This is an optimization exercise on Yosys and OpenROAD, whose aim is a short achievable clock period and few clock cycles, not a production implementation.
At most, simulation tests tie the RTL to the original design; equivalence was not proved.
Not every run is shown, and edits may drop behaviour that the tests do not exercise.
For runs 2 and 4, only the layout was checked, not whether the RTL still works.

===== flow/design.v =====
module Register(
    clk,
	rst_n,
    read_reg_1,
    read_reg_2,
    write_reg,
    write_data,
    RegWrite,
    read_data_1,
    read_data_2
);
input  clk;
input  rst_n;
input  RegWrite;
input  [4:0] read_reg_1;
input  [4:0] read_reg_2;
input  [4:0] write_reg;
input  [31:0] write_data;
output [31:0] read_data_1;
output [31:0] read_data_2;
reg  [31:0]      reg_file [0:31];
reg  [31:0] next_reg_file [0:31];
assign read_data_1 = reg_file[read_reg_1];
assign read_data_2 = reg_file[read_reg_2];
integer k;
always@(*) begin
    for (k=0; k < 32; k=k+1)
        next_reg_file[k] = reg_file[k];
    if (RegWrite && (write_reg != 5'd0))
        next_reg_file[write_reg] = write_data;
end
always@(posedge clk) begin
    if (~rst_n) begin
        for (k=0; k < 32; k=k+1)
            reg_file[k] <= 32'b0;
    end
    else begin
        for (k=0; k < 32; k=k+1)
            reg_file[k] <= next_reg_file[k];
    end
end
endmodule
module Control(
    opcode,
    funct,
    RegDst,
    Jump,
    Branch,
    NEqual,
    MemRead,
    MemtoReg,
    ALUOp,
    MemWrite,
    ALUSrc,
    RegWrite,
    Jal,
    Jr
);
input  [5:0] opcode;
input  [5:0] funct;
output RegDst;
output Jump;
output Branch;
output NEqual;
output MemRead;
output MemtoReg;
output MemWrite;
output ALUSrc;
output RegWrite;
output Jal;
output Jr;
output [1:0] ALUOp;
wire   isRtype  = ~(opcode[3] | opcode[2] | opcode[1] | opcode[0]);
assign RegDst   = ~(opcode[5] | opcode[3]);
assign Jump     = ~opcode[5] &  opcode[1];
assign Branch   =  opcode[2];
assign NEqual   =  opcode[0];
assign MemRead  =  opcode[5] & ~opcode[3];
assign MemtoReg =  opcode[5] & ~opcode[3];
assign MemWrite =  opcode[5] &  opcode[3];
assign ALUSrc   =  opcode[3] |  opcode[1];
assign RegWrite = (opcode[5] ^  opcode[3]) | ( isRtype & (funct[5] | ~funct[3]) ) | Jal;
assign Jal      = ~opcode[5] &  opcode[1] & opcode[0];
assign Jr       =  isRtype & ~funct [5] & funct [3];
assign ALUOp    = (opcode[5] | opcode[3] )? 2'b00 :
                   opcode[2]? 2'b01 : 2'b10;
endmodule
module ALU_control(
    funct,
    ALUOp,
    ALUCtrl
);
input  [5:0] funct;
input  [1:0] ALUOp;
output [3:0] ALUCtrl;
assign ALUCtrl[3] = 1'b0;
assign ALUCtrl[2] = ( ~ALUOp[1] & ALUOp[0] ) | ( ALUOp[1] & ~ALUOp[0] & ( ~funct[5] | funct[1] ) );
assign ALUCtrl[1] = ~ALUOp[1] | ( funct[5] & ~funct[2] );
assign ALUCtrl[0] = ALUOp[1] & ( ( funct[3] & funct[1] ) | ( funct[2] & funct[0] ) | ( ~funct[5] & funct[1] ) );
endmodule
module ALU(
    in0,
    in1,
    ALUCtrl,
    shamt,
    Zero,
    ALUResult
);
input  [31:0] in0;
input  [31:0] in1;
input  [3:0]  ALUCtrl;
input  [4:0]  shamt;
output Zero;
output [31:0] ALUResult;
wire [31:0] add_or_sub = ALUCtrl[2] ? in0 - in1 : in0 + in1;
assign ALUResult = ALUCtrl[2:1] == 2'b00 ? ( ALUCtrl[0]? in0 | in1 : in0 & in1 ) :
                   ALUCtrl[2:1] == 2'b10 ? ( ALUCtrl[0]? in1 >> shamt : in1 << shamt ) :
                   ALUCtrl[1:0] == 2'b10 ? add_or_sub :
                   ALUCtrl[1:0] == 2'b11 ? { 31'b0, (in0[31] ^ in1[31])? in0[31] : add_or_sub[31] } :
                   32'b0;
assign Zero = ( ALUResult == 32'b0 );
endmodule
module SingleCycleMIPS( 
    clk,
    rst_n,
    IR_addr,
    IR,
    ReadDataMem,
    CEN,
    WEN,
    A,
    Data2Mem,
    OEN
);
input         clk, rst_n;
input  [31:0] IR;
output [31:0] IR_addr;
input  [31:0] ReadDataMem;  
output        CEN;  
output        WEN;  
output [6:0]  A;  
output [31:0] Data2Mem;  
output        OEN;  
reg  [31:0] pc;
wire [31:0] next_pc;
wire [5:0] opcode = IR[31:26];
wire [4:0] rs     = IR[25:21];
wire [4:0] rt     = IR[20:16];
wire [4:0] rd     = IR[15:11];
wire [4:0] shamt  = IR[10: 6];
wire [5:0] funct  = IR[ 5: 0];
wire [31:0] extimm = { {16{IR[15]}}, IR[15: 0] };
wire [25:0] addr   = IR[25: 0];
wire RegDst, Branch, NEqual, MemRead, MemtoReg, MemWrite, ALUSrc, RegWrite, Jump, Jal, Jr;
wire [1:0] ALUOp;
wire [3:0] ALUCtrl;
wire        Zero;
wire [31:0] reg_data_1;
wire [31:0] reg_data_2;
wire [31:0] ALU_result;
wire [31:0] added_addr  = pc + 32'd4;
wire [31:0] branch_addr = added_addr + (extimm << 2);
wire [31:0] jump_addr   = { added_addr[31:28], IR[25:0], 2'b00 };
wire [ 4:0] write_reg = Jal? 5'd31: (RegDst? rd : rt);
wire [31:0] ALUInput  = ALUSrc? extimm : reg_data_2;
wire [31:0] DatatoReg = Jal? added_addr : (MemtoReg? ReadDataMem : ALU_result);
wire [31:0] branched  = (Branch & (NEqual ^ Zero))? branch_addr : added_addr;
wire [31:0] jumped    = Jump? jump_addr : branched;
assign CEN = WEN & OEN;
assign WEN = ~MemWrite;
assign OEN = ~MemRead;
assign A   = ALU_result[8:2];
assign Data2Mem = reg_data_2;
assign next_pc  = Jr? reg_data_1 : jumped;
assign IR_addr  = pc;
always@(posedge clk) begin
	if (~rst_n) pc <= 32'b0;
	else 		pc <= next_pc;
end
Register mips_reg(
   .clk(clk),
   .rst_n(rst_n),
   .read_reg_1(rs),
   .read_reg_2(rt),
   .write_reg(write_reg),
   .write_data(DatatoReg),
   .RegWrite(RegWrite),
   .read_data_1(reg_data_1),
   .read_data_2(reg_data_2)
);
Control ctrl(
    .opcode(opcode),
    .funct(funct),
    .RegDst(RegDst),
    .Jump(Jump),
    .Branch(Branch),
    .NEqual(NEqual),
    .MemRead(MemRead),
    .MemtoReg(MemtoReg),
    .ALUOp(ALUOp),
    .MemWrite(MemWrite),
    .ALUSrc(ALUSrc),
    .RegWrite(RegWrite),
    .Jal(Jal),
    .Jr(Jr)
);
ALU_control alu_ctrl(
    .funct(funct),
    .ALUOp(ALUOp),
    .ALUCtrl(ALUCtrl)
);
ALU alu(
    .in0(reg_data_1),
    .in1(ALUInput),
    .ALUCtrl(ALUCtrl),
    .shamt(shamt),
    .Zero(Zero),
    .ALUResult(ALU_result)
);
endmodule

===== flow/run.sh =====
#!/bin/bash
# synth_recipe.tcl (not shown) runs the flow's synth.tcl, then flattens the netlist and writes it again
# the make line also repeats each setting of config.mk as NAME=value (left out here)
make -C /OpenROAD-flow-scripts/flow DESIGN_CONFIG=/design/flow/config.mk WORK_HOME=/design/flow/orfs CLKGATE_MAP_FILE= SYNTH_SCRIPT=/design/flow/synth_recipe.tcl finish

===== flow/config.mk =====
export PLATFORM = sky130hd
export DESIGN_NAME = SingleCycleMIPS
export DESIGN_NICKNAME = SingleCycleMIPS
export VERILOG_FILES = /design/flow/design.v
export SDC_FILE = /design/flow/constraint.sdc
export NUM_CORES = 8
export LEC_CHECK = 0
export CAP_MARGIN = 40
export CORE_MARGIN = 2
export CORE_UTILIZATION = 35
export SETUP_SLACK_MARGIN = 5
export SLEW_MARGIN = 40

===== flow/constraint.sdc =====
create_clock -name core_clock -period 9.0 [get_ports {clk}]
set_input_delay 1.8000 -clock core_clock [delete_from_list [all_inputs] [get_ports {clk}]]
set_output_delay 1.8000 -clock core_clock [all_outputs]
set_load 0.01 [all_outputs]

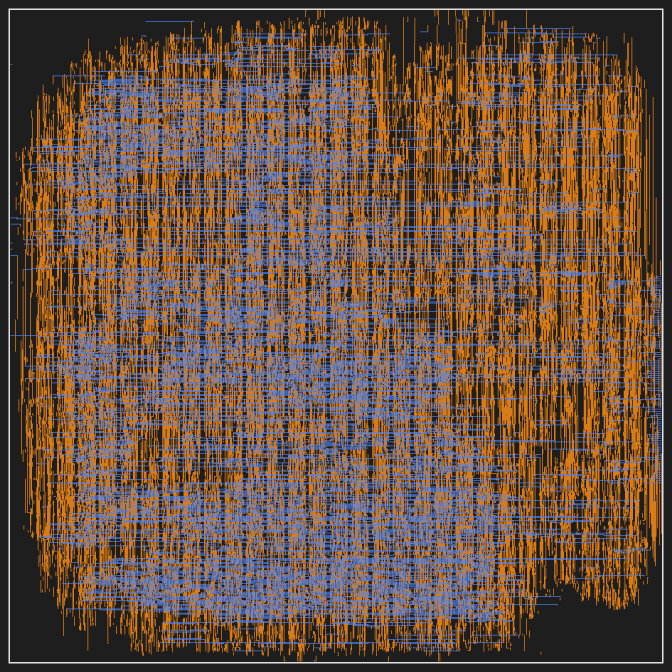
(run_1/layers.png)
Only two layers are drawn.
Blue stands for M3, wire length 72.8 mm. Orange stands for M2, wire length 181 mm.
Detailed Route WL: 466000 microns
Total GRT Usage: 0.482
wire per inst: 41.7 microns
Via Count: 78500

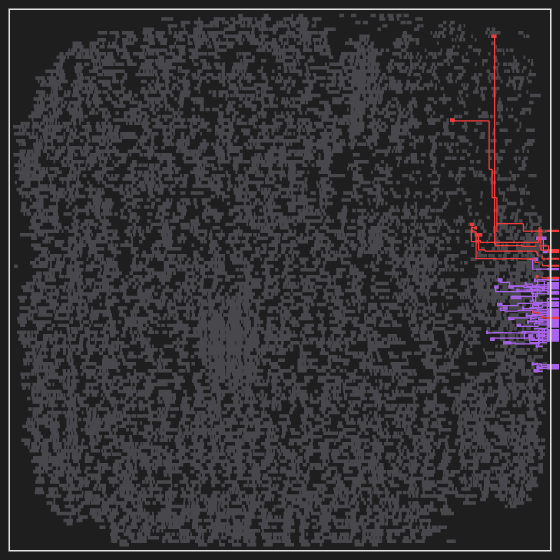
(run_1/port_trees.png)
Purple stands for ReadDataMem, bits 32, direction input, edge right, end cells 32, buffers 32, wire 1080 microns. Red stands for A, bits 7, direction output, edge right, end cells 7, buffers 8, wire 668 microns.
IO Pins: 140
Port Buf Inserts: 138

==> run notes, run 1 <==
- Unrepaired setup endpoints after global routing: true
- Die Y: around 420 microns
- MaxCap Viol Count: 0
- RD Place Congestion: between 1 and 1.5
- Post-synth EDFFs: 0
- CP delay by family, top: compound AO/OA/AOI/OAI gates
- Crit path kind: input pin to register
- Crit start category: input pin
- Top cells by area, synth: dfxtp_1 (35%), a211oi_1 (9.4%), nor2_1 (7.6%)
- Hold Path Class: register to register
- Slowest cell on the critical path: a21oi_1
- Mean Syn Cell Area: just under 8 sq um
- Highest routed layer: met5
- Starting Density: 0.352
- Initial antenna violation count: 47
- Gr ovfl total: 0
- H-tree levels: 3
- Cells after Synth: about 7800
- CTS tree: done
- Worst setup margin: ~0.36 ns
- Final core utilization: 0.502
- Least-Margin Pin Slew: roughly 1.1 ns
- DRT Pass-1 Iters: 13
- Final hold vios: 0
- WL met1: approximately 160000 microns
- Cell mode on critical path: buf_4
- Die X: roughly 420 microns
- Critical Path RT: between 9 and 10 ns
- Clk sinks: between 1000 and 1500
- Status: timing/DRC/antenna clean
- Met2 wire length: between 150000 and 200000 microns
- CP Buf/Inv Count: 12
- Crit Path Max Fanout: 7
- Proportion of layout cells with a drive suffix above 1: 0.294
- Core Region: 0.174 sq mm
- Layout Nets: 8839
- Async SR Flop Fraction: 0
- Max-slew violations: 0
- Crit-path max cell delay: between 0.8 and 0.9 ns
- Dominant cell type by area after synthesis: dfxtp_1
- Post-synthesis sequential area ratio: 0.346
Testbench counts for the RTL of run 1, summed over its fixed seeds: cycles 41,605.
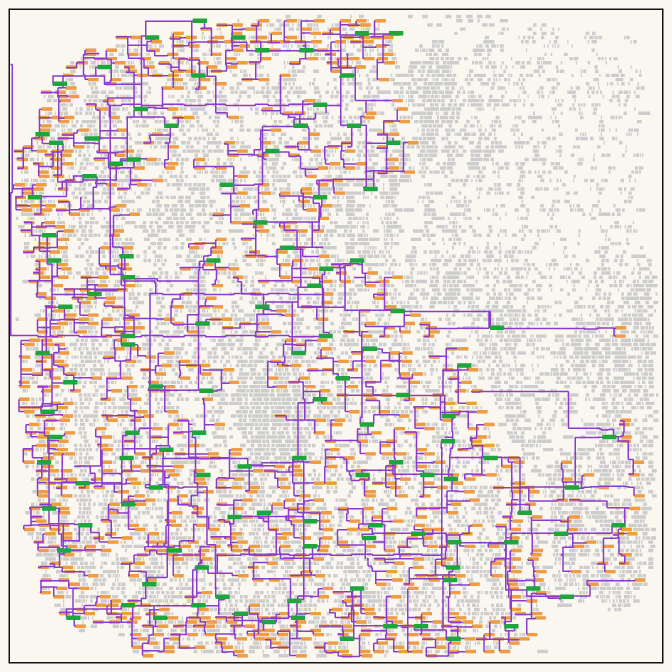
(run_1/clock_wires.png)
Purple stands for clock wires, length 15500 microns. Green stands for clock-net drivers, count 117. Orange stands for flip-flops, count 1056.
Position of the flops: spread over the die. There are 118 routed clock nets.
Clock Skew: 0.0904 ns
worst skew pair latency: 0.87 ns

[run 1: cells in the final DEF (no fill, tap or decap), types with 61 or more instances in the layout]
cell	count
nor2_1	1144
dfxtp_1	1056
buf_4	1011
nand2_1	598
a22oi_1	549
a211oi_1	531
and3_1	411
a21oi_1	278
a211oi_2	232
mux2i_1	207
buf_12	188
buf_6	181
clkbuf_16	150
nand3_1	148
o21ai_0	94
clkdlybuf4s50_1	89
nand4_1	83
nor3_1	75
nor2_4	71
a221oi_1	62
xnor2_1	61
[run 1: cell families after synthesis]
kind of cell	synth area share
AOI/OAI and AO/OA	0.294
xor gates and xnor gates	0.0150
adders and majority gates	0.0186
buffers and inverters	0.0540
DFF	0.346
muxes	0.0440
and+or+nand+nor	0.228
[run 1: state kept, by name, summed over array words and instances, names as in the netlist]
register,cells
mips_reg.reg_file,1024
pc,32
[run 1: metrics by stage]
| stage | setup TNS [ns] | hold WS [ns] | instance area, sq um | instances |
|---|---|---|---|---|
| final | 0 | 0.474 | 87200 | 11200 |
| after global routing | 0 | 0.499 | 87100 | 11100 |
| after CTS | 0 | 0.473 | 81400 | 11000 |
| after detailed placement | -248.33 | 0.464 | 74400 | 10600 |
| after global placement | -299.15 | 0.455 | 74000 | 10600 |
| after floorplan | 0 | 0.441 | 61900 | 7770 |
[run 1: synthesized netlist by cell type (38+ instances only)]
master     number
mux2i_1       218
a22oi_1       557
o21ai_0       142
nand4_1        83
dfxtp_1      1056
a221oi_1       66
and2_1         50
a31oi_1        38
nand3_1       159
buf_1          66
nor4_1         48
xnor2_1        75
nor3_1         91
clkbuf_1      662
and3_1        426
inv_1          67
a21oi_1       359
buf_2          40
a2111oi_0     127
a211oi_1      768
nor2_1       1233
o211ai_1       45
nand2_1       636
ha_1           69
and4_1         58
[run 1: worst reg2reg max path: cells and delay by family (launching register included)]
| kind | cells | cell delay [ns] |
|---|---|---|
| compound gates | 14 | 2.42 |
| buf+inv | 15 | 1.98 |
| simple gates | 8 | 1.77 |
| flops | 1 | 0.37 |
| xor+xnor | 2 | 0.32 |
| fa+ha+maj | 1 | 0.30 |
[run 1: metal layers]
metal / vias up / GRT usage
met3: 2484 / 0.187
met1: 37500 / 0.573
met5: - / 0.00242
li1: 31100 / -
met2: 7364 / 0.671
met4: 20 / 0.419
[run 1: repair_timing]
| item | 4_1_cts | 5_1_grt |
|---|---|---|
| hold buffers | 0 | 0 |
| endpoints found under the hold margin | 0 | 0 |
| pin swaps | 124 | 176 |
| resized for setup | 423 | 848 |
| setup buffers | 110 | 125 |
| gates cloned | 9 | 48 |
| setup endpoints to repair | 1065 | 1064 |
[run 1: cell type report]
cell class / count / area [sq um]
fillers: 16500 / 86500
diodes: 44 / 110
repair buffers: 1589 / 16600
flip-flops and latches: 1056 / 21100
clock buffers: 154 / 3320
multi-input cells: 5865 / 42000
clock inverters: 65 / 825
inverters: 73 / 294
well taps: 2325 / 2910
[run 1: worst paths after layout]
path / end / slack (ns) / cells past startpoint
max: pc[14]$_SDFF_PN0_ / 0.36 / 36
min: mips_reg.reg_file[8][18]$_SDFFE_PN0P_ / 0.47 / 2
max reg2reg: pc[14]$_SDFF_PN0_ / 1.72 / 40
min reg2reg: mips_reg.reg_file[8][18]$_SDFFE_PN0P_ / 0.47 / 2
## Run 2: files that changed since run 1, shown whole
==> flow/design.v <==
module Register(
    clk,
    rst_n,
    read_reg_1,
    read_reg_2,
    write_reg,
    write_data,
    read_data_1,
    read_data_2
);
input         clk;
input         rst_n;
input  [4:0]  read_reg_1;
input  [4:0]  read_reg_2;
input  [4:0]  write_reg;      
input  [31:0] write_data;
output [31:0] read_data_1;
output [31:0] read_data_2;
reg  [31:0] rf [1:31];
wire [31:0] rv [0:31];
assign rv[0] = 32'd0;
genvar g;
generate
    for (g = 1; g < 32; g = g + 1) begin : regs
        assign rv[g] = rf[g];
        always @(posedge clk) begin
            if (~rst_n)
                rf[g] <= 32'd0;
            else if (write_reg == g)
                rf[g] <= write_data;
        end
    end
endgenerate
assign read_data_1 = rv[read_reg_1];
assign read_data_2 = rv[read_reg_2];
endmodule
module Control(
    instr,
    op_add,
    op_sub,
    op_and,
    op_or,
    op_slt,
    op_sll,
    op_srl,
    op_imm,
    op_link,
    is_lw,
    is_sw,
    is_beq,
    is_bne,
    is_j,
    is_jal,
    is_jr,
    use_rs,
    use_rt,
    dst
);
input  [31:0] instr;
output op_add, op_sub, op_and, op_or, op_slt, op_sll, op_srl, op_imm, op_link;
output is_lw, is_sw, is_beq, is_bne, is_j, is_jal, is_jr;
output use_rs;       
output use_rt;       
output [4:0] dst;    
wire [5:0] opcode = instr[31:26];
wire [5:0] funct  = instr[5:0];
wire       rtype  = (opcode == 6'h00);
wire r_add = rtype & (funct == 6'h20);
wire r_sub = rtype & (funct == 6'h22);
wire r_and = rtype & (funct == 6'h24);
wire r_or  = rtype & (funct == 6'h25);
wire r_slt = rtype & (funct == 6'h2a);
wire r_sll = rtype & (funct == 6'h00);
wire r_srl = rtype & (funct == 6'h02);
wire r_jr  = rtype & (funct == 6'h08);
wire i_addi = (opcode == 6'h08);
assign is_lw   = (opcode == 6'h23);
assign is_sw   = (opcode == 6'h2b);
assign is_beq  = (opcode == 6'h04);
assign is_bne  = (opcode == 6'h05);
assign is_j    = (opcode == 6'h02);
assign is_jal  = (opcode == 6'h03);
assign is_jr   = r_jr;
assign op_add  = r_add | i_addi;
assign op_sub  = r_sub;
assign op_and  = r_and;
assign op_or   = r_or;
assign op_slt  = r_slt;
assign op_sll  = r_sll;
assign op_srl  = r_srl;
assign op_imm  = i_addi;
assign op_link = is_jal;
wire r_wr = r_add | r_sub | r_and | r_or | r_slt | r_sll | r_srl;
assign dst = is_jal ? 5'd31 :
             r_wr   ? instr[15:11] :
             (i_addi | is_lw) ? instr[20:16] : 5'd0;
assign use_rs = ~(is_j | is_jal);
assign use_rt = rtype | is_beq | is_bne;
endmodule
module ALU(
    in0,
    in1,
    imm,
    shamt,
    op_add,
    op_sub,
    op_and,
    op_or,
    op_slt,
    op_sll,
    op_srl,
    op_imm,
    op_link,
    link,
    result
);
input  [31:0] in0;
input  [31:0] in1;
input  [31:0] imm;
input  [4:0]  shamt;
input         op_add, op_sub, op_and, op_or, op_slt, op_sll, op_srl, op_imm, op_link;
input  [31:0] link;
output [31:0] result;
wire [31:0] addb = op_imm ? imm : in1;
wire [31:0] sum  = in0 + addb;
wire [31:0] diff = in0 - in1;
wire        lt   = (in0[31] ^ in1[31]) ? in0[31] : diff[31];
assign result = ({32{op_add}}  & sum)
              | ({32{op_sub}}  & diff)
              | ({32{op_and}}  & (in0 & in1))
              | ({32{op_or}}   & (in0 | in1))
              | ({32{op_slt}}  & {31'd0, lt})
              | ({32{op_sll}}  & (in1 << shamt))
              | ({32{op_srl}}  & (in1 >> shamt))
              | ({32{op_link}} & link);
endmodule
module SingleCycleMIPS( 
    clk,
    rst_n,
    IR_addr,
    IR,
    ReadDataMem,
    CEN,
    WEN,
    A,
    Data2Mem,
    OEN
);
input         clk, rst_n;
input  [31:0] IR;
output [31:0] IR_addr;
input  [31:0] ReadDataMem;  
output        CEN;  
output        WEN;  
output [6:0]  A;  
output [31:0] Data2Mem;  
output        OEN;  
reg  [31:0] pc;           
reg  [31:0] ras;          
reg         e_valid;
reg  [31:0] e_a, e_b;     
reg  [31:0] e_imm;
reg  [4:0]  e_shamt;
reg  [31:0] e_pc4;
reg  [31:0] e_alt;        
reg         e_pt;         
reg  [4:0]  e_dst;        
reg         e_fa, e_fb;   
reg         e_fsd;        
reg         e_add, e_sub, e_and, e_or, e_slt, e_sll, e_srl, e_imm_op, e_link;
reg         e_lw, e_sw, e_beq, e_bne, e_jr;
reg  [31:0] m_res;
reg  [4:0]  m_dst;        
reg         m_lw;
reg         CEN_r, WEN_r, OEN_r;
reg  [6:0]  A_r;
reg  [31:0] D_r;
assign IR_addr  = pc;
assign CEN      = CEN_r;
assign WEN      = WEN_r;
assign OEN      = OEN_r;
assign A        = A_r;
assign Data2Mem = D_r;
wire [4:0] f_rs = IR[25:21];
wire [4:0] f_rt = IR[20:16];
wire [31:0] f_imm = { {16{IR[15]}}, IR[15:0] };
wire f_add, f_sub, f_and, f_or, f_slt, f_sll, f_srl, f_imm_op, f_link;
wire f_lw, f_sw, f_beq, f_bne, f_j, f_jal, f_jr, f_use_rs, f_use_rt;
wire [4:0] f_dst;
Control ctrl(
    .instr(IR),
    .op_add(f_add), .op_sub(f_sub), .op_and(f_and), .op_or(f_or),
    .op_slt(f_slt), .op_sll(f_sll), .op_srl(f_srl), .op_imm(f_imm_op),
    .op_link(f_link),
    .is_lw(f_lw), .is_sw(f_sw), .is_beq(f_beq), .is_bne(f_bne),
    .is_j(f_j), .is_jal(f_jal), .is_jr(f_jr),
    .use_rs(f_use_rs), .use_rt(f_use_rt),
    .dst(f_dst)
);
wire [31:0] f_pc4     = pc + 32'd4;
wire [31:0] f_btarget = f_pc4 + { f_imm[29:0], 2'b00 };
wire [31:0] f_jtarget = { f_pc4[31:28], IR[25:0], 2'b00 };
wire        f_br      = f_beq | f_bne;
wire        f_pt      = f_br & IR[15];          
wire stall = e_lw & (e_dst != 5'd0) &
             ((f_use_rs & (f_rs == e_dst)) | (f_use_rt & (f_rt == e_dst)));
wire [31:0] m_wdata = m_lw ? ReadDataMem : m_res;
wire [31:0] rf_a, rf_b;
wire [31:0] f_a = ((f_rs == m_dst) & (m_dst != 5'd0)) ? m_wdata : rf_a;
wire [31:0] f_b = ((f_rt == m_dst) & (m_dst != 5'd0)) ? m_wdata : rf_b;
Register mips_reg(
    .clk(clk),
    .rst_n(rst_n),
    .read_reg_1(f_rs),
    .read_reg_2(f_rt),
    .write_reg(m_dst),
    .write_data(m_wdata),
    .read_data_1(rf_a),
    .read_data_2(rf_b)
);
wire [31:0] opa = e_fa ? m_res : e_a;
wire [31:0] opb = e_fb ? m_res : e_b;
wire [31:0] e_res;
ALU alu(
    .in0(opa),
    .in1(opb),
    .imm(e_imm),
    .shamt(e_shamt),
    .op_add(e_add), .op_sub(e_sub), .op_and(e_and), .op_or(e_or),
    .op_slt(e_slt), .op_sll(e_sll), .op_srl(e_srl), .op_imm(e_imm_op),
    .op_link(e_link),
    .link(e_pc4),
    .result(e_res)
);
wire        e_eq     = (opa == opb);
wire        e_taken  = (e_beq & e_eq) | (e_bne & ~e_eq);
wire        redirect = e_valid & ( ((e_beq | e_bne) & (e_taken ^ e_pt)) |
                                   (e_jr & (opa != e_alt)) );
wire [31:0] redir_pc = e_jr ? opa : e_alt;
wire [8:0]  e_addr   = opa[8:0] + e_imm[8:0];
wire [31:0] e_sdata  = e_fsd ? ReadDataMem : opb;
wire [31:0] f_next = (f_j | f_jal) ? f_jtarget :
                     f_pt          ? f_btarget :
                     f_jr          ? ras       : f_pc4;
wire        f_go   = ~redirect & ~stall;    
always @(posedge clk) begin
    if (~rst_n) begin
        pc      <= 32'd0;
        e_valid <= 1'b0;
        e_dst   <= 5'd0;
        e_lw    <= 1'b0;
        m_dst   <= 5'd0;
        m_lw    <= 1'b0;
        CEN_r   <= 1'b1;
        WEN_r   <= 1'b1;
        OEN_r   <= 1'b1;
    end else begin
        if (redirect)     pc <= redir_pc;
        else if (~stall)  pc <= f_next;
        e_valid <= f_go;
        e_dst   <= f_go ? f_dst : 5'd0;
        e_lw    <= f_go & f_lw;
        m_dst   <= e_valid ? e_dst : 5'd0;
        m_lw    <= e_valid & e_lw;
        CEN_r   <= ~(e_valid & (e_lw | e_sw));
        WEN_r   <= ~(e_valid & e_sw);
        OEN_r   <= ~(e_valid & e_lw);
    end
end
always @(posedge clk) begin
    if (f_go & f_jal) ras <= f_pc4;
    e_a      <= f_a;
    e_b      <= f_b;
    e_imm    <= f_imm;
    e_shamt  <= IR[10:6];
    e_pc4    <= f_pc4;
    e_alt    <= f_jr ? ras : (f_pt ? f_pc4 : f_btarget);
    e_pt     <= f_pt;
    e_fa     <= (f_rs == e_dst) & (e_dst != 5'd0);
    e_fb     <= (f_rt == e_dst) & (e_dst != 5'd0);
    e_fsd    <= (f_rt == e_dst) & (e_dst != 5'd0) & e_lw;
    e_add    <= f_add;
    e_sub    <= f_sub;
    e_and    <= f_and;
    e_or     <= f_or;
    e_slt    <= f_slt;
    e_sll    <= f_sll;
    e_srl    <= f_srl;
    e_imm_op <= f_imm_op;
    e_link   <= f_link;
    e_sw     <= f_sw;
    e_beq    <= f_beq;
    e_bne    <= f_bne;
    e_jr     <= f_jr;
    m_res    <= e_res;
    if (e_valid & (e_lw | e_sw)) A_r <= e_addr[8:2];
    if (e_valid & e_sw)          D_r <= e_sdata;
end
endmodule
==> flow/config.mk <==
export PLATFORM = sky130hd
export DESIGN_NAME = SingleCycleMIPS
export DESIGN_NICKNAME = SingleCycleMIPS
export VERILOG_FILES = /design/flow/design.v
export SDC_FILE = /design/flow/constraint.sdc
export NUM_CORES = 8
export LEC_CHECK = 0
export ABC_CLOCK_PERIOD_IN_PS = 2500
export CAP_MARGIN = 40
export CORE_MARGIN = 2
export CORE_UTILIZATION = 35
export SETUP_SLACK_MARGIN = 5
export SLEW_MARGIN = 40
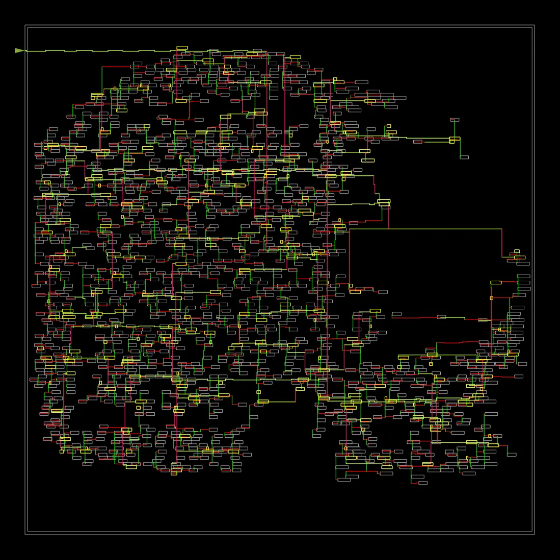
(run_2/clock_nets.png)
clk_buf instances: 194
Clock Skew: 0.0579 ns
worst skew pair latency: 0.85 ns

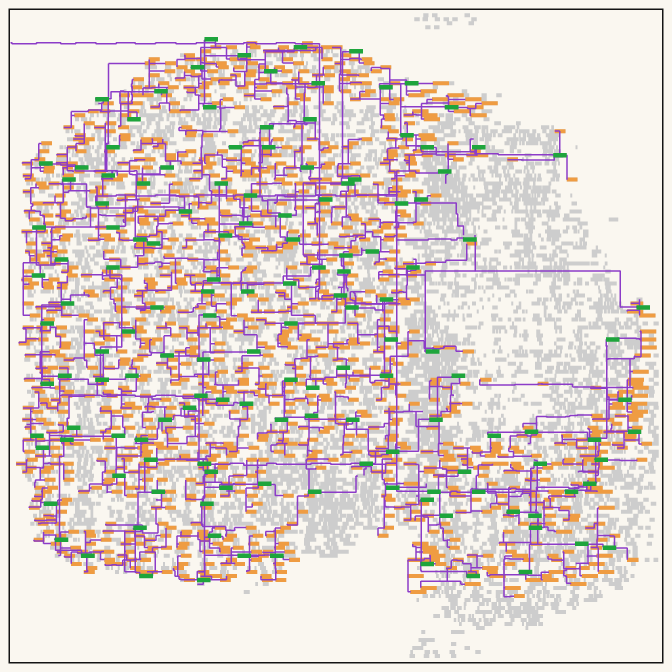
(run_2/clock_wires.png)
Green stands for clock-net drivers, count 145. Orange stands for flip-flops, count 1304. Purple stands for clock wires, length 17600 microns.
Position of the flops: spread over the die.

==> run 2 against run 1 <==
Against the previous run: still clean; clock skew shrank 0.032 ns; clock-buffer cell count grew 40; utilization shrank 7.7 points; setup slack gained 4.5 ns; sequential share of layout area grew 8.7 points; highest routed layer unchanged.
==> run notes, run 2 <==
- Status: timing/DRC/antenna clean (unchanged)
- Largest register FFs: 992 (was 1024)
- R2R cell count: 17 (was 40)
- Unrepaired setup endpoints after global routing: true (unchanged)
- Die Y: 443 microns (was 422 microns)
- Gr ovfl total: 0 (unchanged)
- Hold Path Class: register to register (unchanged)
- Post-synth EDFFs: 71 (was 0)
- Max-slew violations: 0 (unchanged)
- CP Buf/Inv Count: 1 (was 12)
- R2R Path End: m_res[31]$_DFF_P_ (was pc[14]$_SDFF_PN0_)
- Top cells by area, synth: dfxtp_1 (37%), a211oi_1 (11%), nor2_1 (6.9%) (was dfxtp_1 (35%), a211oi_1 (9.4%), nor2_1 (7.6%))
- CTS tree: done (unchanged)
- Layout Nets: 7864 (was 8839)
- Die X: 443 microns (was 422 microns)
- Crit start category: register (was input pin)
- H-tree levels: 4 (was 3)
- Largest Register: mips_reg.rf (was mips_reg.reg_file)
- Proportion of layout cells with a drive suffix above 1: 0.159 (was 0.294)
- Crit Path Max Fanout: 6 (was 7)
- FF/Latch Area: 0.0269 sq mm (was 0.0211 sq mm)
- Slowest cell on the critical path: dfxtp_1 (was a21oi_1)
- Mean Syn Cell Area: 8.76 sq um (was 7.86 sq um)
- Min Hold Slack: 0.459 ns (was 0.474 ns)
- Hold Path End: e_alt[1]$_DFF_P_ (was mips_reg.reg_file[8][18]$_SDFFE_PN0P_)
- Starting Density: 0.351 (was 0.352)
- Crit-path max cell delay: 0.52 ns (was 0.84 ns)
- Dominant cell type by area after synthesis: dfxtp_1 (unchanged)
- Synth cell count leaders: dfxtp_1 (1233), nor2_1 (1233), a211oi_1 (960) (was nor2_1 (1233), dfxtp_1 (1056), a211oi_1 (768))
- Commonest non-fill, non-tap cells in the layout: dfxtp_1 (1208), nor2_1 (1131), a211oi_1 (948), a22oi_1 (403), nand2_1 (323) (was nor2_1 (1144), dfxtp_1 (1056), buf_4 (1011), nand2_1 (598), a22oi_1 (549))
- Core Region: 0.192 sq mm (was 0.174 sq mm)
- Final hold vios: 0 (unchanged)
- Least-Margin Pin Slew: 1.09 ns (was 1.10 ns)
- RD Place Congestion: 1.05 (was 1.09)
- Async SR Flop Fraction: 0 (unchanged)
- Filler instances: 18600 (was 16500)
- Crit path kind: register to register (was input pin to register)
- Most common cell after layout, fill and taps aside: dfxtp_1 (was nor2_1)
- R2R Setup Slk: 4.82 ns (was 1.72 ns)
- Port Buf Inserts: 139 (was 138)
[run 2: per-layer routing]
metal / global-route usage / routed length [microns]
met1: 0.440 / 133000
met3: 0.132 / 52700
met5: 0.00855 / 383
met4: 0.260 / 35500
met2: 0.524 / 151000
[run 2: through the flow]
| step | cells | setup slack (ns) | cell area, sq um | util |
|---|---|---|---|---|
| 4_1_cts | 10200 | 4.90 | 79800 | 0.416 |
| 3_5_place_dp | 9855 | 3.33 | 73100 | 0.381 |
| 6_report | 10300 | 4.82 | 81600 | 0.425 |
| 2_1_floorplan | 7697 | 4.92 | 67700 | - |
| 3_3_place_gp | 9779 | 3.20 | 71700 | 0.374 |
| 5_1_grt | 10300 | 4.69 | 81500 | 0.425 |
[run 2: timing repair]
item / 4_1_cts / 5_1_grt
setup buffers: 80 / 56
cloned: 4 / 6
gates resized for setup: 245 / 204
hold buffers: 0 / 0
pin swaps: 46 / 38
setup endpoints to repair: 175 / 123
[run 2: worst reg2reg max path: cells and delay by family (launching register included)]
family,cells,cell delay (ns)
DFF,1,0.52
adders and majority gates,2,0.79
AOI/OAI and AO/OA,7,1.09
buffers and inverters,1,0.11
and+or+nand+nor,6,1.08
muxes,1,0.41
[run 2: how the worst max path moves through the flow]
stage | cells past startpoint | end | slack [ns] | startpoint
2_1_floorplan | 15 | ras[0]$_DFFE_PP_ | 4.92 | e_fb$_DFF_P_
3_3_place_gp | 10 | pc[31]$_SDFFE_PN0P_ | 3.20 | IR[15]
3_5_place_dp | 11 | pc[31]$_SDFFE_PN0P_ | 3.33 | IR[1]
4_1_cts | 18 | m_res[31]$_DFF_P_ | 4.90 | e_fb$_DFF_P_
5_1_grt | 18 | m_res[31]$_DFF_P_ | 4.69 | e_fb$_DFF_P_
6_report | 17 | m_res[31]$_DFF_P_ | 4.82 | m_res[7]$_DFF_P_
[run 2: final cells by class]
type	instances	share of cell area
Multi-Input combinational cell	5486	0.492
Sequential cell	1304	0.329
Timing Repair Buffer	556	0.0732
Clock buffer	194	0.0497
Tap cell	2526	0.0388
Clock inverter	66	0.00999
Inverter	138	0.00660
Antenna cell	15	0.000460
[run 2: logic make-up (layout without fill, tap and decap cells)]
kind of cell	after synthesis	in the layout	synth area share
AO/OA/AOI/OAI	2734	2736	0.307
XOR/XNOR	162	162	0.0211
adder cells (fa/ha/maj)	167	167	0.0315
buffers and inverters	909	954	0.0521
flip-flops	1304	1304	0.398
multiplexers	302	302	0.0548
other	0	15	0
AND/OR/NAND/NOR	2119	2119	0.135
==> run 2 -> run 3 <==
--- a/flow/design.v
+++ b/flow/design.v
@@ -100,7 +100,6 @@
 module ALU(
     in0,
     in1,
-    imm,
     shamt,
     op_add,
     op_sub,
@@ -109,24 +108,21 @@
     op_slt,
     op_sll,
     op_srl,
-    op_imm,
     op_link,
     link,
     result
 );
 input  [31:0] in0;
-input  [31:0] in1;
-input  [31:0] imm;
+input  [31:0] in1;        
 input  [4:0]  shamt;
-input         op_add, op_sub, op_and, op_or, op_slt, op_sll, op_srl, op_imm, op_link;
+input         op_add, op_sub, op_and, op_or, op_slt, op_sll, op_srl, op_link;
 input  [31:0] link;
 output [31:0] result;
-wire [31:0] addb = op_imm ? imm : in1;
-wire [31:0] sum  = in0 + addb;
-wire [31:0] diff = in0 - in1;
-wire        lt   = (in0[31] ^ in1[31]) ? in0[31] : diff[31];
-assign result = ({32{op_add}}  & sum)
-              | ({32{op_sub}}  & diff)
+wire        inv = op_sub | op_slt;
+wire [31:0] sum;
+KSAdd #(.W(32)) adder(.a(in0), .b(in1 ^ {32{inv}}), .cin(inv), .s(sum));
+wire lt = (in0[31] ^ in1[31]) ? in0[31] : sum[31];
+assign result = ({32{op_add | op_sub}} & sum)
               | ({32{op_and}}  & (in0 & in1))
               | ({32{op_or}}   & (in0 | in1))
               | ({32{op_slt}}  & {31'd0, lt})
@@ -134,6 +130,53 @@
               | ({32{op_srl}}  & (in1 >> shamt))
               | ({32{op_link}} & link);
 endmodule
+module KSAdd #(parameter W = 32) (
+    input  [W-1:0] a,
+    input  [W-1:0] b,
+    input          cin,
+    output [W-1:0] s
+);
+wire [W-1:0] p0 = a ^ b;
+wire [W-1:0] g  = { a[W-1:1] & b[W-1:1], (a[0] & b[0]) | (p0[0] & cin) };
+wire [W-1:0] p  = { p0[W-1:1], 1'b0 };
+wire [W-1:0] gl [0:5];
+wire [W-1:0] pl [0:5];
+assign gl[0] = g;
+assign pl[0] = p;
+genvar l, i;
+generate
+    for (l = 0; l < 5; l = l + 1) begin : lv
+        for (i = 0; i < W; i = i + 1) begin : bt
+            if (i >= (1 << l)) begin : comb
+                assign gl[l+1][i] = gl[l][i] | (pl[l][i] & gl[l][i - (1 << l)]);
+                assign pl[l+1][i] = pl[l][i] & pl[l][i - (1 << l)];
+            end else begin : pass
+                assign gl[l+1][i] = gl[l][i];
+                assign pl[l+1][i] = pl[l][i];
+            end
+        end
+    end
+endgenerate
+assign s = p0 ^ { gl[5][W-2:0], cin };
+endmodule
+module IncDec #(parameter W = 20) (
+    input  [W-1:0] a,
+    output [W-1:0] inc,
+    output [W-1:0] dec
+);
+genvar i;
+generate
+    for (i = 0; i < W; i = i + 1) begin : bt
+        if (i == 0) begin : b0
+            assign inc[i] = ~a[i];
+            assign dec[i] = ~a[i];
+        end else begin : bn
+            assign inc[i] = a[i] ^ (&a[i-1:0]);
+            assign dec[i] = a[i] ^ ~(|a[i-1:0]);
+        end
+    end
+endgenerate
+endmodule
 module SingleCycleMIPS( 
     clk,
     rst_n,
@@ -164,10 +207,10 @@
 reg  [31:0] e_pc4;
 reg  [31:0] e_alt;        
 reg         e_pt;         
+reg  [5:0]  e_bidx;       
 reg  [4:0]  e_dst;        
-reg         e_fa, e_fb;   
 reg         e_fsd;        
-reg         e_add, e_sub, e_and, e_or, e_slt, e_sll, e_srl, e_imm_op, e_link;
+reg         e_add, e_sub, e_and, e_or, e_slt, e_sll, e_srl, e_link;
 reg         e_lw, e_sw, e_beq, e_bne, e_jr;
 reg  [31:0] m_res;
 reg  [4:0]  m_dst;        
@@ -198,10 +241,22 @@
     .dst(f_dst)
 );
 wire [31:0] f_pc4     = pc + 32'd4;
-wire [31:0] f_btarget = f_pc4 + { f_imm[29:0], 2'b00 };
+wire [31:0] f_btarget;
+wire [10:0] bt_lo;
+wire        bt_c  = bt_lo[10];
+wire        bt_s  = IR[15];
+wire [19:0] pc_hi_p1, pc_hi_m1;
+IncDec #(.W(20)) pchi(.a(pc[31:12]), .inc(pc_hi_p1), .dec(pc_hi_m1));
+KSAdd #(.W(11)) btadd(.a({1'b0, pc[11:2]}), .b({1'b0, IR[9:0]}), .cin(1'b1), .s(bt_lo));
+wire [19:0] bt_hi_c1 = bt_s ? pc[31:12] : pc_hi_p1;
+wire [19:0] bt_hi_c0 = bt_s ? pc_hi_m1  : pc[31:12];
+assign f_btarget[11:0]  = { bt_lo[9:0], pc[1:0] };
+assign f_btarget[31:12] = bt_c ? bt_hi_c1 : bt_hi_c0;
 wire [31:0] f_jtarget = { f_pc4[31:28], IR[25:0], 2'b00 };
 wire        f_br      = f_beq | f_bne;
-wire        f_pt      = f_br & IR[15];          
+reg  [1:0]  bht [0:63];
+wire        f_agree   = ~bht[pc[7:2]][1];
+wire        f_pt      = f_br & (IR[15] ^ ~f_agree);
 wire stall = e_lw & (e_dst != 5'd0) &
              ((f_use_rs & (f_rs == e_dst)) | (f_use_rt & (f_rt == e_dst)));
 wire [31:0] m_wdata = m_lw ? ReadDataMem : m_res;
@@ -218,16 +273,15 @@
     .read_data_1(rf_a),
     .read_data_2(rf_b)
 );
-wire [31:0] opa = e_fa ? m_res : e_a;
-wire [31:0] opb = e_fb ? m_res : e_b;
+wire [31:0] opa = e_a;
+wire [31:0] opb = e_b;
 wire [31:0] e_res;
 ALU alu(
     .in0(opa),
     .in1(opb),
-    .imm(e_imm),
     .shamt(e_shamt),
     .op_add(e_add), .op_sub(e_sub), .op_and(e_and), .op_or(e_or),
-    .op_slt(e_slt), .op_sll(e_sll), .op_srl(e_srl), .op_imm(e_imm_op),
+    .op_slt(e_slt), .op_sll(e_sll), .op_srl(e_srl),
     .op_link(e_link),
     .link(e_pc4),
     .result(e_res)
@@ -239,10 +293,36 @@
 wire [31:0] redir_pc = e_jr ? opa : e_alt;
 wire [8:0]  e_addr   = opa[8:0] + e_imm[8:0];
 wire [31:0] e_sdata  = e_fsd ? ReadDataMem : opb;
-wire [31:0] f_next = (f_j | f_jal) ? f_jtarget :
-                     f_pt          ? f_btarget :
-                     f_jr          ? ras       : f_pc4;
+reg         u_upd, u_agrees;
+reg  [5:0]  u_bidx;
+always @(posedge clk) begin
+    u_agrees <= e_taken ^ ~e_imm[31];
+    u_bidx   <= e_bidx;
+    u_upd    <= rst_n & e_valid & (e_beq | e_bne);
+end
+genvar bi;
+generate
+    for (bi = 0; bi < 64; bi = bi + 1) begin : bhtu
+        always @(posedge clk) begin
+            if (~rst_n)
+                bht[bi] <= 2'b01;
+            else if (u_upd & (u_bidx == bi)) begin
+                if (u_agrees & (bht[bi] != 2'b00))  bht[bi] <= bht[bi] - 2'b01;
+                if (~u_agrees & (bht[bi] != 2'b11)) bht[bi] <= bht[bi] + 2'b01;
+            end
+        end
+    end
+endgenerate
+wire [31:0] f_other = stall         ? pc        :
+                      (f_j | f_jal) ? f_jtarget :
+                      f_jr          ? ras       : f_pc4;
+wire        f_tbr   = f_pt & ~stall;
+wire [31:0] f_next  = redirect ? redir_pc :
+                      f_tbr    ? { (bt_c ? bt_hi_c1 : bt_hi_c0), bt_lo[9:0], pc[1:0] } :
+                      f_other;
 wire        f_go   = ~redirect & ~stall;    
+wire        fwd_a  = (f_rs == e_dst) & (e_dst != 5'd0);
+wire        fwd_b  = (f_rt == e_dst) & (e_dst != 5'd0);
 always @(posedge clk) begin
     if (~rst_n) begin
         pc      <= 32'd0;
@@ -255,8 +335,7 @@
         WEN_r   <= 1'b1;
         OEN_r   <= 1'b1;
     end else begin
-        if (redirect)     pc <= redir_pc;
-        else if (~stall)  pc <= f_next;
+        pc <= f_next;
         e_valid <= f_go;
         e_dst   <= f_go ? f_dst : 5'd0;
         e_lw    <= f_go & f_lw;
@@ -269,16 +348,15 @@
 end
 always @(posedge clk) begin
     if (f_go & f_jal) ras <= f_pc4;
-    e_a      <= f_a;
-    e_b      <= f_b;
+    e_a      <= fwd_a ? e_res : f_a;
+    e_b      <= f_imm_op ? f_imm : (fwd_b ? e_res : f_b);
     e_imm    <= f_imm;
     e_shamt  <= IR[10:6];
     e_pc4    <= f_pc4;
     e_alt    <= f_jr ? ras : (f_pt ? f_pc4 : f_btarget);
     e_pt     <= f_pt;
-    e_fa     <= (f_rs == e_dst) & (e_dst != 5'd0);
-    e_fb     <= (f_rt == e_dst) & (e_dst != 5'd0);
-    e_fsd    <= (f_rt == e_dst) & (e_dst != 5'd0) & e_lw;
+    e_bidx   <= pc[7:2];
+    e_fsd    <= fwd_b & e_lw;
     e_add    <= f_add;
     e_sub    <= f_sub;
     e_and    <= f_and;
@@ -286,7 +364,6 @@
     e_slt    <= f_slt;
     e_sll    <= f_sll;
     e_srl    <= f_srl;
-    e_imm_op <= f_imm_op;
     e_link   <= f_link;
     e_sw     <= f_sw;
     e_beq    <= f_beq;
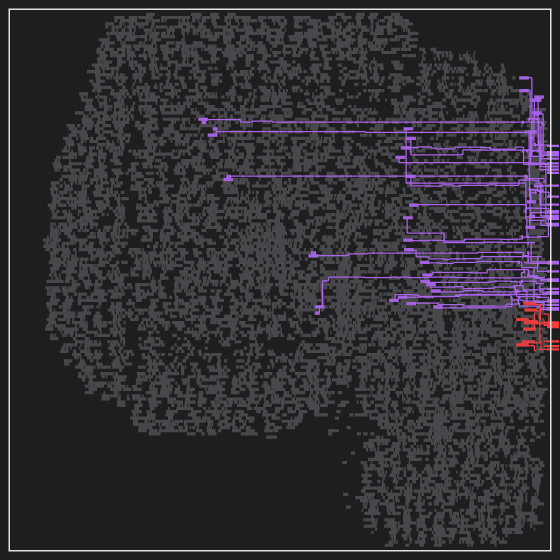
(run_3/port_trees.png)
Red stands for A, bits 7, direction output, edge right, end cells 7, buffers 7, wire 153 microns. Purple stands for ReadDataMem, bits 32, direction input, edge right, end cells 69, buffers 32, wire 4660 microns.
Port Buf Inserts: 139

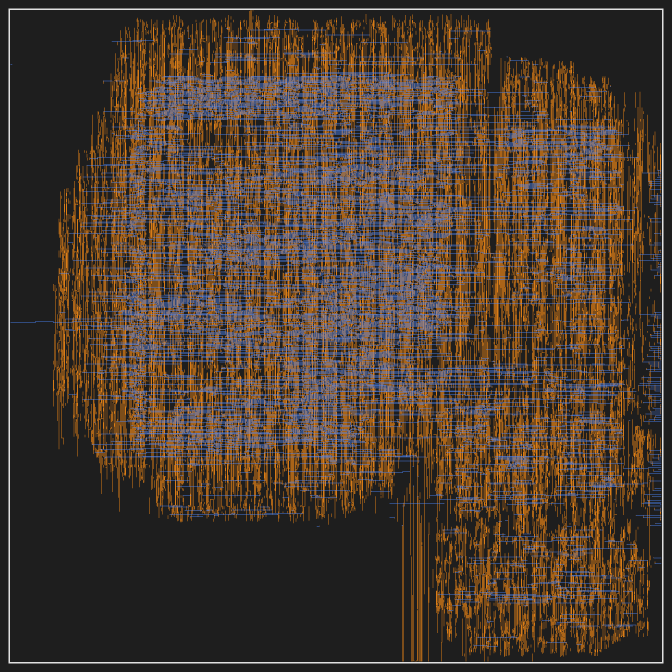
(run_3/layers.png)
Only two layers are drawn.
Orange stands for M2, wire length 159 mm. Blue stands for M3, wire length 60.4 mm.
Detailed Route WL: 402000 microns
wire per inst: 34.7 microns
Via Count: 78900

==> run 3 against run 2 <==
Against the previous run: critical endpoint is now e_b[9]$_DFF_P_; setup slack improved by 0.024 ns; clock-buffer cell count increased by 29; utilization shrank 1.1 points; highest routed layer unchanged; non-clock buffer count grew 19; die area increased by 8.9%; register-to-register slack improved by 0.22 ns; critical path type is now input pin to register.
==> run notes, run 3 <==
- Dominant cell type by area after synthesis: dfxtp_1 (unchanged)
- DRT Pass-1 Iters: 15 (unchanged)
- Slowest cell on the critical path: buf_6 (was dfxtp_1)
- Status: timing/DRC/antenna clean (unchanged)
- Die Y: 462 microns (was 443 microns)
- Crit-path max cell delay: 0.60 ns (was 0.52 ns)
- Crit path from: IR[20] (was m_res[7]$_DFF_P_)
- Core Region: 0.209 sq mm (was 0.192 sq mm)
- Placed cells: 11200 (was 9855)
- Crit start category: input pin (was register)
- Crit path kind: input pin to register (was register to register)
- Combinational family with the most area after synthesis: compound AO/OA/AOI/OAI gates (unchanged)
- Filler instances: 20700 (was 18600)
- CTS Hold Buffers Added: 0 (unchanged)
- Largest register FFs: 992 (unchanged)
- Critical Path RT: 9.78 ns (was 9.66 ns)
- Mux cell area share after synthesis: 0.0360 (was 0.0548)
- Most common cell after layout, fill and taps aside: nor2_1 (was dfxtp_1)
- Starting Density: 0.351 (about the same)
- Gr ovfl total: 0 (unchanged)
- Clock Skew: 0.0590 ns (was 0.0579 ns)
- Clock-pin slew on the worst setup and hold paths: 0.07 ns (about the same)
- Proportion of layout cells with a drive suffix above 1: 0.123 (was 0.159)
- Top flop regs: mips_reg.rf (992), bht (128)
- IO Pins: 140 (unchanged)
- Max-slew violations: 0 (unchanged)
- Setup TNS: 0 ns (unchanged)
- Initial antenna violation count: 25 (was 13)
- Synth cell count leaders: nor2_1 (1407), dfxtp_1 (1368), a211oi_1 (1020) (was dfxtp_1 (1233), nor2_1 (1233), a211oi_1 (960))
- Die X: 462 microns (was 443 microns)
- Synth Area in Adders: 0.0230 (was 0.0315)
- Unrepaired setup endpoints after global routing: true (unchanged)
- Synth Area in Simple Gates: 0.167 (was 0.135)
- Total GRT Usage: 0.359 (was 0.362)
- Clk sinks: 1439 (was 1304)
- Commonest non-fill, non-tap cells in the layout: nor2_1 (1341), dfxtp_1 (1336), a211oi_1 (1013), a22oi_1 (689), nand2_1 (617) (was dfxtp_1 (1208), nor2_1 (1131), a211oi_1 (948), a22oi_1 (403), nand2_1 (323))
- Async SR Flop Fraction: 0 (unchanged)
- Hold Path Class: register to register (unchanged)
- Least-Margin Pin Slew: 1.01 ns (was 1.09 ns)
- Layout Cells excl Fill: 11600 (was 10300)
- RD Place Congestion: 1.02 (was 1.05)
- Mean Syn Cell Area: 8.35 sq um (was 8.76 sq um)
- Post-synthesis sequential area ratio: 0.402 (was 0.398)
- Post-synth EDFFs: 71 (unchanged)
- MaxCap Viol Count: 0 (unchanged)
- H-tree levels: 4 (unchanged)
- Final hold vios: 0 (unchanged)
- R2R Setup Slk: 5.04 ns (was 4.82 ns)
- Cells after Synth: 8798 (was 7697)
- CTS tree: done (unchanged)
- Top cells by area, synth: dfxtp_1 (37%), a211oi_1 (10%), nor2_1 (7.2%) (was dfxtp_1 (37%), a211oi_1 (11%), nor2_1 (6.9%))
Testbench counts for the RTL of run 3, summed over its fixed seeds: cycles 45,876.
==> run 3: cell types whose count changed after synthesis, sizes merged, moves of 75 or more <==
cell	change
a22o	-127
a221oi	-234
nor3	+77
a22oi	+286
nor2	+176
o211a	-75
o21ai	+203
a221o	+108
nand2	+294
dfxtp	+135
==> run 3: path summary, 6_finish.rpt <==
path,endpoint,cells after the start
setup / recovery,e_b[9]$_DFF_P_,10
hold / removal,u_bidx[1]$_DFF_P_,0
setup reg to reg,e_b[16]$_DFF_P_,11
hold reg to reg,u_bidx[1]$_DFF_P_,0
==> run 3: kinds of logic (layout without fill, tap and decap cells) <==
kind of cell	Yosys count	in the layout
mux	188	188
flops	1439	1439
other cells	0	22
compound gates	3017	3019
xor+xnor	156	157
fa+ha+maj	134	134
simple gates	2822	2822
buf+inv	1042	1006
==> run 3: repair_timing <==
action	4_1_cts	5_1_grt
buffers inserted	48	71
setup endpoints to repair	184	107
resized for setup	174	127
pin swaps	33	40
gates cloned	2	7
==> run 3: worst max-delay path, delay by kind of cell <==
| kind | cells | cell delay (ns) |
|---|---|---|
| simple gates | 5 | 1.21 |
| compound gates | 3 | 0.89 |
| buf+inv | 2 | 0.99 |
==> run 3: stage by stage <==
| step | setup slack, ns | utilization | hold slack, ns | area (sq um) |
|---|---|---|---|---|
| after floorplan | 4.99 | - | 0.310 | 73500 |
| after detailed placement | 3.10 | 0.378 | 0.312 | 79000 |
| after global routing | 4.97 | 0.414 | 0.329 | 86600 |
| final | 4.84 | 0.414 | 0.326 | 86600 |
| after global placement | 3.07 | 0.373 | 0.310 | 78000 |
| after CTS | 4.82 | 0.408 | 0.325 | 85200 |
==> run 3: layer usage <==
layer,vias up,part of all wire,track usage
met5,-,0.00063,0.00701
li1,32600,-,-
met1,37400,0.37,0.451
met3,2062,0.15,0.145
met2,6811,0.40,0.505
met4,26,0.085,0.231
==> run 3: layout make-up <==
class | count | area (sq um) | share of cell area
multi-input combinational | 6320 | 41800 | 0.482
sequential | 1439 | 29600 | 0.341
timing repair buffer | 575 | 5860 | 0.0677
clock buffer | 223 | 4550 | 0.0525
tap | 2805 | 3510 | 0.0405
clock inverter | 60 | 689 | 0.00796
inverter | 148 | 586 | 0.00676
antenna | 22 | 55.1 | 0.000636
--- run 4 (changed files replaced; the others as in run 3) ---
removed: flow/run.sh
==> flow/design.v <==
module Register(
    clk,
    rst_n,
    read_reg_1,
    read_reg_2,
    write_reg,
    write_data,
    read_data_1,
    read_data_2,
    offset,
    addr_1
);
input         clk;
input         rst_n;
input  [4:0]  read_reg_1;
input  [4:0]  read_reg_2;
input  [4:0]  write_reg;      
input  [31:0] write_data;
output [31:0] read_data_1;
output [31:0] read_data_2;
input  [8:0]  offset;
output [6:0]  addr_1;     
reg  [31:0] rf [1:31];
wire [31:0] rv [0:31];
wire [8:0]  rs [0:31];
assign rv[0] = 32'd0;
assign rs[0] = offset;
genvar g;
generate
    for (g = 1; g < 32; g = g + 1) begin : regs
        assign rv[g] = rf[g];
        KSAdd #(.W(9)) oadd(.a(rf[g][8:0]), .b(offset), .cin(1'b0), .s(rs[g]));
        always @(posedge clk) begin
            if (~rst_n)
                rf[g] <= 32'd0;
            else if (write_reg == g)
                rf[g] <= write_data;
        end
    end
endgenerate
assign read_data_1 = rv[read_reg_1];
assign read_data_2 = rv[read_reg_2];
wire   [8:0] sel_sum = rs[read_reg_1];
assign addr_1      = sel_sum[8:2];
endmodule
module Control(
    instr,
    op_add,
    op_sub,
    op_and,
    op_or,
    op_slt,
    op_sll,
    op_srl,
    op_imm,
    op_link,
    is_lw,
    is_sw,
    is_beq,
    is_bne,
    is_j,
    is_jal,
    is_jr,
    use_rs,
    use_rt,
    dst
);
input  [31:0] instr;
output op_add, op_sub, op_and, op_or, op_slt, op_sll, op_srl, op_imm, op_link;
output is_lw, is_sw, is_beq, is_bne, is_j, is_jal, is_jr;
output use_rs;       
output use_rt;       
output [4:0] dst;    
wire [5:0] opcode = instr[31:26];
wire [5:0] funct  = instr[5:0];
wire       rtype  = (opcode == 6'h00);
wire r_add = rtype & (funct == 6'h20);
wire r_sub = rtype & (funct == 6'h22);
wire r_and = rtype & (funct == 6'h24);
wire r_or  = rtype & (funct == 6'h25);
wire r_slt = rtype & (funct == 6'h2a);
wire r_sll = rtype & (funct == 6'h00);
wire r_srl = rtype & (funct == 6'h02);
wire r_jr  = rtype & (funct == 6'h08);
wire i_addi = (opcode == 6'h08);
assign is_lw   = (opcode == 6'h23);
assign is_sw   = (opcode == 6'h2b);
assign is_beq  = (opcode == 6'h04);
assign is_bne  = (opcode == 6'h05);
assign is_j    = (opcode == 6'h02);
assign is_jal  = (opcode == 6'h03);
assign is_jr   = r_jr;
assign op_add  = r_add | i_addi;
assign op_sub  = r_sub;
assign op_and  = r_and;
assign op_or   = r_or;
assign op_slt  = r_slt;
assign op_sll  = r_sll;
assign op_srl  = r_srl;
assign op_imm  = i_addi;
assign op_link = is_jal;
wire r_wr = r_add | r_sub | r_and | r_or | r_slt | r_sll | r_srl;
assign dst = is_jal ? 5'd31 :
             r_wr   ? instr[15:11] :
             (i_addi | is_lw) ? instr[20:16] : 5'd0;
assign use_rs = ~(is_j | is_jal);
assign use_rt = rtype | is_beq | is_bne;
endmodule
module ALU(
    in0,
    in1,
    shamt,
    op_add,
    op_sub,
    op_and,
    op_or,
    op_slt,
    op_sll,
    op_srl,
    op_link,
    link,
    result
);
input  [31:0] in0;
input  [31:0] in1;        
input  [4:0]  shamt;
input         op_add, op_sub, op_and, op_or, op_slt, op_sll, op_srl, op_link;
input  [31:0] link;
output [31:0] result;
wire        inv = op_sub | op_slt;
wire [31:0] sum;
KSAdd #(.W(32)) adder(.a(in0), .b(in1 ^ {32{inv}}), .cin(inv), .s(sum));
wire lt = (in0[31] ^ in1[31]) ? in0[31] : sum[31];
assign result = ({32{op_add | op_sub}} & sum)
              | ({32{op_and}}  & (in0 & in1))
              | ({32{op_or}}   & (in0 | in1))
              | ({32{op_slt}}  & {31'd0, lt})
              | ({32{op_sll}}  & (in1 << shamt))
              | ({32{op_srl}}  & (in1 >> shamt))
              | ({32{op_link}} & link);
endmodule
module KSAdd #(parameter W = 32) (
    input  [W-1:0] a,
    input  [W-1:0] b,
    input          cin,
    output [W-1:0] s
);
wire [W-1:0] p0 = a ^ b;
wire [W-1:0] g  = { a[W-1:1] & b[W-1:1], (a[0] & b[0]) | (p0[0] & cin) };
wire [W-1:0] p  = { p0[W-1:1], 1'b0 };
wire [W-1:0] gl [0:5];
wire [W-1:0] pl [0:5];
assign gl[0] = g;
assign pl[0] = p;
genvar l, i;
generate
    for (l = 0; l < 5; l = l + 1) begin : lv
        for (i = 0; i < W; i = i + 1) begin : bt
            if (i >= (1 << l)) begin : comb
                assign gl[l+1][i] = gl[l][i] | (pl[l][i] & gl[l][i - (1 << l)]);
                assign pl[l+1][i] = pl[l][i] & pl[l][i - (1 << l)];
            end else begin : pass
                assign gl[l+1][i] = gl[l][i];
                assign pl[l+1][i] = pl[l][i];
            end
        end
    end
endgenerate
assign s = p0 ^ { gl[5][W-2:0], cin };
endmodule
module IncDec #(parameter W = 20) (
    input  [W-1:0] a,
    output [W-1:0] inc,
    output [W-1:0] dec
);
genvar i;
generate
    for (i = 0; i < W; i = i + 1) begin : bt
        if (i == 0) begin : b0
            assign inc[i] = ~a[i];
            assign dec[i] = ~a[i];
        end else begin : bn
            assign inc[i] = a[i] ^ (&a[i-1:0]);
            assign dec[i] = a[i] ^ ~(|a[i-1:0]);
        end
    end
endgenerate
endmodule
module SingleCycleMIPS( 
    clk,
    rst_n,
    IR_addr,
    IR,
    ReadDataMem,
    CEN,
    WEN,
    A,
    Data2Mem,
    OEN
);
input         clk, rst_n;
input  [31:0] IR;
output [31:0] IR_addr;
input  [31:0] ReadDataMem;  
output        CEN;  
output        WEN;  
output [6:0]  A;  
output [31:0] Data2Mem;  
output        OEN;  
reg  [31:0] pc;           
reg  [31:0] ras;          
reg         e_valid;
reg  [31:0] e_a, e_b;     
reg  [4:0]  e_shamt;
reg  [31:0] e_pc4;
reg  [31:0] e_alt;        
reg         e_pt;         
reg         e_bsign;      
reg  [5:0]  e_bidx;       
reg  [4:0]  e_dst;        
reg         e_add, e_sub, e_and, e_or, e_slt, e_sll, e_srl, e_link;
reg         e_lw, e_beq, e_bne, e_jr;
reg  [31:0] w_res;        
reg  [4:0]  w_dst;        
reg         CEN_r, WEN_r, OEN_r;
reg  [6:0]  A_r;
reg  [31:0] D_r;
assign IR_addr  = pc;
assign CEN      = CEN_r;
assign WEN      = WEN_r;
assign OEN      = OEN_r;
assign A        = A_r;
assign Data2Mem = D_r;
wire [4:0]  f_rs  = IR[25:21];
wire [4:0]  f_rt  = IR[20:16];
wire [31:0] f_imm = { {16{IR[15]}}, IR[15:0] };
wire f_add, f_sub, f_and, f_or, f_slt, f_sll, f_srl, f_imm_op, f_link;
wire f_lw, f_sw, f_beq, f_bne, f_j, f_jal, f_jr, f_use_rs, f_use_rt;
wire [4:0] f_dst;
Control ctrl(
    .instr(IR),
    .op_add(f_add), .op_sub(f_sub), .op_and(f_and), .op_or(f_or),
    .op_slt(f_slt), .op_sll(f_sll), .op_srl(f_srl), .op_imm(f_imm_op),
    .op_link(f_link),
    .is_lw(f_lw), .is_sw(f_sw), .is_beq(f_beq), .is_bne(f_bne),
    .is_j(f_j), .is_jal(f_jal), .is_jr(f_jr),
    .use_rs(f_use_rs), .use_rt(f_use_rt),
    .dst(f_dst)
);
wire [31:0] f_pc4     = pc + 32'd4;
wire [31:0] f_jtarget = { f_pc4[31:28], IR[25:0], 2'b00 };
wire [10:0] bt_lo;
wire        bt_c = bt_lo[10];
wire        bt_s = IR[15];
wire [19:0] pc_hi_p1, pc_hi_m1;
KSAdd #(.W(11)) btadd(.a({1'b0, pc[11:2]}), .b({1'b0, IR[9:0]}), .cin(1'b1), .s(bt_lo));
IncDec #(.W(20)) pchi(.a(pc[31:12]), .inc(pc_hi_p1), .dec(pc_hi_m1));
wire [19:0] bt_hi_c1  = bt_s ? pc[31:12] : pc_hi_p1;
wire [19:0] bt_hi_c0  = bt_s ? pc_hi_m1  : pc[31:12];
wire [31:0] f_btarget = { (bt_c ? bt_hi_c1 : bt_hi_c0), bt_lo[9:0], pc[1:0] };
reg  [1:0]  bht [0:63];
wire        f_flip = bht[pc[7:2]][1];
wire        f_br   = f_beq | f_bne;
wire        f_pt   = f_br & (IR[15] ^ f_flip);
wire [31:0] e_res;
wire [31:0] e_val = e_lw ? ReadDataMem : e_res;
wire        fe_a  = (f_rs == e_dst) & (e_dst != 5'd0);
wire        fe_b  = (f_rt == e_dst) & (e_dst != 5'd0);
wire        fw_a  = (f_rs == w_dst) & (w_dst != 5'd0);
wire        fw_b  = (f_rt == w_dst) & (w_dst != 5'd0);
wire [31:0] rf_a, rf_b;
wire [6:0]  rf_addr;
Register mips_reg(
    .clk(clk),
    .rst_n(rst_n),
    .read_reg_1(f_rs),
    .read_reg_2(f_rt),
    .write_reg(w_dst),
    .write_data(w_res),
    .read_data_1(rf_a),
    .read_data_2(rf_b),
    .offset(IR[8:0]),
    .addr_1(rf_addr)
);
wire [31:0] f_a = fe_a ? e_val : (fw_a ? w_res : rf_a);
wire [31:0] f_b = fe_b ? e_val : (fw_b ? w_res : rf_b);
wire [8:0]  ld_sum, w_sum;
KSAdd #(.W(9)) ldadd(.a(ReadDataMem[8:0]), .b(IR[8:0]), .cin(1'b0), .s(ld_sum));
KSAdd #(.W(9)) wadd(.a(w_res[8:0]), .b(IR[8:0]), .cin(1'b0), .s(w_sum));
wire [6:0]  f_addr = fe_a ? ld_sum[8:2] : (fw_a ? w_sum[8:2] : rf_addr);
ALU alu(
    .in0(e_a),
    .in1(e_b),
    .shamt(e_shamt),
    .op_add(e_add), .op_sub(e_sub), .op_and(e_and), .op_or(e_or),
    .op_slt(e_slt), .op_sll(e_sll), .op_srl(e_srl),
    .op_link(e_link),
    .link(e_pc4),
    .result(e_res)
);
wire        e_eq     = (e_a == e_b);
wire        e_taken  = (e_beq & e_eq) | (e_bne & ~e_eq);
wire        redirect = e_valid & ( ((e_beq | e_bne) & (e_taken ^ e_pt)) |
                                   (e_jr & (e_a != e_alt)) );
wire [31:0] redir_pc = e_jr ? e_a : e_alt;
reg         u_upd, u_flip;
reg  [5:0]  u_bidx;
always @(posedge clk) begin
    u_flip <= e_taken ^ e_bsign;
    u_bidx <= e_bidx;
    u_upd  <= rst_n & e_valid & (e_beq | e_bne);
end
genvar bi;
generate
    for (bi = 0; bi < 64; bi = bi + 1) begin : bhtu
        always @(posedge clk) begin
            if (~rst_n)
                bht[bi] <= 2'b01;
            else if (u_upd & (u_bidx == bi)) begin
                if (~u_flip & (bht[bi] != 2'b00)) bht[bi] <= bht[bi] - 2'b01;
                if ( u_flip & (bht[bi] != 2'b11)) bht[bi] <= bht[bi] + 2'b01;
            end
        end
    end
endgenerate
wire        stall  = (f_lw | f_sw) & fe_a & ~e_lw;
wire        f_go   = ~redirect & ~stall;    
wire [31:0] f_other = stall         ? pc        :
                      (f_j | f_jal) ? f_jtarget :
                      f_jr          ? ras       : f_pc4;
wire        f_tbr   = f_pt & ~stall;
wire [31:0] f_next  = redirect ? redir_pc  :
                      f_tbr    ? f_btarget : f_other;
always @(posedge clk) begin
    if (~rst_n) begin
        pc      <= 32'd0;
        e_valid <= 1'b0;
        e_dst   <= 5'd0;
        e_lw    <= 1'b0;
        w_dst   <= 5'd0;
        CEN_r   <= 1'b1;
        WEN_r   <= 1'b1;
        OEN_r   <= 1'b1;
    end else begin
        pc      <= f_next;
        e_valid <= f_go;
        e_dst   <= f_go ? f_dst : 5'd0;
        e_lw    <= f_go & f_lw;
        CEN_r   <= ~(f_go & (f_lw | f_sw));
        WEN_r   <= ~(f_go & f_sw);
        OEN_r   <= ~(f_go & f_lw);
        w_dst   <= e_dst;
    end
end
always @(posedge clk) begin
    if (f_go & f_jal) ras <= f_pc4;
    e_a      <= f_a;
    e_b      <= f_imm_op ? f_imm : f_b;
    e_shamt  <= IR[10:6];
    e_pc4    <= f_pc4;
    e_alt    <= f_jr ? ras : (f_pt ? f_pc4 : f_btarget);
    e_pt     <= f_pt;
    e_bsign  <= IR[15];
    e_bidx   <= pc[7:2];
    e_add    <= f_add;
    e_sub    <= f_sub;
    e_and    <= f_and;
    e_or     <= f_or;
    e_slt    <= f_slt;
    e_sll    <= f_sll;
    e_srl    <= f_srl;
    e_link   <= f_link;
    e_beq    <= f_beq;
    e_bne    <= f_bne;
    e_jr     <= f_jr;
    if (f_lw | f_sw) A_r <= f_addr;
    if (f_sw)        D_r <= f_b;
    w_res    <= e_val;
end
endmodule
==> flow/flow/run.sh <==
#!/bin/bash
# Layout flow: the standard synthesis unchanged, then the standard ORFS
# steps with a larger setup repair margin so that repair_timing keeps
# improving paths past 5 ns of slack. Each tool's output goes to its own log.
set -euo pipefail
bash standard.sh synth > synth.log 2>&1
bash standard.sh SETUP_SLACK_MARGIN=7 TNS_END_PERCENT=100 finish > layout.log 2>&1
==> flow/standard.sh <==
#!/bin/bash
# synth_recipe.tcl (not shown) runs the flow's synth.tcl, then flattens the netlist and writes it again
# the make line also repeats each setting of config.mk as NAME=value (left out here)
make -C /OpenROAD-flow-scripts/flow DESIGN_CONFIG=/design/flow/config.mk WORK_HOME=/design/flow/orfs CLKGATE_MAP_FILE= SYNTH_SCRIPT=/design/flow/synth_recipe.tcl "${@:-finish}"
==> flow/config.mk <==
export PLATFORM = sky130hd
export DESIGN_NAME = SingleCycleMIPS
export DESIGN_NICKNAME = SingleCycleMIPS
export VERILOG_FILES = /design/flow/design.v
export SDC_FILE = /design/flow/constraint.sdc
export NUM_CORES = 8
export LEC_CHECK = 0
export CAP_MARGIN = 40
export CORE_MARGIN = 2
export CORE_UTILIZATION = 60
export PLACE_DENSITY = 0.7
export SETUP_SLACK_MARGIN = 5
export SLEW_MARGIN = 40
==> run 4 against run 3 <==
Against the previous run: the run now fails in global routing; synthesized area grew 20%; synthesized cell count grew 27%.
==> run notes, run 4 <==
- Starting Density: 0.605 (was 0.351)
- Fail Step: global routing
- Row count: 140 (was 168)
- RD Place Congestion: 1.18 (was 1.02)
- CTS Buf Count: 154 (was 159)
- Most common cell in the netlist: nand2_1 (was nor2_1)
- Post-synthesis sequential area ratio: 0.333 (was 0.402)
- Synthesized cell area: 0.0882 sq mm (was 0.0734 sq mm)
- Synth cell count leaders: nand2_1 (2717), dfxtp_1 (1359), a21boi_0 (1054) (was nor2_1 (1407), dfxtp_1 (1368), a211oi_1 (1020))
- Clk sinks: 1430 (was 1439)
- Top cells by area, synth: dfxtp_1 (31%), nand2_1 (12%), a21boi_0 (9.0%) (was dfxtp_1 (37%), a211oi_1 (10%), nor2_1 (7.2%))
- IO Pins: 140 (unchanged)
- Placed Area: 0.0931 sq mm (was 0.0790 sq mm)
- Status: stopped before the end (was timing/DRC/antenna clean)
- Async SR Flop Fraction: 0 (unchanged)
- Root buffer cell: clkbuf_16 (unchanged)
- Cells after Synth: 11200 (was 8798)
- Vias in the first global route: 129000
- Die Y: 387 microns (was 462 microns)
- Gr ovfl total: 6470
- First-pass GRT wire length: ~1000000 microns
- DP HPWL: 324000 microns (was 253000 microns)
- Post-synth EDFFs: 71 (unchanged)
- Log Error: [ERROR GRT-0116] Global routing finished with congestion. Check the congestion regions in the DRC Viewer.
- Die X: 387 microns (was 462 microns)
- Synth warn: 7 (was 6)
- Port Buf Inserts: 139 (unchanged)
- Dominant cell type by area after synthesis: dfxtp_1 (unchanged)
- Synth top area share: 0.309 (was 0.373)
- Synthesized flop and latch total: 1430 (was 1439)
- Longest Clk Path Bufs: 3 (unchanged)
- Mean Syn Cell Area: 7.87 sq um (was 8.35 sq um)
- Total GRT Usage: 0.941
- Library cells used by synthesis: 99 (was 93)
- Largest net degree at the start of global routing: 135
- Main synth FF type: dfxtp_1 (unchanged)
- H-tree levels: 4 (unchanged)
run 4: cell count changes after synthesis, sizes merged, moves of 143 or more:
cell / previous run / this run
a21oi: 236 / 379
nand2: 627 / 2717
a211oi: 1021 / 59
a22oi: 689 / 960
nor2: 1410 / 510
o21ai: 403 / 191
ha: 132 / 356
a21boi: 3 / 1054
run 4: how the worst max path moves through the flow:
stage	to	slack, ns	depth (start not counted)
CTS	A_r[5]$_DFFE_PN_	4.85	13
detailed placement	e_b[14]$_DFF_P_	2.79	13
global placement	A_r[5]$_DFFE_PN_	2.56	10
floorplan	e_alt[12]$_DFF_P_	4.48	15
run 4: logic make-up after synthesis:
group                    synth area share
flip-flops                          0.333
multiplexers                       0.0379
AND/OR/NAND/NOR                     0.208
XOR/XNOR                           0.0346
AO/OA/AOI/OAI                       0.285
buffers and inverters              0.0502
adder cells (fa/ha/maj)            0.0510
run 4: stage by stage:
stage / hold slack, ns / utilization / instances / setup WS, ns
after CTS: 0.324 / 0.810 / 13800 / 4.85
after detailed placement: 0.312 / 0.639 / 12600 / 2.79
after floorplan: 0.310 / - / 11200 / 4.48
after global placement: 0.310 / 0.634 / 12600 / 2.56
run 4: routing by layer:
layer / overflow / track usage
met1: 639 / 0.923
met5: 97 / 0.679
met4: 1616 / 0.941
met2: 3501 / 1.06
met3: 617 / 0.841
run 4: what timing repair did:
action,in CTS
endpoints found under the setup margin,1475
hold buffers,0
buffers inserted,761
pin swaps,486
gates resized for setup,2759
gates cloned,189
--- run 5 (changed files replaced; the others as in run 4) ---
==> flow/design.v <==
module Register(
    clk,
    rst_n,
    read_reg_1,
    read_reg_2,
    write_reg,
    write_data,
    read_data_1,
    read_data_2,
    offset,
    addr_1
);
input         clk;
input         rst_n;
input  [4:0]  read_reg_1;
input  [4:0]  read_reg_2;
input  [4:0]  write_reg;      
input  [31:0] write_data;
output [31:0] read_data_1;
output [31:0] read_data_2;
input  [8:0]  offset;
output [6:0]  addr_1;     
reg  [31:0] rf [1:31];
wire [31:0] rv [0:31];
wire [8:0]  rs [0:31];
assign rv[0] = 32'd0;
assign rs[0] = offset;
genvar g;
generate
    for (g = 1; g < 32; g = g + 1) begin : regs
        assign rv[g] = rf[g];
        KSAdd #(.W(9)) oadd(.a(rf[g][8:0]), .b(offset), .cin(1'b0), .s(rs[g]));
        always @(posedge clk) begin
            if (~rst_n)
                rf[g] <= 32'd0;
            else if (write_reg == g)
                rf[g] <= write_data;
        end
    end
endgenerate
assign read_data_1 = rv[read_reg_1];
assign read_data_2 = rv[read_reg_2];
wire   [8:0] sel_sum = rs[read_reg_1];
assign addr_1      = sel_sum[8:2];
endmodule
module Control(
    instr,
    op_add,
    op_sub,
    op_and,
    op_or,
    op_slt,
    op_sll,
    op_srl,
    op_imm,
    op_link,
    is_lw,
    is_sw,
    is_beq,
    is_bne,
    is_j,
    is_jal,
    is_jr,
    use_rs,
    use_rt,
    dst
);
input  [31:0] instr;
output op_add, op_sub, op_and, op_or, op_slt, op_sll, op_srl, op_imm, op_link;
output is_lw, is_sw, is_beq, is_bne, is_j, is_jal, is_jr;
output use_rs;       
output use_rt;       
output [4:0] dst;    
wire [5:0] opcode = instr[31:26];
wire [5:0] funct  = instr[5:0];
wire       rtype  = (opcode == 6'h00);
wire r_add = rtype & (funct == 6'h20);
wire r_sub = rtype & (funct == 6'h22);
wire r_and = rtype & (funct == 6'h24);
wire r_or  = rtype & (funct == 6'h25);
wire r_slt = rtype & (funct == 6'h2a);
wire r_sll = rtype & (funct == 6'h00);
wire r_srl = rtype & (funct == 6'h02);
wire r_jr  = rtype & (funct == 6'h08);
wire i_addi = (opcode == 6'h08);
assign is_lw   = (opcode == 6'h23);
assign is_sw   = (opcode == 6'h2b);
assign is_beq  = (opcode == 6'h04);
assign is_bne  = (opcode == 6'h05);
assign is_j    = (opcode == 6'h02);
assign is_jal  = (opcode == 6'h03);
assign is_jr   = r_jr;
assign op_add  = r_add | i_addi;
assign op_sub  = r_sub;
assign op_and  = r_and;
assign op_or   = r_or;
assign op_slt  = r_slt;
assign op_sll  = r_sll;
assign op_srl  = r_srl;
assign op_imm  = i_addi;
assign op_link = is_jal;
wire r_wr = r_add | r_sub | r_and | r_or | r_slt | r_sll | r_srl;
assign dst = is_jal ? 5'd31 :
             r_wr   ? instr[15:11] :
             (i_addi | is_lw) ? instr[20:16] : 5'd0;
assign use_rs = ~(is_j | is_jal);
assign use_rt = rtype | is_beq | is_bne;
endmodule
module ALU(
    in0,
    in1,
    shamt,
    op_add,
    op_sub,
    op_and,
    op_or,
    op_slt,
    op_sll,
    op_srl,
    op_link,
    link,
    sum,
    lt,
    other
);
input  [31:0] in0;
input  [31:0] in1;        
input  [4:0]  shamt;
input         op_add, op_sub, op_and, op_or, op_slt, op_sll, op_srl, op_link;
input  [31:0] link;
output [31:0] sum;
output        lt;
output [31:0] other;
wire        inv = op_sub | op_slt;
wire [31:0] s;
KSAdd #(.W(32)) adder(.a(in0), .b(in1 ^ {32{inv}}), .cin(inv), .s(s));
assign sum   = {32{op_add | op_sub}} & s;
assign lt    = op_slt & ((in0[31] ^ in1[31]) ? in0[31] : s[31]);
assign other = ({32{op_and}}  & (in0 & in1))
             | ({32{op_or}}   & (in0 | in1))
             | ({32{op_sll}}  & (in1 << shamt))
             | ({32{op_srl}}  & (in1 >> shamt))
             | ({32{op_link}} & link);
endmodule
module KSAdd #(parameter W = 32) (
    input  [W-1:0] a,
    input  [W-1:0] b,
    input          cin,
    output [W-1:0] s
);
wire [W-1:0] p0 = a ^ b;
wire [W-1:0] g  = { a[W-1:1] & b[W-1:1], (a[0] & b[0]) | (p0[0] & cin) };
wire [W-1:0] p  = { p0[W-1:1], 1'b0 };
wire [W-1:0] gl [0:5];
wire [W-1:0] pl [0:5];
assign gl[0] = g;
assign pl[0] = p;
genvar l, i;
generate
    for (l = 0; l < 5; l = l + 1) begin : lv
        for (i = 0; i < W; i = i + 1) begin : bt
            if (i >= (1 << l)) begin : comb
                assign gl[l+1][i] = gl[l][i] | (pl[l][i] & gl[l][i - (1 << l)]);
                assign pl[l+1][i] = pl[l][i] & pl[l][i - (1 << l)];
            end else begin : pass
                assign gl[l+1][i] = gl[l][i];
                assign pl[l+1][i] = pl[l][i];
            end
        end
    end
endgenerate
assign s = p0 ^ { gl[5][W-2:0], cin };
endmodule
module IncDec #(parameter W = 20) (
    input  [W-1:0] a,
    output [W-1:0] inc,
    output [W-1:0] dec
);
genvar i;
generate
    for (i = 0; i < W; i = i + 1) begin : bt
        if (i == 0) begin : b0
            assign inc[i] = ~a[i];
            assign dec[i] = ~a[i];
        end else begin : bn
            assign inc[i] = a[i] ^ (&a[i-1:0]);
            assign dec[i] = a[i] ^ ~(|a[i-1:0]);
        end
    end
endgenerate
endmodule
module SingleCycleMIPS( 
    clk,
    rst_n,
    IR_addr,
    IR,
    ReadDataMem,
    CEN,
    WEN,
    A,
    Data2Mem,
    OEN
);
input         clk, rst_n;
input  [31:0] IR;
output [31:0] IR_addr;
input  [31:0] ReadDataMem;  
output        CEN;  
output        WEN;  
output [6:0]  A;  
output [31:0] Data2Mem;  
output        OEN;  
localparam BTB_B = 6;             
localparam BTB_N = 1 << BTB_B;
reg  [31:0] pc;           
reg         d_valid;      
reg  [31:0] d_ir;
reg  [31:0] d_pc;
reg         d_pt;
reg  [11:2] d_ptgt;
reg         e_valid;      
reg  [31:0] e_a, e_b;     
reg  [4:0]  e_shamt;
reg  [31:0] e_pc4;
reg  [11:2] e_tgt;        
reg  [19:0] e_jhi;        
reg         e_bcy, e_bs;  
reg         e_pt;         
reg  [11:2] e_ptgt;       
reg  [19:0] e_pchi;       
reg  [4:0]  e_dst;        
reg         e_add, e_sub, e_and, e_or, e_slt, e_sll, e_srl, e_link;
reg         e_lw, e_beq, e_bne, e_j, e_jr;
reg  [31:0] w_res;        
reg  [4:0]  w_dst;        
reg         CEN_r, WEN_r, OEN_r;
reg  [6:0]  A_r;
reg  [31:0] D_r;
assign IR_addr  = pc;
assign CEN      = CEN_r;
assign WEN      = WEN_r;
assign OEN      = OEN_r;
assign A        = A_r;
assign Data2Mem = D_r;
reg              bt_v   [0:BTB_N-1];
reg              bt_j   [0:BTB_N-1];
reg  [1:0]       bt_c   [0:BTB_N-1];
reg  [11:2]      bt_t   [0:BTB_N-1];
wire [BTB_B-1:0] f_bidx = pc[BTB_B+1:2];
wire             f_pt   = bt_v[f_bidx] & (bt_j[f_bidx] | bt_c[f_bidx][1]);
wire [11:2]      f_ptgt = bt_t[f_bidx];
wire [31:0]      f_pc4;
wire [29:0]      f_pc4_dec;
IncDec #(.W(30)) pcinc(.a(pc[31:2]), .inc(f_pc4[31:2]), .dec(f_pc4_dec));
assign f_pc4[1:0] = pc[1:0];
wire [31:0]      f_pred = f_pt ? { pc[31:12], f_ptgt, 2'b00 } : f_pc4;
wire [4:0]  d_rs  = d_ir[25:21];
wire [4:0]  d_rt  = d_ir[20:16];
wire [31:0] d_imm = { {16{d_ir[15]}}, d_ir[15:0] };
wire d_add, d_sub, d_and, d_or, d_slt, d_sll, d_srl, d_imm_op, d_link;
wire d_lw, d_sw, d_beq, d_bne, d_j, d_jal, d_jr, d_use_rs, d_use_rt;
wire [4:0] d_dst;
Control ctrl(
    .instr(d_ir),
    .op_add(d_add), .op_sub(d_sub), .op_and(d_and), .op_or(d_or),
    .op_slt(d_slt), .op_sll(d_sll), .op_srl(d_srl), .op_imm(d_imm_op),
    .op_link(d_link),
    .is_lw(d_lw), .is_sw(d_sw), .is_beq(d_beq), .is_bne(d_bne),
    .is_j(d_j), .is_jal(d_jal), .is_jr(d_jr),
    .use_rs(d_use_rs), .use_rt(d_use_rt),
    .dst(d_dst)
);
wire [31:0] d_pc4     = d_pc + 32'd4;
wire [31:0] d_jtarget = { d_pc4[31:28], d_ir[25:0], 2'b00 };
wire [10:0] bt_lo;
KSAdd #(.W(11)) btadd(.a({1'b0, d_pc[11:2]}), .b({1'b0, d_ir[9:0]}), .cin(1'b1), .s(bt_lo));
wire [31:0] e_sum, e_other;
wire        e_lt;
wire [31:0] e_res = e_sum | e_other | { 31'd0, e_lt };
wire [31:0] e_val = e_lw ? ReadDataMem : e_res;
wire        fe_a  = (d_rs == e_dst) & (e_dst != 5'd0);
wire        fe_b  = (d_rt == e_dst) & (e_dst != 5'd0);
wire        fw_a  = (d_rs == w_dst) & (w_dst != 5'd0);
wire        fw_b  = (d_rt == w_dst) & (w_dst != 5'd0);
wire [31:0] rf_a, rf_b;
wire [6:0]  rf_addr;
Register mips_reg(
    .clk(clk),
    .rst_n(rst_n),
    .read_reg_1(d_rs),
    .read_reg_2(d_rt),
    .write_reg(w_dst),
    .write_data(w_res),
    .read_data_1(rf_a),
    .read_data_2(rf_b),
    .offset(d_ir[8:0]),
    .addr_1(rf_addr)
);
wire        fa_rf = ~fe_a & ~fw_a;
wire        fa_w  = ~fe_a &  fw_a;
wire        fa_ld =  fe_a &  e_lw;
wire        fb_rf = ~fe_b & ~fw_b;
wire        fb_w  = ~fe_b &  fw_b;
wire        fb_ld =  fe_b &  e_lw;
wire [31:0] d_a = ({32{fe_a}}  & (e_sum | e_other | { 31'd0, e_lt }))
                | ({32{fa_ld}} & ReadDataMem)
                | ({32{fa_w}}  & w_res)
                | ({32{fa_rf}} & rf_a);
wire [31:0] d_b = ({32{fe_b}}  & (e_sum | e_other | { 31'd0, e_lt }))
                | ({32{fb_ld}} & ReadDataMem)
                | ({32{fb_w}}  & w_res)
                | ({32{fb_rf}} & rf_b);
wire [31:0] d_bi = ({32{fe_b & ~d_imm_op}}  & (e_sum | e_other | { 31'd0, e_lt }))
                 | ({32{fb_ld & ~d_imm_op}} & ReadDataMem)
                 | ({32{fb_w  & ~d_imm_op}} & w_res)
                 | ({32{fb_rf & ~d_imm_op}} & rf_b)
                 | ({32{d_imm_op}}          & d_imm);
wire [8:0]  ld_sum, w_sum;
KSAdd #(.W(9)) ldadd(.a(ReadDataMem[8:0]), .b(d_ir[8:0]), .cin(1'b0), .s(ld_sum));
KSAdd #(.W(9)) wadd(.a(w_res[8:0]), .b(d_ir[8:0]), .cin(1'b0), .s(w_sum));
wire [6:0]  d_addr = fe_a ? ld_sum[8:2] : (fw_a ? w_sum[8:2] : rf_addr);
ALU alu(
    .in0(e_a),
    .in1(e_b),
    .shamt(e_shamt),
    .op_add(e_add), .op_sub(e_sub), .op_and(e_and), .op_or(e_or),
    .op_slt(e_slt), .op_sll(e_sll), .op_srl(e_srl),
    .op_link(e_link),
    .link(e_pc4),
    .sum(e_sum),
    .lt(e_lt),
    .other(e_other)
);
wire [19:0] e_pchi_p1, e_pchi_m1;
IncDec #(.W(20)) pchi(.a(e_pchi), .inc(e_pchi_p1), .dec(e_pchi_m1));
wire        e_bsame  = (e_bcy == e_bs);
wire [19:0] e_bhi    = e_bsame ? e_pchi : (e_bcy ? e_pchi_p1 : e_pchi_m1);
wire [31:0] e_atgt   = e_jr ? e_a : { (e_j ? e_jhi : e_bhi), e_tgt, 2'b00 };
wire        e_hi_ok  = e_jr ? (e_a[31:12] == e_pchi) :
                       e_j  ? (e_jhi == e_pchi) : e_bsame;
wire        e_lo_ok  = ((e_jr ? e_a[11:0] : { e_tgt, 2'b00 }) == { e_ptgt, 2'b00 });
wire        e_tgt_ok = e_hi_ok & e_lo_ok;
wire        e_eq     = (e_a == e_b);
wire        e_br     = e_beq | e_bne;
wire        e_taken  = e_j | e_jr | (e_beq & e_eq) | (e_bne & ~e_eq);
wire        redirect = e_valid & ((e_taken != e_pt) | (e_taken & ~e_tgt_ok));
wire [31:0] redir_pc = e_taken ? e_atgt : e_pc4;
reg              u_upd, u_ctl, u_taken, u_br, u_pt;
reg  [BTB_B-1:0] u_bidx;
reg  [11:2]      u_tgt;
always @(posedge clk) begin
    u_upd   <= rst_n & e_valid;
    u_ctl   <= e_br | e_j | e_jr;
    u_br    <= e_br;
    u_taken <= e_taken;
    u_pt    <= e_pt;
    u_bidx  <= e_pc4[BTB_B+1:2] - 1'b1;
    u_tgt   <= e_atgt[11:2];
end
genvar bi;
generate
    for (bi = 0; bi < BTB_N; bi = bi + 1) begin : btbu
        always @(posedge clk) begin
            if (~rst_n) begin
                bt_v[bi] <= 1'b0;
            end else if (u_upd & (u_bidx == bi)) begin
                if (u_ctl & u_taken) begin
                    bt_v[bi] <= 1'b1;
                    bt_j[bi] <= ~u_br;
                    bt_t[bi] <= u_tgt;
                    if (~bt_v[bi] | bt_j[bi])  bt_c[bi] <= 2'b10;
                    else if (bt_c[bi] != 2'b11) bt_c[bi] <= bt_c[bi] + 2'b01;
                end else if (u_ctl) begin
                    if (bt_c[bi] != 2'b00) bt_c[bi] <= bt_c[bi] - 2'b01;
                end else if (u_pt) begin
                    bt_v[bi] <= 1'b0;
                end
            end
        end
    end
endgenerate
wire        stall  = d_valid & (d_lw | d_sw) & fe_a & ~e_lw;
wire        d_go   = d_valid & ~redirect & ~stall;    
wire [31:0] f_next = redirect ? redir_pc :
                     stall    ? pc       : f_pred;
always @(posedge clk) begin
    if (~rst_n) begin
        pc      <= 32'd0;
        d_valid <= 1'b0;
        e_valid <= 1'b0;
        e_dst   <= 5'd0;
        e_lw    <= 1'b0;
        w_dst   <= 5'd0;
        CEN_r   <= 1'b1;
        WEN_r   <= 1'b1;
        OEN_r   <= 1'b1;
    end else begin
        pc      <= f_next;
        if (redirect)    d_valid <= 1'b0;
        else if (~stall) d_valid <= 1'b1;
        e_valid <= d_go;
        e_dst   <= d_go ? d_dst : 5'd0;
        e_lw    <= d_go & d_lw;
        CEN_r   <= ~(d_go & (d_lw | d_sw));
        WEN_r   <= ~(d_go & d_sw);
        OEN_r   <= ~(d_go & d_lw);
        w_dst   <= e_dst;
    end
end
always @(posedge clk) begin
    if (~stall) begin
        d_ir   <= IR;
        d_pc   <= pc;
        d_pt   <= f_pt;
        d_ptgt <= f_ptgt;
    end
    e_a      <= d_a;
    e_b      <= d_bi;
    e_shamt  <= d_ir[10:6];
    e_pc4    <= d_pc4;
    e_tgt    <= (d_j | d_jal) ? d_ir[9:0] : bt_lo[9:0];
    e_jhi    <= d_jtarget[31:12];
    e_bcy    <= bt_lo[10];
    e_bs     <= d_ir[15];
    e_pt     <= d_pt;
    e_ptgt   <= d_ptgt;
    e_pchi   <= d_pc[31:12];
    e_add    <= d_add;
    e_sub    <= d_sub;
    e_and    <= d_and;
    e_or     <= d_or;
    e_slt    <= d_slt;
    e_sll    <= d_sll;
    e_srl    <= d_srl;
    e_link   <= d_link;
    e_beq    <= d_beq;
    e_bne    <= d_bne;
    e_j      <= d_j | d_jal;
    e_jr     <= d_jr;
    A_r      <= d_addr;
    D_r      <= d_b;
    w_res    <= e_val;
end
endmodule
==> flow/flow/run.sh <==
#!/bin/bash
# Layout flow: the standard synthesis unchanged, then the standard ORFS
# steps with a larger setup repair margin so that repair_timing keeps
# improving paths past 5 ns of slack. Each tool's output goes to its own log.
set -euo pipefail
bash standard.sh synth > synth.log 2>&1
bash standard.sh SETUP_SLACK_MARGIN=6 TNS_END_PERCENT=100 finish > layout.log 2>&1
==> flow/config.mk <==
export PLATFORM = sky130hd
export DESIGN_NAME = SingleCycleMIPS
export DESIGN_NICKNAME = SingleCycleMIPS
export VERILOG_FILES = /design/flow/design.v
export SDC_FILE = /design/flow/constraint.sdc
export NUM_CORES = 8
export LEC_CHECK = 0
export CAP_MARGIN = 40
export CORE_MARGIN = 2
export CORE_UTILIZATION = 45
export PLACE_DENSITY = 0.6
export SETUP_SLACK_MARGIN = 5
export SLEW_MARGIN = 40
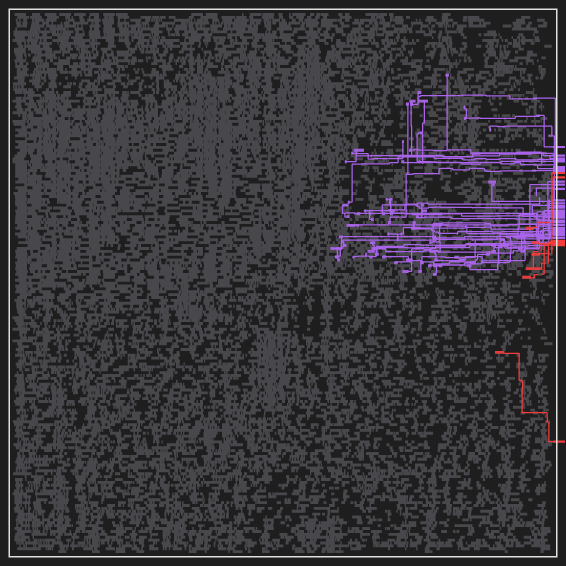
(run_5/port_trees.png)
Red stands for A, bits 7, direction output, edge right, end cells 7, buffers 7, wire 431 microns. Purple stands for ReadDataMem, bits 32, direction input, edge right, end cells 93, buffers 32, wire 6520 microns.

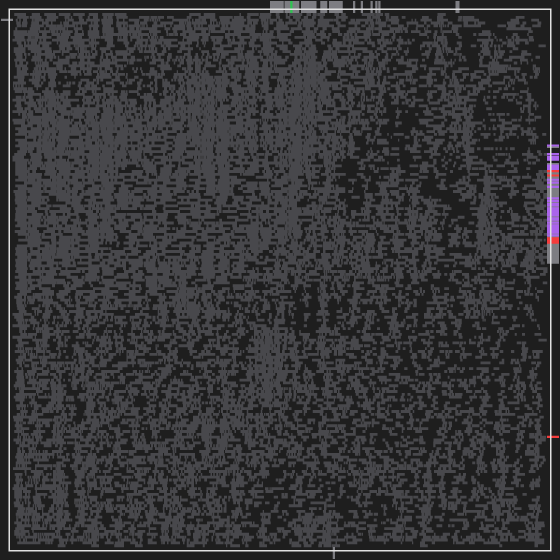
(run_5/pinout.png)
Pins as bars across the die edge, other pins in grey.
Red stands for A, pins 7, direction output, edge right. Purple stands for ReadDataMem, pins 32, direction input, edge right. Green stands for WEN, pins 1, direction output, edge top.
All pins by edge: 77 right, 61 top, 1 bottom, 1 left.
Die Y: 514 microns
Die X: 514 microns

==> run 5 against run 4 <==
Against the previous run: now clean on timing, DRC and antenna; synthesized cell count up 17%; synthesized area up 33%.
==> run notes, run 5 <==
- RD Place Congestion: 1.03 (was 1.18)
- Critical Path RT: slightly below 10 ns
- Cells after Synth: 13100 (was 11200)
- Detailed Route WL: 751000 microns
- Clock-pin slew on the worst setup and hold paths: about 0.06 ns
- Hold Path Class: register to register
- Post-synthesis sequential area ratio: 0.466 (was 0.333)
- Worst skew pair latency: 1.00 ns
- Most common cell after layout, fill and taps aside: nand2_1
- Top cells by area, synth: dfxtp_1 (23%), edfxtp_1 (23%), nand2_1 (8.4%) (was dfxtp_1 (31%), nand2_1 (12%), a21boi_0 (9.0%))
- CTS Buf Count: 245 (was 154)
- Placed Area: 0.125 sq mm (was 0.0931 sq mm)
- Port Buf Inserts: 139 (unchanged)
- Total GRT Usage: 0.543
- Vias in the first global route: 115000
- Synth warn: 10 (was 7)
- Synthesized flop and latch total: 2273 (was 1430)
- Crit path kind: register to register
- Clock Skew: roughly 0.15 ns
- Starting Density: 0.452 (was 0.605)
- Layout Nets: 14200
- Top flop regs: mips_reg.rf (992), bt_t (640), bt_c (128)
- Commonest non-fill, non-tap cells in the layout: nand2_1 (2555), a21oi_1 (1282), dfxtp_1 (1205), a22oi_1 (1181), edfxtp_1 (907)
- Longest Clk Path Bufs: 4 (was 3)
- Status: timing/DRC/antenna clean (was stopped before the end)
- Crit Path Max Fanout: 8
- Root buffer cell: clkbuf_16 (unchanged)
- Crit start category: register
- Library cells used by synthesis: 102 (was 99)
Testbench counts for the RTL of run 5, summed over its fixed seeds: cycles 45,385.
-- run 5: cell count changes after synthesis, moves of 90 or more --
cell / delta
inv_1: +163
o21ai_0: +113
a21oi_1: +1032
a22oi_1: +295
a21boi_0: -1040
nor2_1: +95
nor3_1: +111
edfxtp_1: +836
nand4_1: +96
a21o_1: -90
ha_1: +118
o211ai_1: +93
-- run 5: timing repair --
action | in CTS | in global routing
hold buffers | 0 | 0
gates cloned | 49 | 4
gates resized for setup | 1620 | 524
pin swaps | 378 | 318
setup buffers | 568 | 192
endpoints found under the setup margin | 1606 | 640
-- run 5: final cells by class --
cell class,count,area (sq um),area share
well taps,3402,4260,0.0284
clock buffers,343,6950,0.0463
flip-flops and latches,2273,55000,0.367
diodes,76,190,0.00127
clock inverters,102,1190,0.00793
inverters,345,1350,0.00902
repair buffers,1328,15000,0.0998
multi-input cells,9429,66100,0.441
repair inverters,2,16.3,0.000108
-- run 5: cells by family (layout without fill, tap and decap cells) --
kind of cell	count (synthesis)	in the layout	share of synthesized area
DFF	2273	2273	0.466
other	0	76	0
muxes	189	189	0.0232
AOI/OAI and AO/OA	3848	3849	0.216
and+or+nand+nor	4522	4529	0.170
adders and majority gates	476	476	0.0510
xor gates and xnor gates	386	386	0.0289
buffers and inverters	1373	2120	0.0454
-- run 5: worst max-delay path, cell delays in order, from the launching register on --
cell      delay [ns]
edfxtp_1        0.48
buf_12          0.19
or3b_4          0.31
nor2_4          0.09
buf_4           0.17
buf_6           0.17
a222oi_1        0.89
o21ai_0         0.21
nor2_1          0.17
nand3_2         0.34
a31oi_4         0.37
o21ai_2         0.10
buf_4           0.15
-- run 5: path summary, 6_finish.rpt --
kind	from	end	slack (ns)	depth (start not counted)
min	d_ptgt[5]$_DFFE_PN_	e_ptgt[5]$_DFF_P_	0.34	0
max	d_ir[17]$_DFFE_PN_	e_b[30]$_DFF_P_	5.15	12
min reg2reg	d_ptgt[5]$_DFFE_PN_	e_ptgt[5]$_DFF_P_	0.34	0
max reg2reg	d_ir[17]$_DFFE_PN_	e_b[30]$_DFF_P_	5.15	12
-- run 5: routing by layer --
layer,track usage,wire length (microns)
met5,0.0221,1480
met4,0.371,74000
met3,0.302,137000
met2,0.708,278000
met1,0.670,261000
-- run 5: per-stage QoR --
step                cells
floorplan           13100
detailed placement  16000
finish              17300
CTS                 17000
global route        17200
global placement    15900
## Run 6: large edit since run 5, in outline
flow/design.v: 444 -> 597 lines; modules unchanged: 2
  Register: edited, 45 -> 42 lines
  ALU: edited, 36 -> 40 lines
  KSAdd: edited, 29 -> 26 lines
  Fwd: new, 18 lines
  Mux4: new, 7 lines
  Mux64: new, 23 lines
  AOMux: new, 15 lines
  SingleCycleMIPS: edited, 253 -> 345 lines
==> module Mux64 as of run 6 <==
module Mux64 #(parameter W = 1) (
    input  [64*W-1:0] d,
    input  [5:0]      s,
    output [W-1:0]    y
);
wire [16*W-1:0] l1;
wire [4*W-1:0]  l2;
genvar i;
generate
    for (i = 0; i < 16; i = i + 1) begin : m1
        Mux4 #(.W(W)) m(.d0(d[(4*i)*W +: W]), .d1(d[(4*i+1)*W +: W]),
                        .d2(d[(4*i+2)*W +: W]), .d3(d[(4*i+3)*W +: W]),
                        .s(s[1:0]), .y(l1[i*W +: W]));
    end
    for (i = 0; i < 4; i = i + 1) begin : m2
        Mux4 #(.W(W)) m(.d0(l1[(4*i)*W +: W]), .d1(l1[(4*i+1)*W +: W]),
                        .d2(l1[(4*i+2)*W +: W]), .d3(l1[(4*i+3)*W +: W]),
                        .s(s[3:2]), .y(l2[i*W +: W]));
    end
endgenerate
Mux4 #(.W(W)) m3(.d0(l2[0 +: W]), .d1(l2[W +: W]), .d2(l2[2*W +: W]), .d3(l2[3*W +: W]),
                 .s(s[5:4]), .y(y));
endmodule
==> module KSAdd as of run 6 <==
module KSAdd #(parameter W = 32) (
    input  [W-1:0] a,
    input  [W-1:0] b,
    output [W-1:0] s
);
wire [W-1:0] p0 = a ^ b;
wire [W-1:0] gl [0:5];
wire [W-1:0] pl [0:5];
assign gl[0] = a & b;
assign pl[0] = p0;
genvar l, i;
generate
    for (l = 0; l < 5; l = l + 1) begin : lv
        for (i = 0; i < W; i = i + 1) begin : bt
            if (i >= (1 << l)) begin : comb
                assign gl[l+1][i] = gl[l][i] | (pl[l][i] & gl[l][i - (1 << l)]);
                assign pl[l+1][i] = pl[l][i] & pl[l][i - (1 << l)];
            end else begin : pass
                assign gl[l+1][i] = gl[l][i];
                assign pl[l+1][i] = pl[l][i];
            end
        end
    end
endgenerate
assign s = p0 ^ { gl[5][W-2:0], 1'b0 };
endmodule
==> module Mux4 as of run 6 <==
module Mux4 #(parameter W = 1) (
    input  [W-1:0] d0, d1, d2, d3,
    input  [1:0]   s,
    output [W-1:0] y
);
assign y = s[1] ? (s[0] ? d3 : d2) : (s[0] ? d1 : d0);
endmodule
==> module ALU as of run 6 <==
module ALU(
    in0,
    in1,
    in1x,
    cin,
    shamt,
    op_add,
    op_sub,
    op_and,
    op_or,
    op_slt,
    op_sll,
    op_srl,
    op_link,
    link,
    sum,
    lt,
    other
);
input  [31:0] in0;
input  [31:0] in1;        
input  [31:0] in1x;       
input         cin;        
input  [4:0]  shamt;
input         op_add, op_sub, op_and, op_or, op_slt, op_sll, op_srl, op_link;
input  [31:0] link;
output [31:0] sum;
output        lt;
output [31:0] other;
wire [32:0] sx;
wire [31:0] s = sx[32:1];
KSAdd #(.W(33)) adder(.a({in0, 1'b1}), .b({in1x, cin}), .s(sx));
assign sum   = {32{op_add | op_sub}} & s;
assign lt    = op_slt & ((in0[31] ^ in1[31]) ? in0[31] : s[31]);
assign other = ({32{op_and}}  & (in0 & in1))
             | ({32{op_or}}   & (in0 | in1))
             | ({32{op_sll}}  & (in1 << shamt))
             | ({32{op_srl}}  & (in1 >> shamt))
             | ({32{op_link}} & link);
endmodule
==> module Register as of run 6 <==
module Register(
    clk,
    rst_n,
    sel_1,
    sel_2,
    write_reg,
    write_data,
    read_data_1,
    read_data_2,
    lo
);
input         clk;
input         rst_n;
input  [31:0] sel_1;          
input  [31:0] sel_2;
input  [4:0]  write_reg;      
input  [31:0] write_data;
output [31:0] read_data_1;
output [31:0] read_data_2;
output [31*9-1:0] lo;          
reg  [31:0] rf [1:31];
wire [31:0] t1 [0:31];
wire [31:0] t2 [0:31];
assign t1[0] = 32'd0;
assign t2[0] = 32'd0;
genvar g;
generate
    for (g = 1; g < 32; g = g + 1) begin : regs
        assign lo[(g-1)*9 +: 9] = rf[g][8:0];
        assign t1[g] = t1[g-1] | ({32{sel_1[g]}} & rf[g]);
        assign t2[g] = t2[g-1] | ({32{sel_2[g]}} & rf[g]);
        always @(posedge clk) begin
            if (~rst_n)
                rf[g] <= 32'd0;
            else if (write_reg == g)
                rf[g] <= write_data;
        end
    end
endgenerate
assign read_data_1 = t1[31];
assign read_data_2 = t2[31];
endmodule
==> module Fwd as of run 6 <==
module Fwd (
    input  [31:0] sum,       
    input  [31:0] other,
    input         lt,
    input  [31:0] rdm,       
    input  [31:0] w,         
    input  [31:0] rf,        
    input  [31:0] imm,
    input         s_e, s_ld, s_w, s_rf, s_imm,
    input         inv,
    output [31:0] y
);
assign y = {32{inv}} ^ ( ({32{s_e}}   & (sum | other | { 31'd0, lt }))
                       | ({32{s_ld}}  & rdm)
                       | ({32{s_w}}   & w)
                       | ({32{s_rf}}  & rf)
                       | ({32{s_imm}} & imm) );
endmodule
==> module AOMux as of run 6 <==
module AOMux #(parameter N = 32, W = 7) (
    input  [N*W-1:0] d,
    input  [N-1:0]   sel,
    output [W-1:0]   y
);
wire [W-1:0] t [0:N];
assign t[0] = {W{1'b0}};
genvar k;
generate
    for (k = 0; k < N; k = k + 1) begin : o
        assign t[k+1] = t[k] | ({W{sel[k]}} & d[k*W +: W]);
    end
endgenerate
assign y = t[N];
endmodule
==> flow/flow/run.sh (replaced) <==
#!/bin/bash
set -euo pipefail
bash standard.sh synth > synth.log 2>&1
bash standard.sh SETUP_SLACK_MARGIN=6 TNS_END_PERCENT=100 finish > layout.log 2>&1
--- a/flow/config.mk
+++ b/flow/config.mk
@@ -12,2 +12,4 @@
 export SETUP_SLACK_MARGIN = 5
 export SLEW_MARGIN = 40
+export SYNTH_HIERARCHICAL = 1
+export SYNTH_MINIMUM_KEEP_SIZE = 0
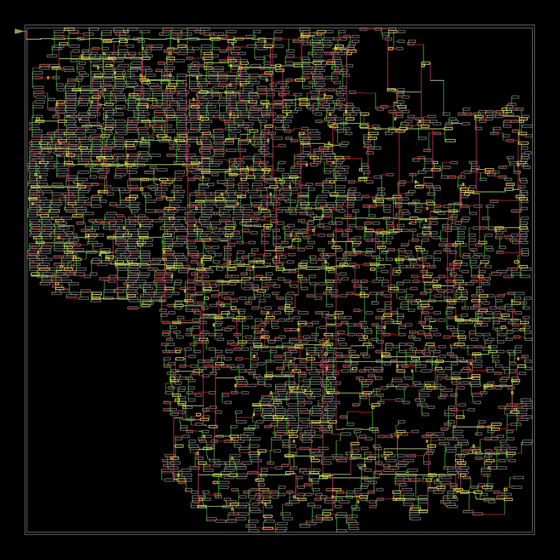
(run_6/clock_nets.png)
worst skew pair latency: 0.99 ns

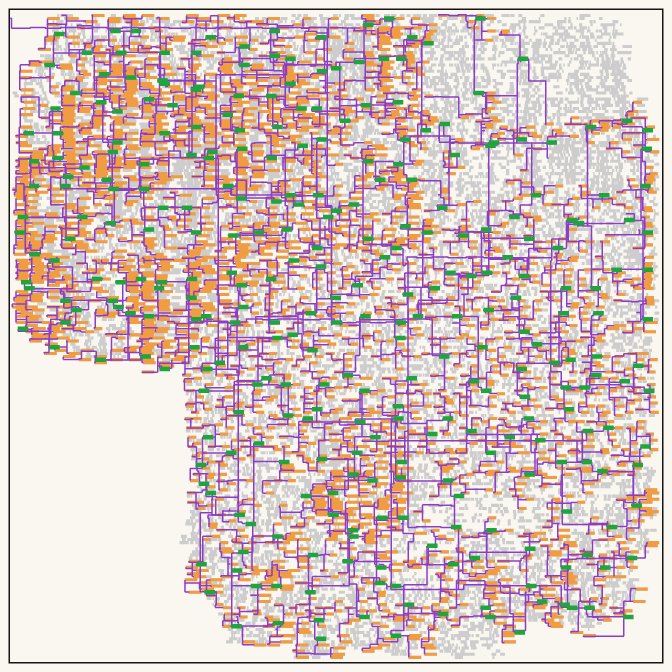
(run_6/clock_wires.png)
Green stands for clock-net drivers, count 310. Orange stands for flip-flops, count 2763. Purple stands for clock wires, length 37.0 mm.
There are 311 routed clock nets.
Clock Skew: 0.108 ns

==> run 6 against run 5 <==
Against the previous run: setup slack improved by 0.33 ns; cell count increased by 8.9%; worst hold slack got worse by 0.0016 ns; global-route usage decreased by 19 points; sequential share of layout area increased by 4.1 points; clock-buffer cell count increased by 85; flip-flop and latch count increased by 490; largest cell class unchanged.
==> run notes, run 6 <==
- Layout Nets: 14800 (was 14200)
- Gr ovfl total: 0 (unchanged)
- Filler instances: 28500 (was 22000)
- CTS tree: done (unchanged)
- Top flop regs: mips_reg.rf (992), bt_t (640), d_sums (217) (was mips_reg.rf (992), bt_t (640), bt_c (128))
- Status: timing/DRC/antenna clean (unchanged)
- Most common cell after layout, fill and taps aside: nand2_1 (unchanged)
- Placed cells: 17900 (was 16000)
- Total GRT Usage: 0.350 (was 0.543)
- Initial antenna violation count: 49 (was 78)
- Crit Path Max Fanout: 9 (was 8)
- Synth warn: 18 (was 10)
- Layout Cells excl Fill: 18800 (was 17300)
- Hold Path Class: register to register (unchanged)
- Mean Syn Cell Area: 10.0 sq um (was 8.97 sq um)
- Longest Clk Path Bufs: 4 (unchanged)
- Largest Register: mips_reg.rf (unchanged)
- Crit path kind: register to register (unchanged)
- Root buffer cell: clkbuf_16 (unchanged)
- Die Y: 572 microns (was 514 microns)
- RD Place Congestion: 1.00 (was 1.03)
- Die X: 572 microns (was 514 microns)
- MaxCap Viol Count: 0 (unchanged)
- Crit start category: register (unchanged)
- Core Region: 0.321 sq mm (was 0.259 sq mm)
- Synthesized cell area: 0.145 sq mm (was 0.117 sq mm)
- Vias in the first global route: 110000 (was 115000)
- Clk sinks: 2763 (was 2273)
- Wire per inst: 31.7 microns (was 43.4 microns)
- Unrepaired setup endpoints after global routing: true (unchanged)
- Starting Density: 0.452 (about the same)
- First-pass GRT wire length: 829000 microns (was 987000 microns)
- DP HPWL: 386000 microns (was 463000 microns)
- Clock-pin slew on the worst setup and hold paths: 0.06 ns (about the same)
- Least-Margin Pin Slew: 0.916 ns (was 1.11 ns)
- Row count: 208 (was 187)
Testbench counts for the RTL of run 6, summed over its fixed seeds: cycles 45,385.
==> run 6: critical path, stage by stage, from the launching register on <==
cell      delay [ns]
dfxtp_4         0.42
buf_16          0.17
buf_12          0.12
mux4_2          0.50
mux4_2          0.58
mux4_2          0.53
buf_12          0.17
nor2_4          0.12
buf_12          0.15
mux2_4          0.30
a31oi_1         0.17
a221oi_1        0.11
==> run 6: stage by stage <==
| step | hold WS [ns] | instance area (sq um) | util | worst slack, ns |
|---|---|---|---|---|
| global placement | 0.325 | 148000 | 0.462 | 3.62 |
| floorplan | 0.323 | 146000 | - | 5.65 |
| CTS | 0.340 | 163000 | 0.509 | 5.48 |
| detailed placement | 0.327 | 149000 | 0.463 | 3.59 |
| finish | 0.340 | 167000 | 0.520 | 5.48 |
| global route | 0.346 | 167000 | 0.520 | 5.45 |
==> run 6: final cells by class <==
class / count / area [sq um] / share of cell area
multi-input cells: 10100 / 73300 / 0.439
flip-flops and latches: 2763 / 68000 / 0.408
clock buffers: 428 / 8890 / 0.0532
repair buffers: 737 / 8240 / 0.0494
well taps: 4305 / 5390 / 0.0323
clock inverters: 139 / 1630 / 0.00977
inverters: 355 / 1390 / 0.00832
diodes: 24 / 60.1 / 0.000360
repair inverters: 1 / 8.76 / 0.0000525
==> run 6: worst paths after layout <==
kind	cells after the start	endpoint	slack (ns)	from
worst min-delay path	0	e_jhi[11]$_DFF_P_	0.34	d_ir[21]$_DFFE_PN_
worst min register to register	0	e_jhi[11]$_DFF_P_	0.34	d_ir[21]$_DFFE_PN_
worst max-delay path	11	pc[30]$_SDFFE_PN0P_	5.48	pc[2]$_SDFFE_PN0P_
worst max register to register	11	pc[30]$_SDFFE_PN0P_	5.48	pc[2]$_SDFFE_PN0P_
==> run 6: metal layers <==
layer	GRT usage	vias up	wire, microns
met4	0.191	30	39500
li1	-	52600	-
met2	0.503	7927	247000
met3	0.100	1720	77800
met5	0	-	239
met1	0.472	59500	233000
==> run 6: timing repair <==
| item | CTS | global route |
|---|---|---|
| pin swaps | 93 | 162 |
| buffers inserted | 136 | 136 |
| resized for setup | 984 | 430 |
| endpoints found under the setup margin | 2449 | 1243 |
| cloned | 29 | 18 |
==> run 6 -> run 7 <==
--- a/flow/design.v
+++ b/flow/design.v
@@ -250,6 +250,28 @@
 endgenerate
 assign y = t[N];
 endmodule
+module Mux32 #(parameter W = 1) (
+    input  [32*W-1:0] d,
+    input  [4:0]      s,
+    output [W-1:0]    y
+);
+wire [8*W-1:0] l1;
+wire [2*W-1:0] l2;
+genvar i;
+generate
+    for (i = 0; i < 8; i = i + 1) begin : m1
+        Mux4 #(.W(W)) m(.d0(d[(4*i)*W +: W]), .d1(d[(4*i+1)*W +: W]),
+                        .d2(d[(4*i+2)*W +: W]), .d3(d[(4*i+3)*W +: W]),
+                        .s(s[1:0]), .y(l1[i*W +: W]));
+    end
+    for (i = 0; i < 2; i = i + 1) begin : m2
+        Mux4 #(.W(W)) m(.d0(l1[(4*i)*W +: W]), .d1(l1[(4*i+1)*W +: W]),
+                        .d2(l1[(4*i+2)*W +: W]), .d3(l1[(4*i+3)*W +: W]),
+                        .s(s[3:2]), .y(l2[i*W +: W]));
+    end
+endgenerate
+assign y = s[4] ? l2[W +: W] : l2[0 +: W];
+endmodule
 module SingleCycleMIPS( 
     clk,
     rst_n,
@@ -271,7 +293,7 @@
 output [6:0]  A;  
 output [31:0] Data2Mem;  
 output        OEN;  
-localparam BTB_B = 6;             
+localparam BTB_B = 5;             
 localparam BTB_N = 1 << BTB_B;
 reg  [31:0] pc;           
 reg         d_valid;      
@@ -326,14 +348,14 @@
 wire [BTB_B-1:0] f_bidx = pc[BTB_B+1:2];
 wire             f_pt;
 wire [11:2]      f_ptgt;
-wire [64*11-1:0] bt_all;
+wire [BTB_N*11-1:0] bt_all;
 genvar bj;
 generate
     for (bj = 0; bj < BTB_N; bj = bj + 1) begin : btbr
         assign bt_all[bj*11 +: 11] = { bt_p[bj], bt_t[bj] };
     end
 endgenerate
-Mux64 #(.W(11)) btbmux(.d(bt_all), .s(f_bidx), .y({ f_pt, f_ptgt }));
+Mux32 #(.W(11)) btbmux(.d(bt_all), .s(f_bidx), .y({ f_pt, f_ptgt }));
 wire [31:0]      f_pc4;
 wire [29:0]      f_pc4_dec;
 IncDec #(.W(30)) pcinc(.a(pc[31:2]), .inc(f_pc4[31:2]), .dec(f_pc4_dec));
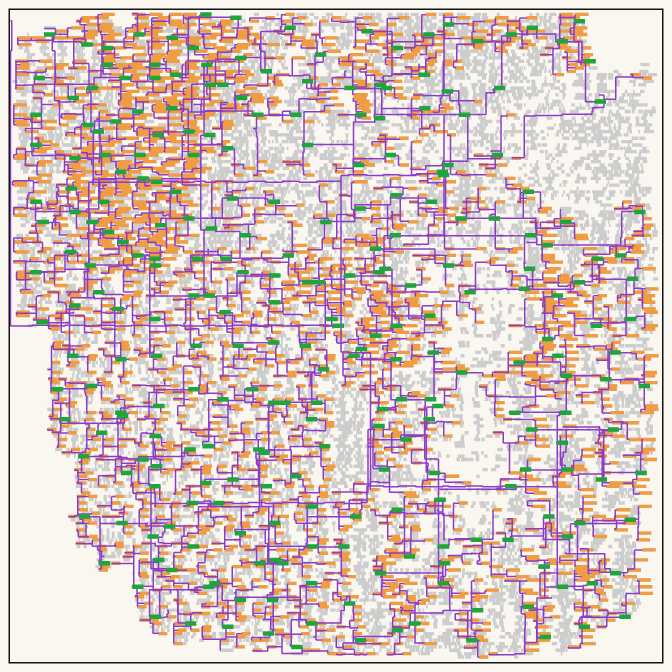
(run_7/clock_wires.png)
Orange stands for flip-flops, count 2282. Green stands for clock-net drivers, count 269. Purple stands for clock wires, length 31.8 mm.
Position of the flops: spread over the die.
worst skew pair latency: 0.92 ns

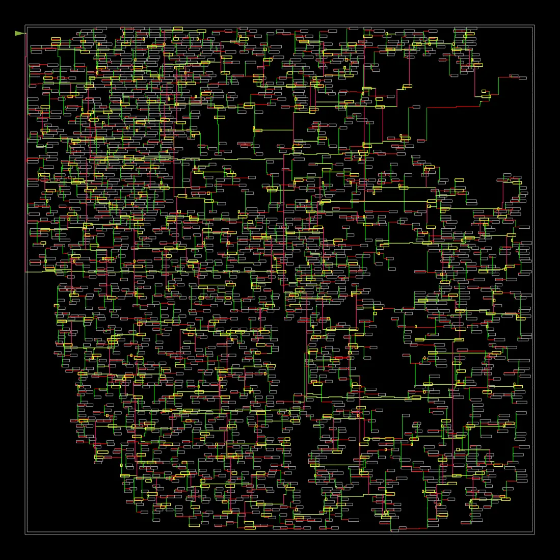
(run_7/clock_nets.png)
clk_buf instances: 377
CTS Buf Count: 269
clk sinks: 2282
Clock Skew: 0.0611 ns

==> run 7 against run 6 <==
Against the previous run: clock-buffer cell count down 51; synthesized area shrank 14%; maximum frequency is 5.5% higher; critical path type is now register to output port; highest routed layer unchanged.
==> run notes, run 7 <==
- Status: timing/DRC/antenna clean (unchanged)
- Place WS: 4.21 ns (was 3.59 ns)
- Crit-path max cell delay: 0.37 ns (was 0.58 ns)
- Largest register FFs: 992 (unchanged)
- R2R Path End: D_r[23]$_DFF_P_ (was pc[30]$_SDFFE_PN0P_)
- Initial antenna violation count: 50 (was 49)
- Hold Path End: e_pc4[1]$_DFF_P_ (was e_jhi[11]$_DFF_P_)
- R2R Setup Slk: 5.75 ns (was 5.48 ns)
- Most common cell after layout, fill and taps aside: nand2_1 (unchanged)
- FF-to-FF Start: e_cin$_DFF_P_ (was pc[2]$_SDFFE_PN0P_)
- Setup TNS: 0 ns (unchanged)
- Critical path, cell by cell: buf_12, buf_6 (was buf_16, buf_12, mux4_2, mux4_2, mux4_2, buf_12, nor2_4, buf_12, mux2_4, a31oi_1, a221oi_1)
- Slowest cell on the critical path: dfxtp_4 (was mux4_2)
- Die Y: 530 microns (was 572 microns)
- Final hold vios: 0 (unchanged)
- CTS Hold Buffers Added: 0 (unchanged)
- Detailed Route WL: 556000 microns (was 598000 microns)
- Max-slew violations: 0 (unchanged)
- Gr ovfl total: 0 (unchanged)
- Filler instances: 24700 (was 28500)
- Crit path kind: register to output port (was register to register)
- Starting Density: 0.451 (was 0.452)
- Vias in the first global route: 103000 (was 110000)
- DP HPWL: 365000 microns (was 386000 microns)
- Hold path startpoint: d_pc[1]$_DFFE_PN_ (was d_ir[21]$_DFFE_PN_)
- Largest net degree at the start of global routing: 260 (was 146)
- Total GRT Usage: 0.379 (was 0.350)
Testbench counts for the RTL of run 7, summed over its fixed seeds: cycles 45,675.
-- run 7: repair_timing --
action,in CTS,in global routing
endpoints found under the setup margin,1204,805
pin swaps,96,138
setup buffers,147,51
gates cloned,15,13
gates resized for setup,986,409
-- run 7: area by class of cell --
class	instances	area, sq um	area share
Multi-Input combinational cell	9388	66900	0.472
Sequential cell	2282	54200	0.382
Clock buffer	377	7680	0.0541
Timing Repair Buffer	602	6370	0.0449
Tap cell	3705	4640	0.0327
Clock inverter	103	1020	0.00718
Inverter	241	933	0.00658
Antenna cell	18	45.0	0.000318
Timing Repair inverter	1	8.76	0.0000617
-- run 7: through the flow --
stage / utilization / hold slack (ns) / area (sq um)
4_1_cts: 0.506 / 0.336 / 139000
3_3_place_gp: 0.459 / 0.324 / 127000
3_5_place_dp: 0.461 / 0.327 / 127000
5_1_grt: 0.514 / 0.342 / 142000
2_1_floorplan: - / 0.323 / 125000
6_report: 0.514 / 0.337 / 142000
-- run 7: worst max path at each step --
stage,start,end
2_1_floorplan,IR[22],d_rs_asel[13]$_SDFFCE_PP0N_
3_3_place_gp,IR[24],d_rs_asel[26]$_SDFFCE_PP0N_
3_5_place_dp,IR[24],d_rs_asel[2]$_SDFFCE_PP0N_
4_1_cts,pc[4]$_SDFFE_PN0P_,IR_addr[4]
5_1_grt,pc[4]$_SDFFE_PN0P_,IR_addr[4]
6_report,pc[4]$_SDFFE_PN0P_,IR_addr[4]
-- run 7: critical path: cells and delay by family, from the launching register on --
kind / cells / cell delay, ns
flops: 1 / 0.37
buf+inv: 2 / 0.25
-- run 7: metal layers --
layer  share of wire  global-route usage  up-vias
li1                -                   -    47100
met1            0.38               0.496    54200
met2            0.42               0.545     7477
met3            0.12               0.102     1749
met4           0.079               0.254       16
met5         0.00017            0.000171        -
## Run 8: large edit since run 7, in outline
flow/design.v: 619 -> 625 lines; modules unchanged: 10
  SingleCycleMIPS: edited, 345 -> 351 lines
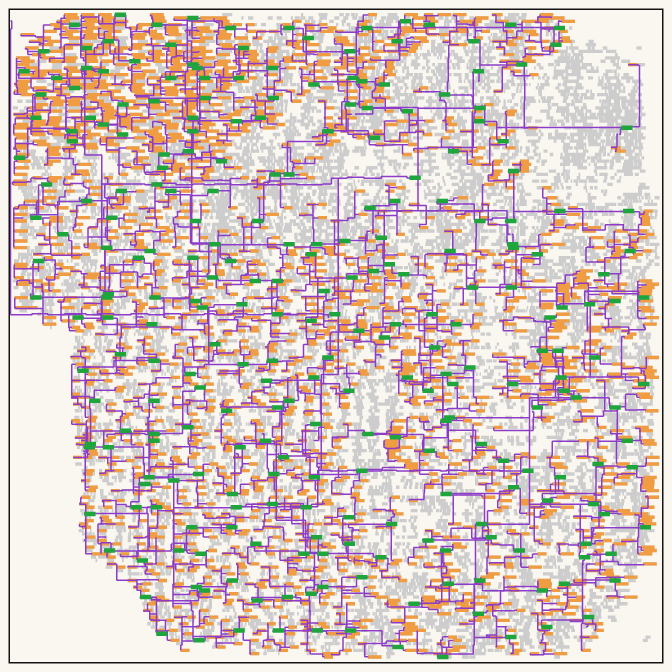
(run_8/clock_wires.png)
Green stands for clock-net drivers, count 268. Purple stands for clock wires, length 31.6 mm. Orange stands for flip-flops, count 2284.
Position of the flops: spread over the die. There are 269 routed clock nets.
Clock Skew: 0.0704 ns
worst skew pair latency: 0.95 ns

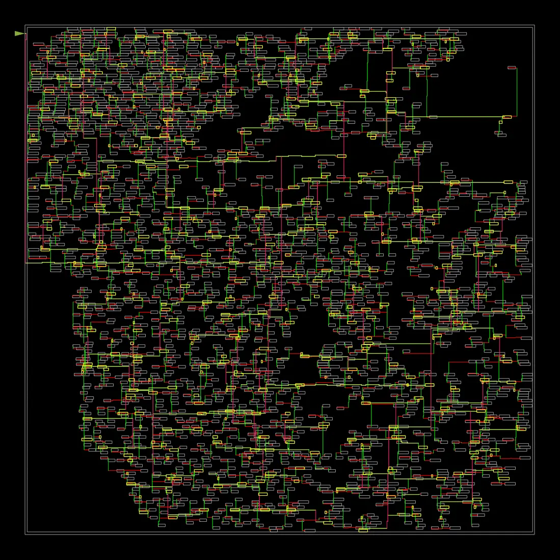
(run_8/clock_nets.png)
CTS Buf Count: 268
Seq Cell Count: 2284

==> run 8 against run 7 <==
Against the previous run: first-iteration DRC count shrank 0.75%; global-route usage shrank 0.81 points; synthesized cell count rose by 2.2%; critical endpoint is now IR_addr[2]; register-to-register slack worse by 0.14 ns; still clean; die area grew 1.1%.
==> run notes, run 8 <==
- Hold Path End: e_jhi[12]$_DFF_P_ (was e_pc4[1]$_DFF_P_)
- Layout Cells excl Fill: 17100 (was 16700)
- Largest Register: mips_reg.rf (unchanged)
- Status: timing/DRC/antenna clean (unchanged)
- Critical Path RT: 7.20 ns (about the same)
- R2R Setup Slk: 5.61 ns (was 5.75 ns)
- Hold path startpoint: d_ir[22]$_DFFE_PN_ (was d_pc[1]$_DFFE_PN_)
- First-pass GRT wire length: 770000 microns (about the same)
- Wire per inst: 32.5 microns (was 33.2 microns)
- Gr ovfl total: 0 (unchanged)
- Largest register FFs: 992 (unchanged)
- Met3 Resource Use GR: 0.0955 (was 0.102)
- Met1 Track Usage GR: 0.479 (was 0.496)
- Crit start category: register (unchanged)
- Hold Path Class: register to register (unchanged)
- Row count: 194 (was 193)
- IO Pins: 140 (unchanged)
- Setup TNS: 0 ns (unchanged)
- Min Hold Slack: 0.339 ns (was 0.337 ns)
- Crit Path Max Fanout: 2 (unchanged)
- Most common cell after layout, fill and taps aside: nand2_1 (unchanged)
- Max-slew violations: 0 (unchanged)
- Largest net degree at the start of global routing: 194 (was 260)
- Layout Nets: 13700 (was 13300)
- Vias in the first global route: 105000 (was 103000)
- Die X: 533 microns (was 530 microns)
- Crit-path max cell delay: 0.38 ns (was 0.37 ns)
- Top flop regs: mips_reg.rf (992), bt_t (320), d_sums (217) (unchanged)
- Least-Margin Pin Slew: 1.29 ns (was 1.03 ns)
Testbench counts for the RTL of run 8, summed over its fixed seeds: cycles 45,293.
[run 8: cell type report]
class,count,area [sq um],share of cell area
timing repair buffer,728,7890,0.0533
clock inverter,113,1220,0.00826
multi-input combinational,9628,71500,0.483
antenna,23,57.6,0.000389
sequential,2284,54200,0.366
clock buffer,363,7460,0.0504
inverter,257,992,0.00671
tap,3724,4660,0.0315
[run 8: worst max-delay path by stage]
stage	start	endpoint	slack [ns]	cells after the start
final	pc[2]$_SDFFE_PN0P_	IR_addr[2]	5.50	3
after global routing	pc[2]$_SDFFE_PN0P_	IR_addr[2]	5.47	3
after CTS	pc[2]$_SDFFE_PN0P_	IR_addr[2]	5.46	3
after detailed placement	IR[24]	d_rs_asel[16]$_SDFFCE_PP0N_	4.28	7
after global placement	pc[2]$_SDFFE_PN0P_	pc[21]$_SDFFE_PN0P_	4.23	8
after floorplan	IR[21]	d_rs_asel[28]$_SDFFCE_PP0N_	5.72	9
[run 8: critical path, delay by kind of cell, from the launching register on]
| kind | cells | cell delay [ns] |
|---|---|---|
| flops | 1 | 0.38 |
| buf+inv | 3 | 0.39 |
[run 8: per-layer routing]
layer  share of wire  up-vias  routed length (microns)
met5         0.00058        -                      321
met4           0.076       32                    42400
met3            0.12     1677                    64400
met2            0.43     7341                   238000
met1            0.38    55300                   212000
li1                -    48300                        -
[run 8: timing repair]
action | CTS | global route
hold buffers | 0 | 0
endpoints found under the setup margin | 1158 | 912
gates resized for setup | 1131 | 618
pin swaps | 161 | 308
gates cloned | 23 | 16
buffers inserted | 176 | 89
[run 8: through the flow]
step	cell area, sq um	utilization
final	148000	0.531
after global routing	148000	0.530
after floorplan	128000	-
after detailed placement	131000	0.468
after global placement	130000	0.466
after CTS	145000	0.518

==> gallery <==
Port wiring.
image #1
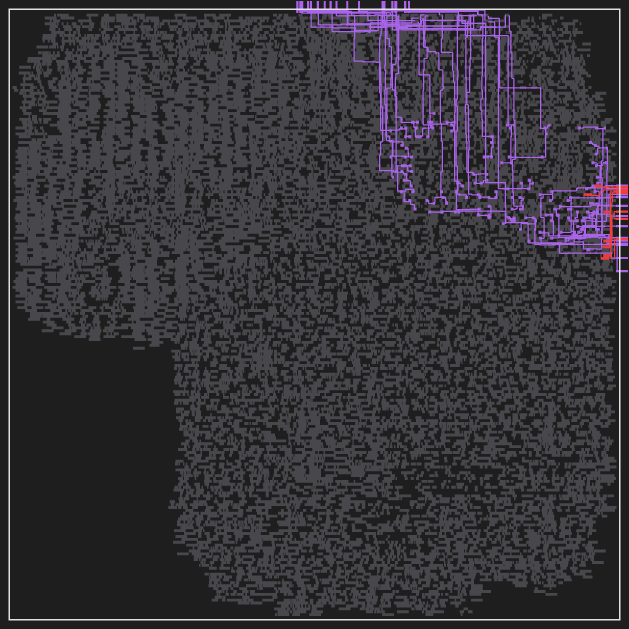
image #2
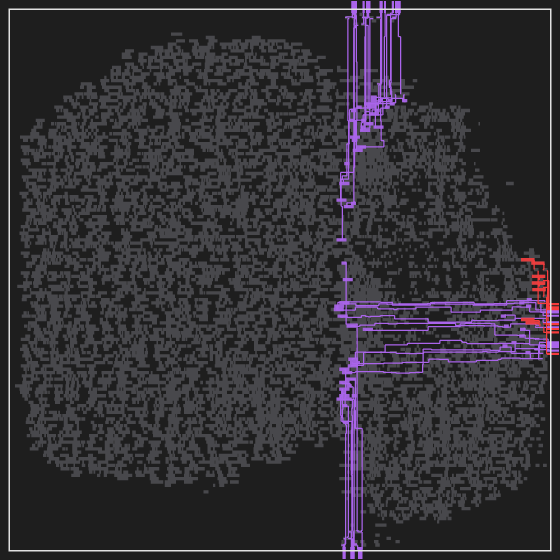
image #3
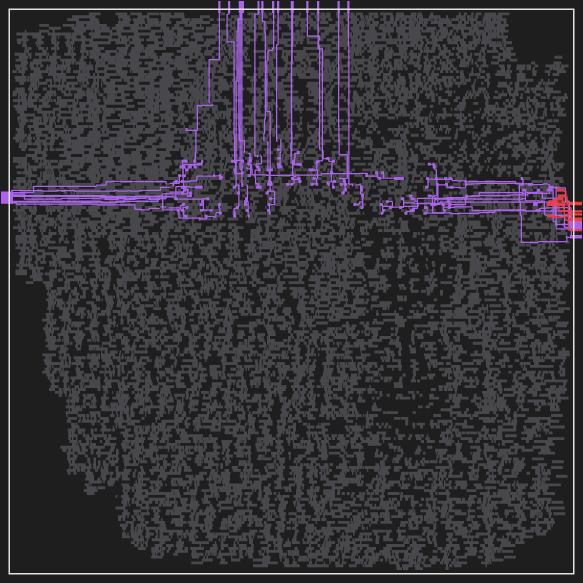
| picture | from |
|---|---|
| image #2 | run 2 |
| image #1 | run 6 |
| image #3 | run 7 |
- fewest cells: image #2

Key to image #1:
Purple stands for ReadDataMem, bits 32, direction input, edge 19 top, 13 right, end cells 170, buffers 32, wire 7420 microns. Red stands for A, bits 7, direction output, edge right, end cells 7, buffers 7, wire 221 microns.


==> notes/layouts.md <==
Pictures saved along the way, in no particular order.

Clock nets.
panel A
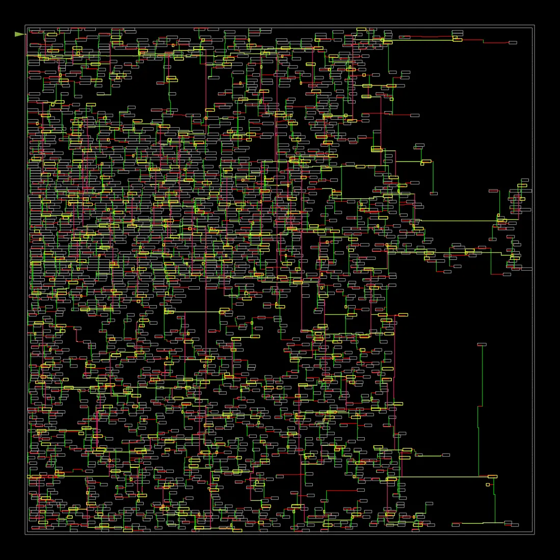
panel B
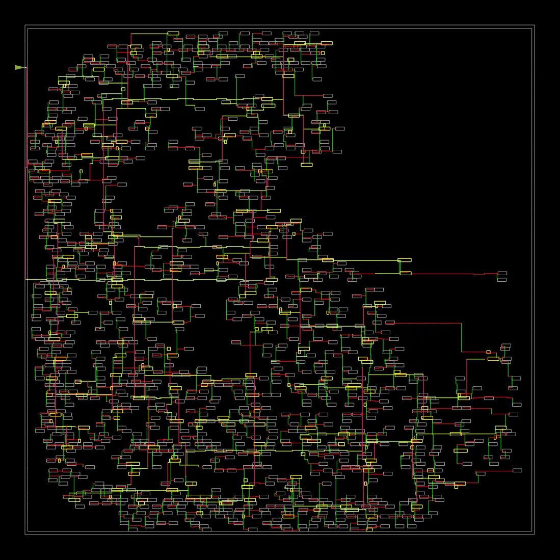
panel C
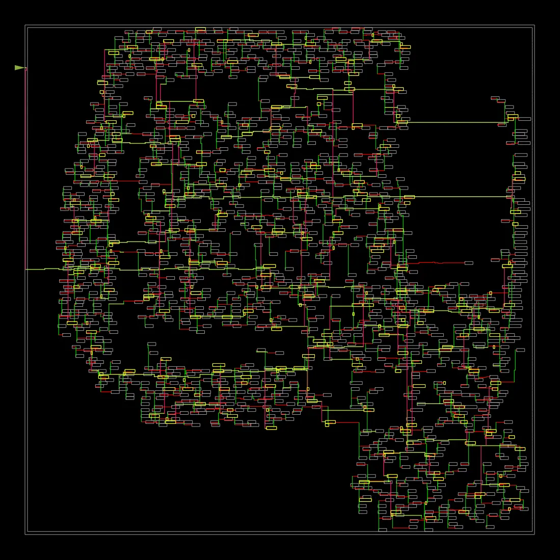
The one with the fewest clock buffers is panel B.
The one with the most clock buffers is panel A.
Panel A is run 5.
Panel C is run 3.
Panel B is run 1.

==> static timing again, ports no longer ideal <==
How much do the figures lean on ideal ports? The routed layouts below were timed once more, with nothing changed but the port constraints.
Step 1 (the two cells are an assumption about what drives the block):
set clk [get_ports {clk}]
set_driving_cell -lib_cell sky130_fd_sc_hd__clkbuf_16 $clk
set_driving_cell -lib_cell sky130_fd_sc_hd__buf_2 [delete_from_list [all_inputs] $clk]
Step 2 also shifts input and output timing later by t, the mid clock arrival at the registers, as if the neighbouring blocks saw the same clock.
Slacks: ideal / step 1 / step 2; pairs: ideal / step 1.
run	shift t [ns]	slack for setup (ns)	worst hold slack (ns)	worst setup path after step 2	worst slew at a driven data input, ns
run 1	0.905	0.356 / 0.319 / -0.508	0.474 / 0.474 / 0.474	input to register	0.15
run 2	0.906	4.820 / 4.820 / 4.089	0.459 / 0.459 / 0.459	input to register	0.09
run 3	0.935	4.844 / 4.735 / 3.800	0.326 / 0.326 / 0.326	input to register	0.21
run 5	1.036	5.149 / 5.149 / 4.687	0.342 / 0.342 / 0.342	input to register	0.08
run 6	1.058	5.482 / 5.369 / 4.814	0.340 / 0.340 / 0.340	input to register	0.27
run 7	0.999	5.664 / 5.565 / 4.887	0.337 / 0.337 / 0.337	input to register	0.27
run 8	1.010	5.504 / 5.407 / 5.017	0.339 / 0.339 / 0.339	input to register	0.22
Met with ideal ports but missed after step 2: setup timing in run 1. The setup slack of run 3, which loses most, moves by -0.109 ns with the drivers and by -1.044 ns with both steps.
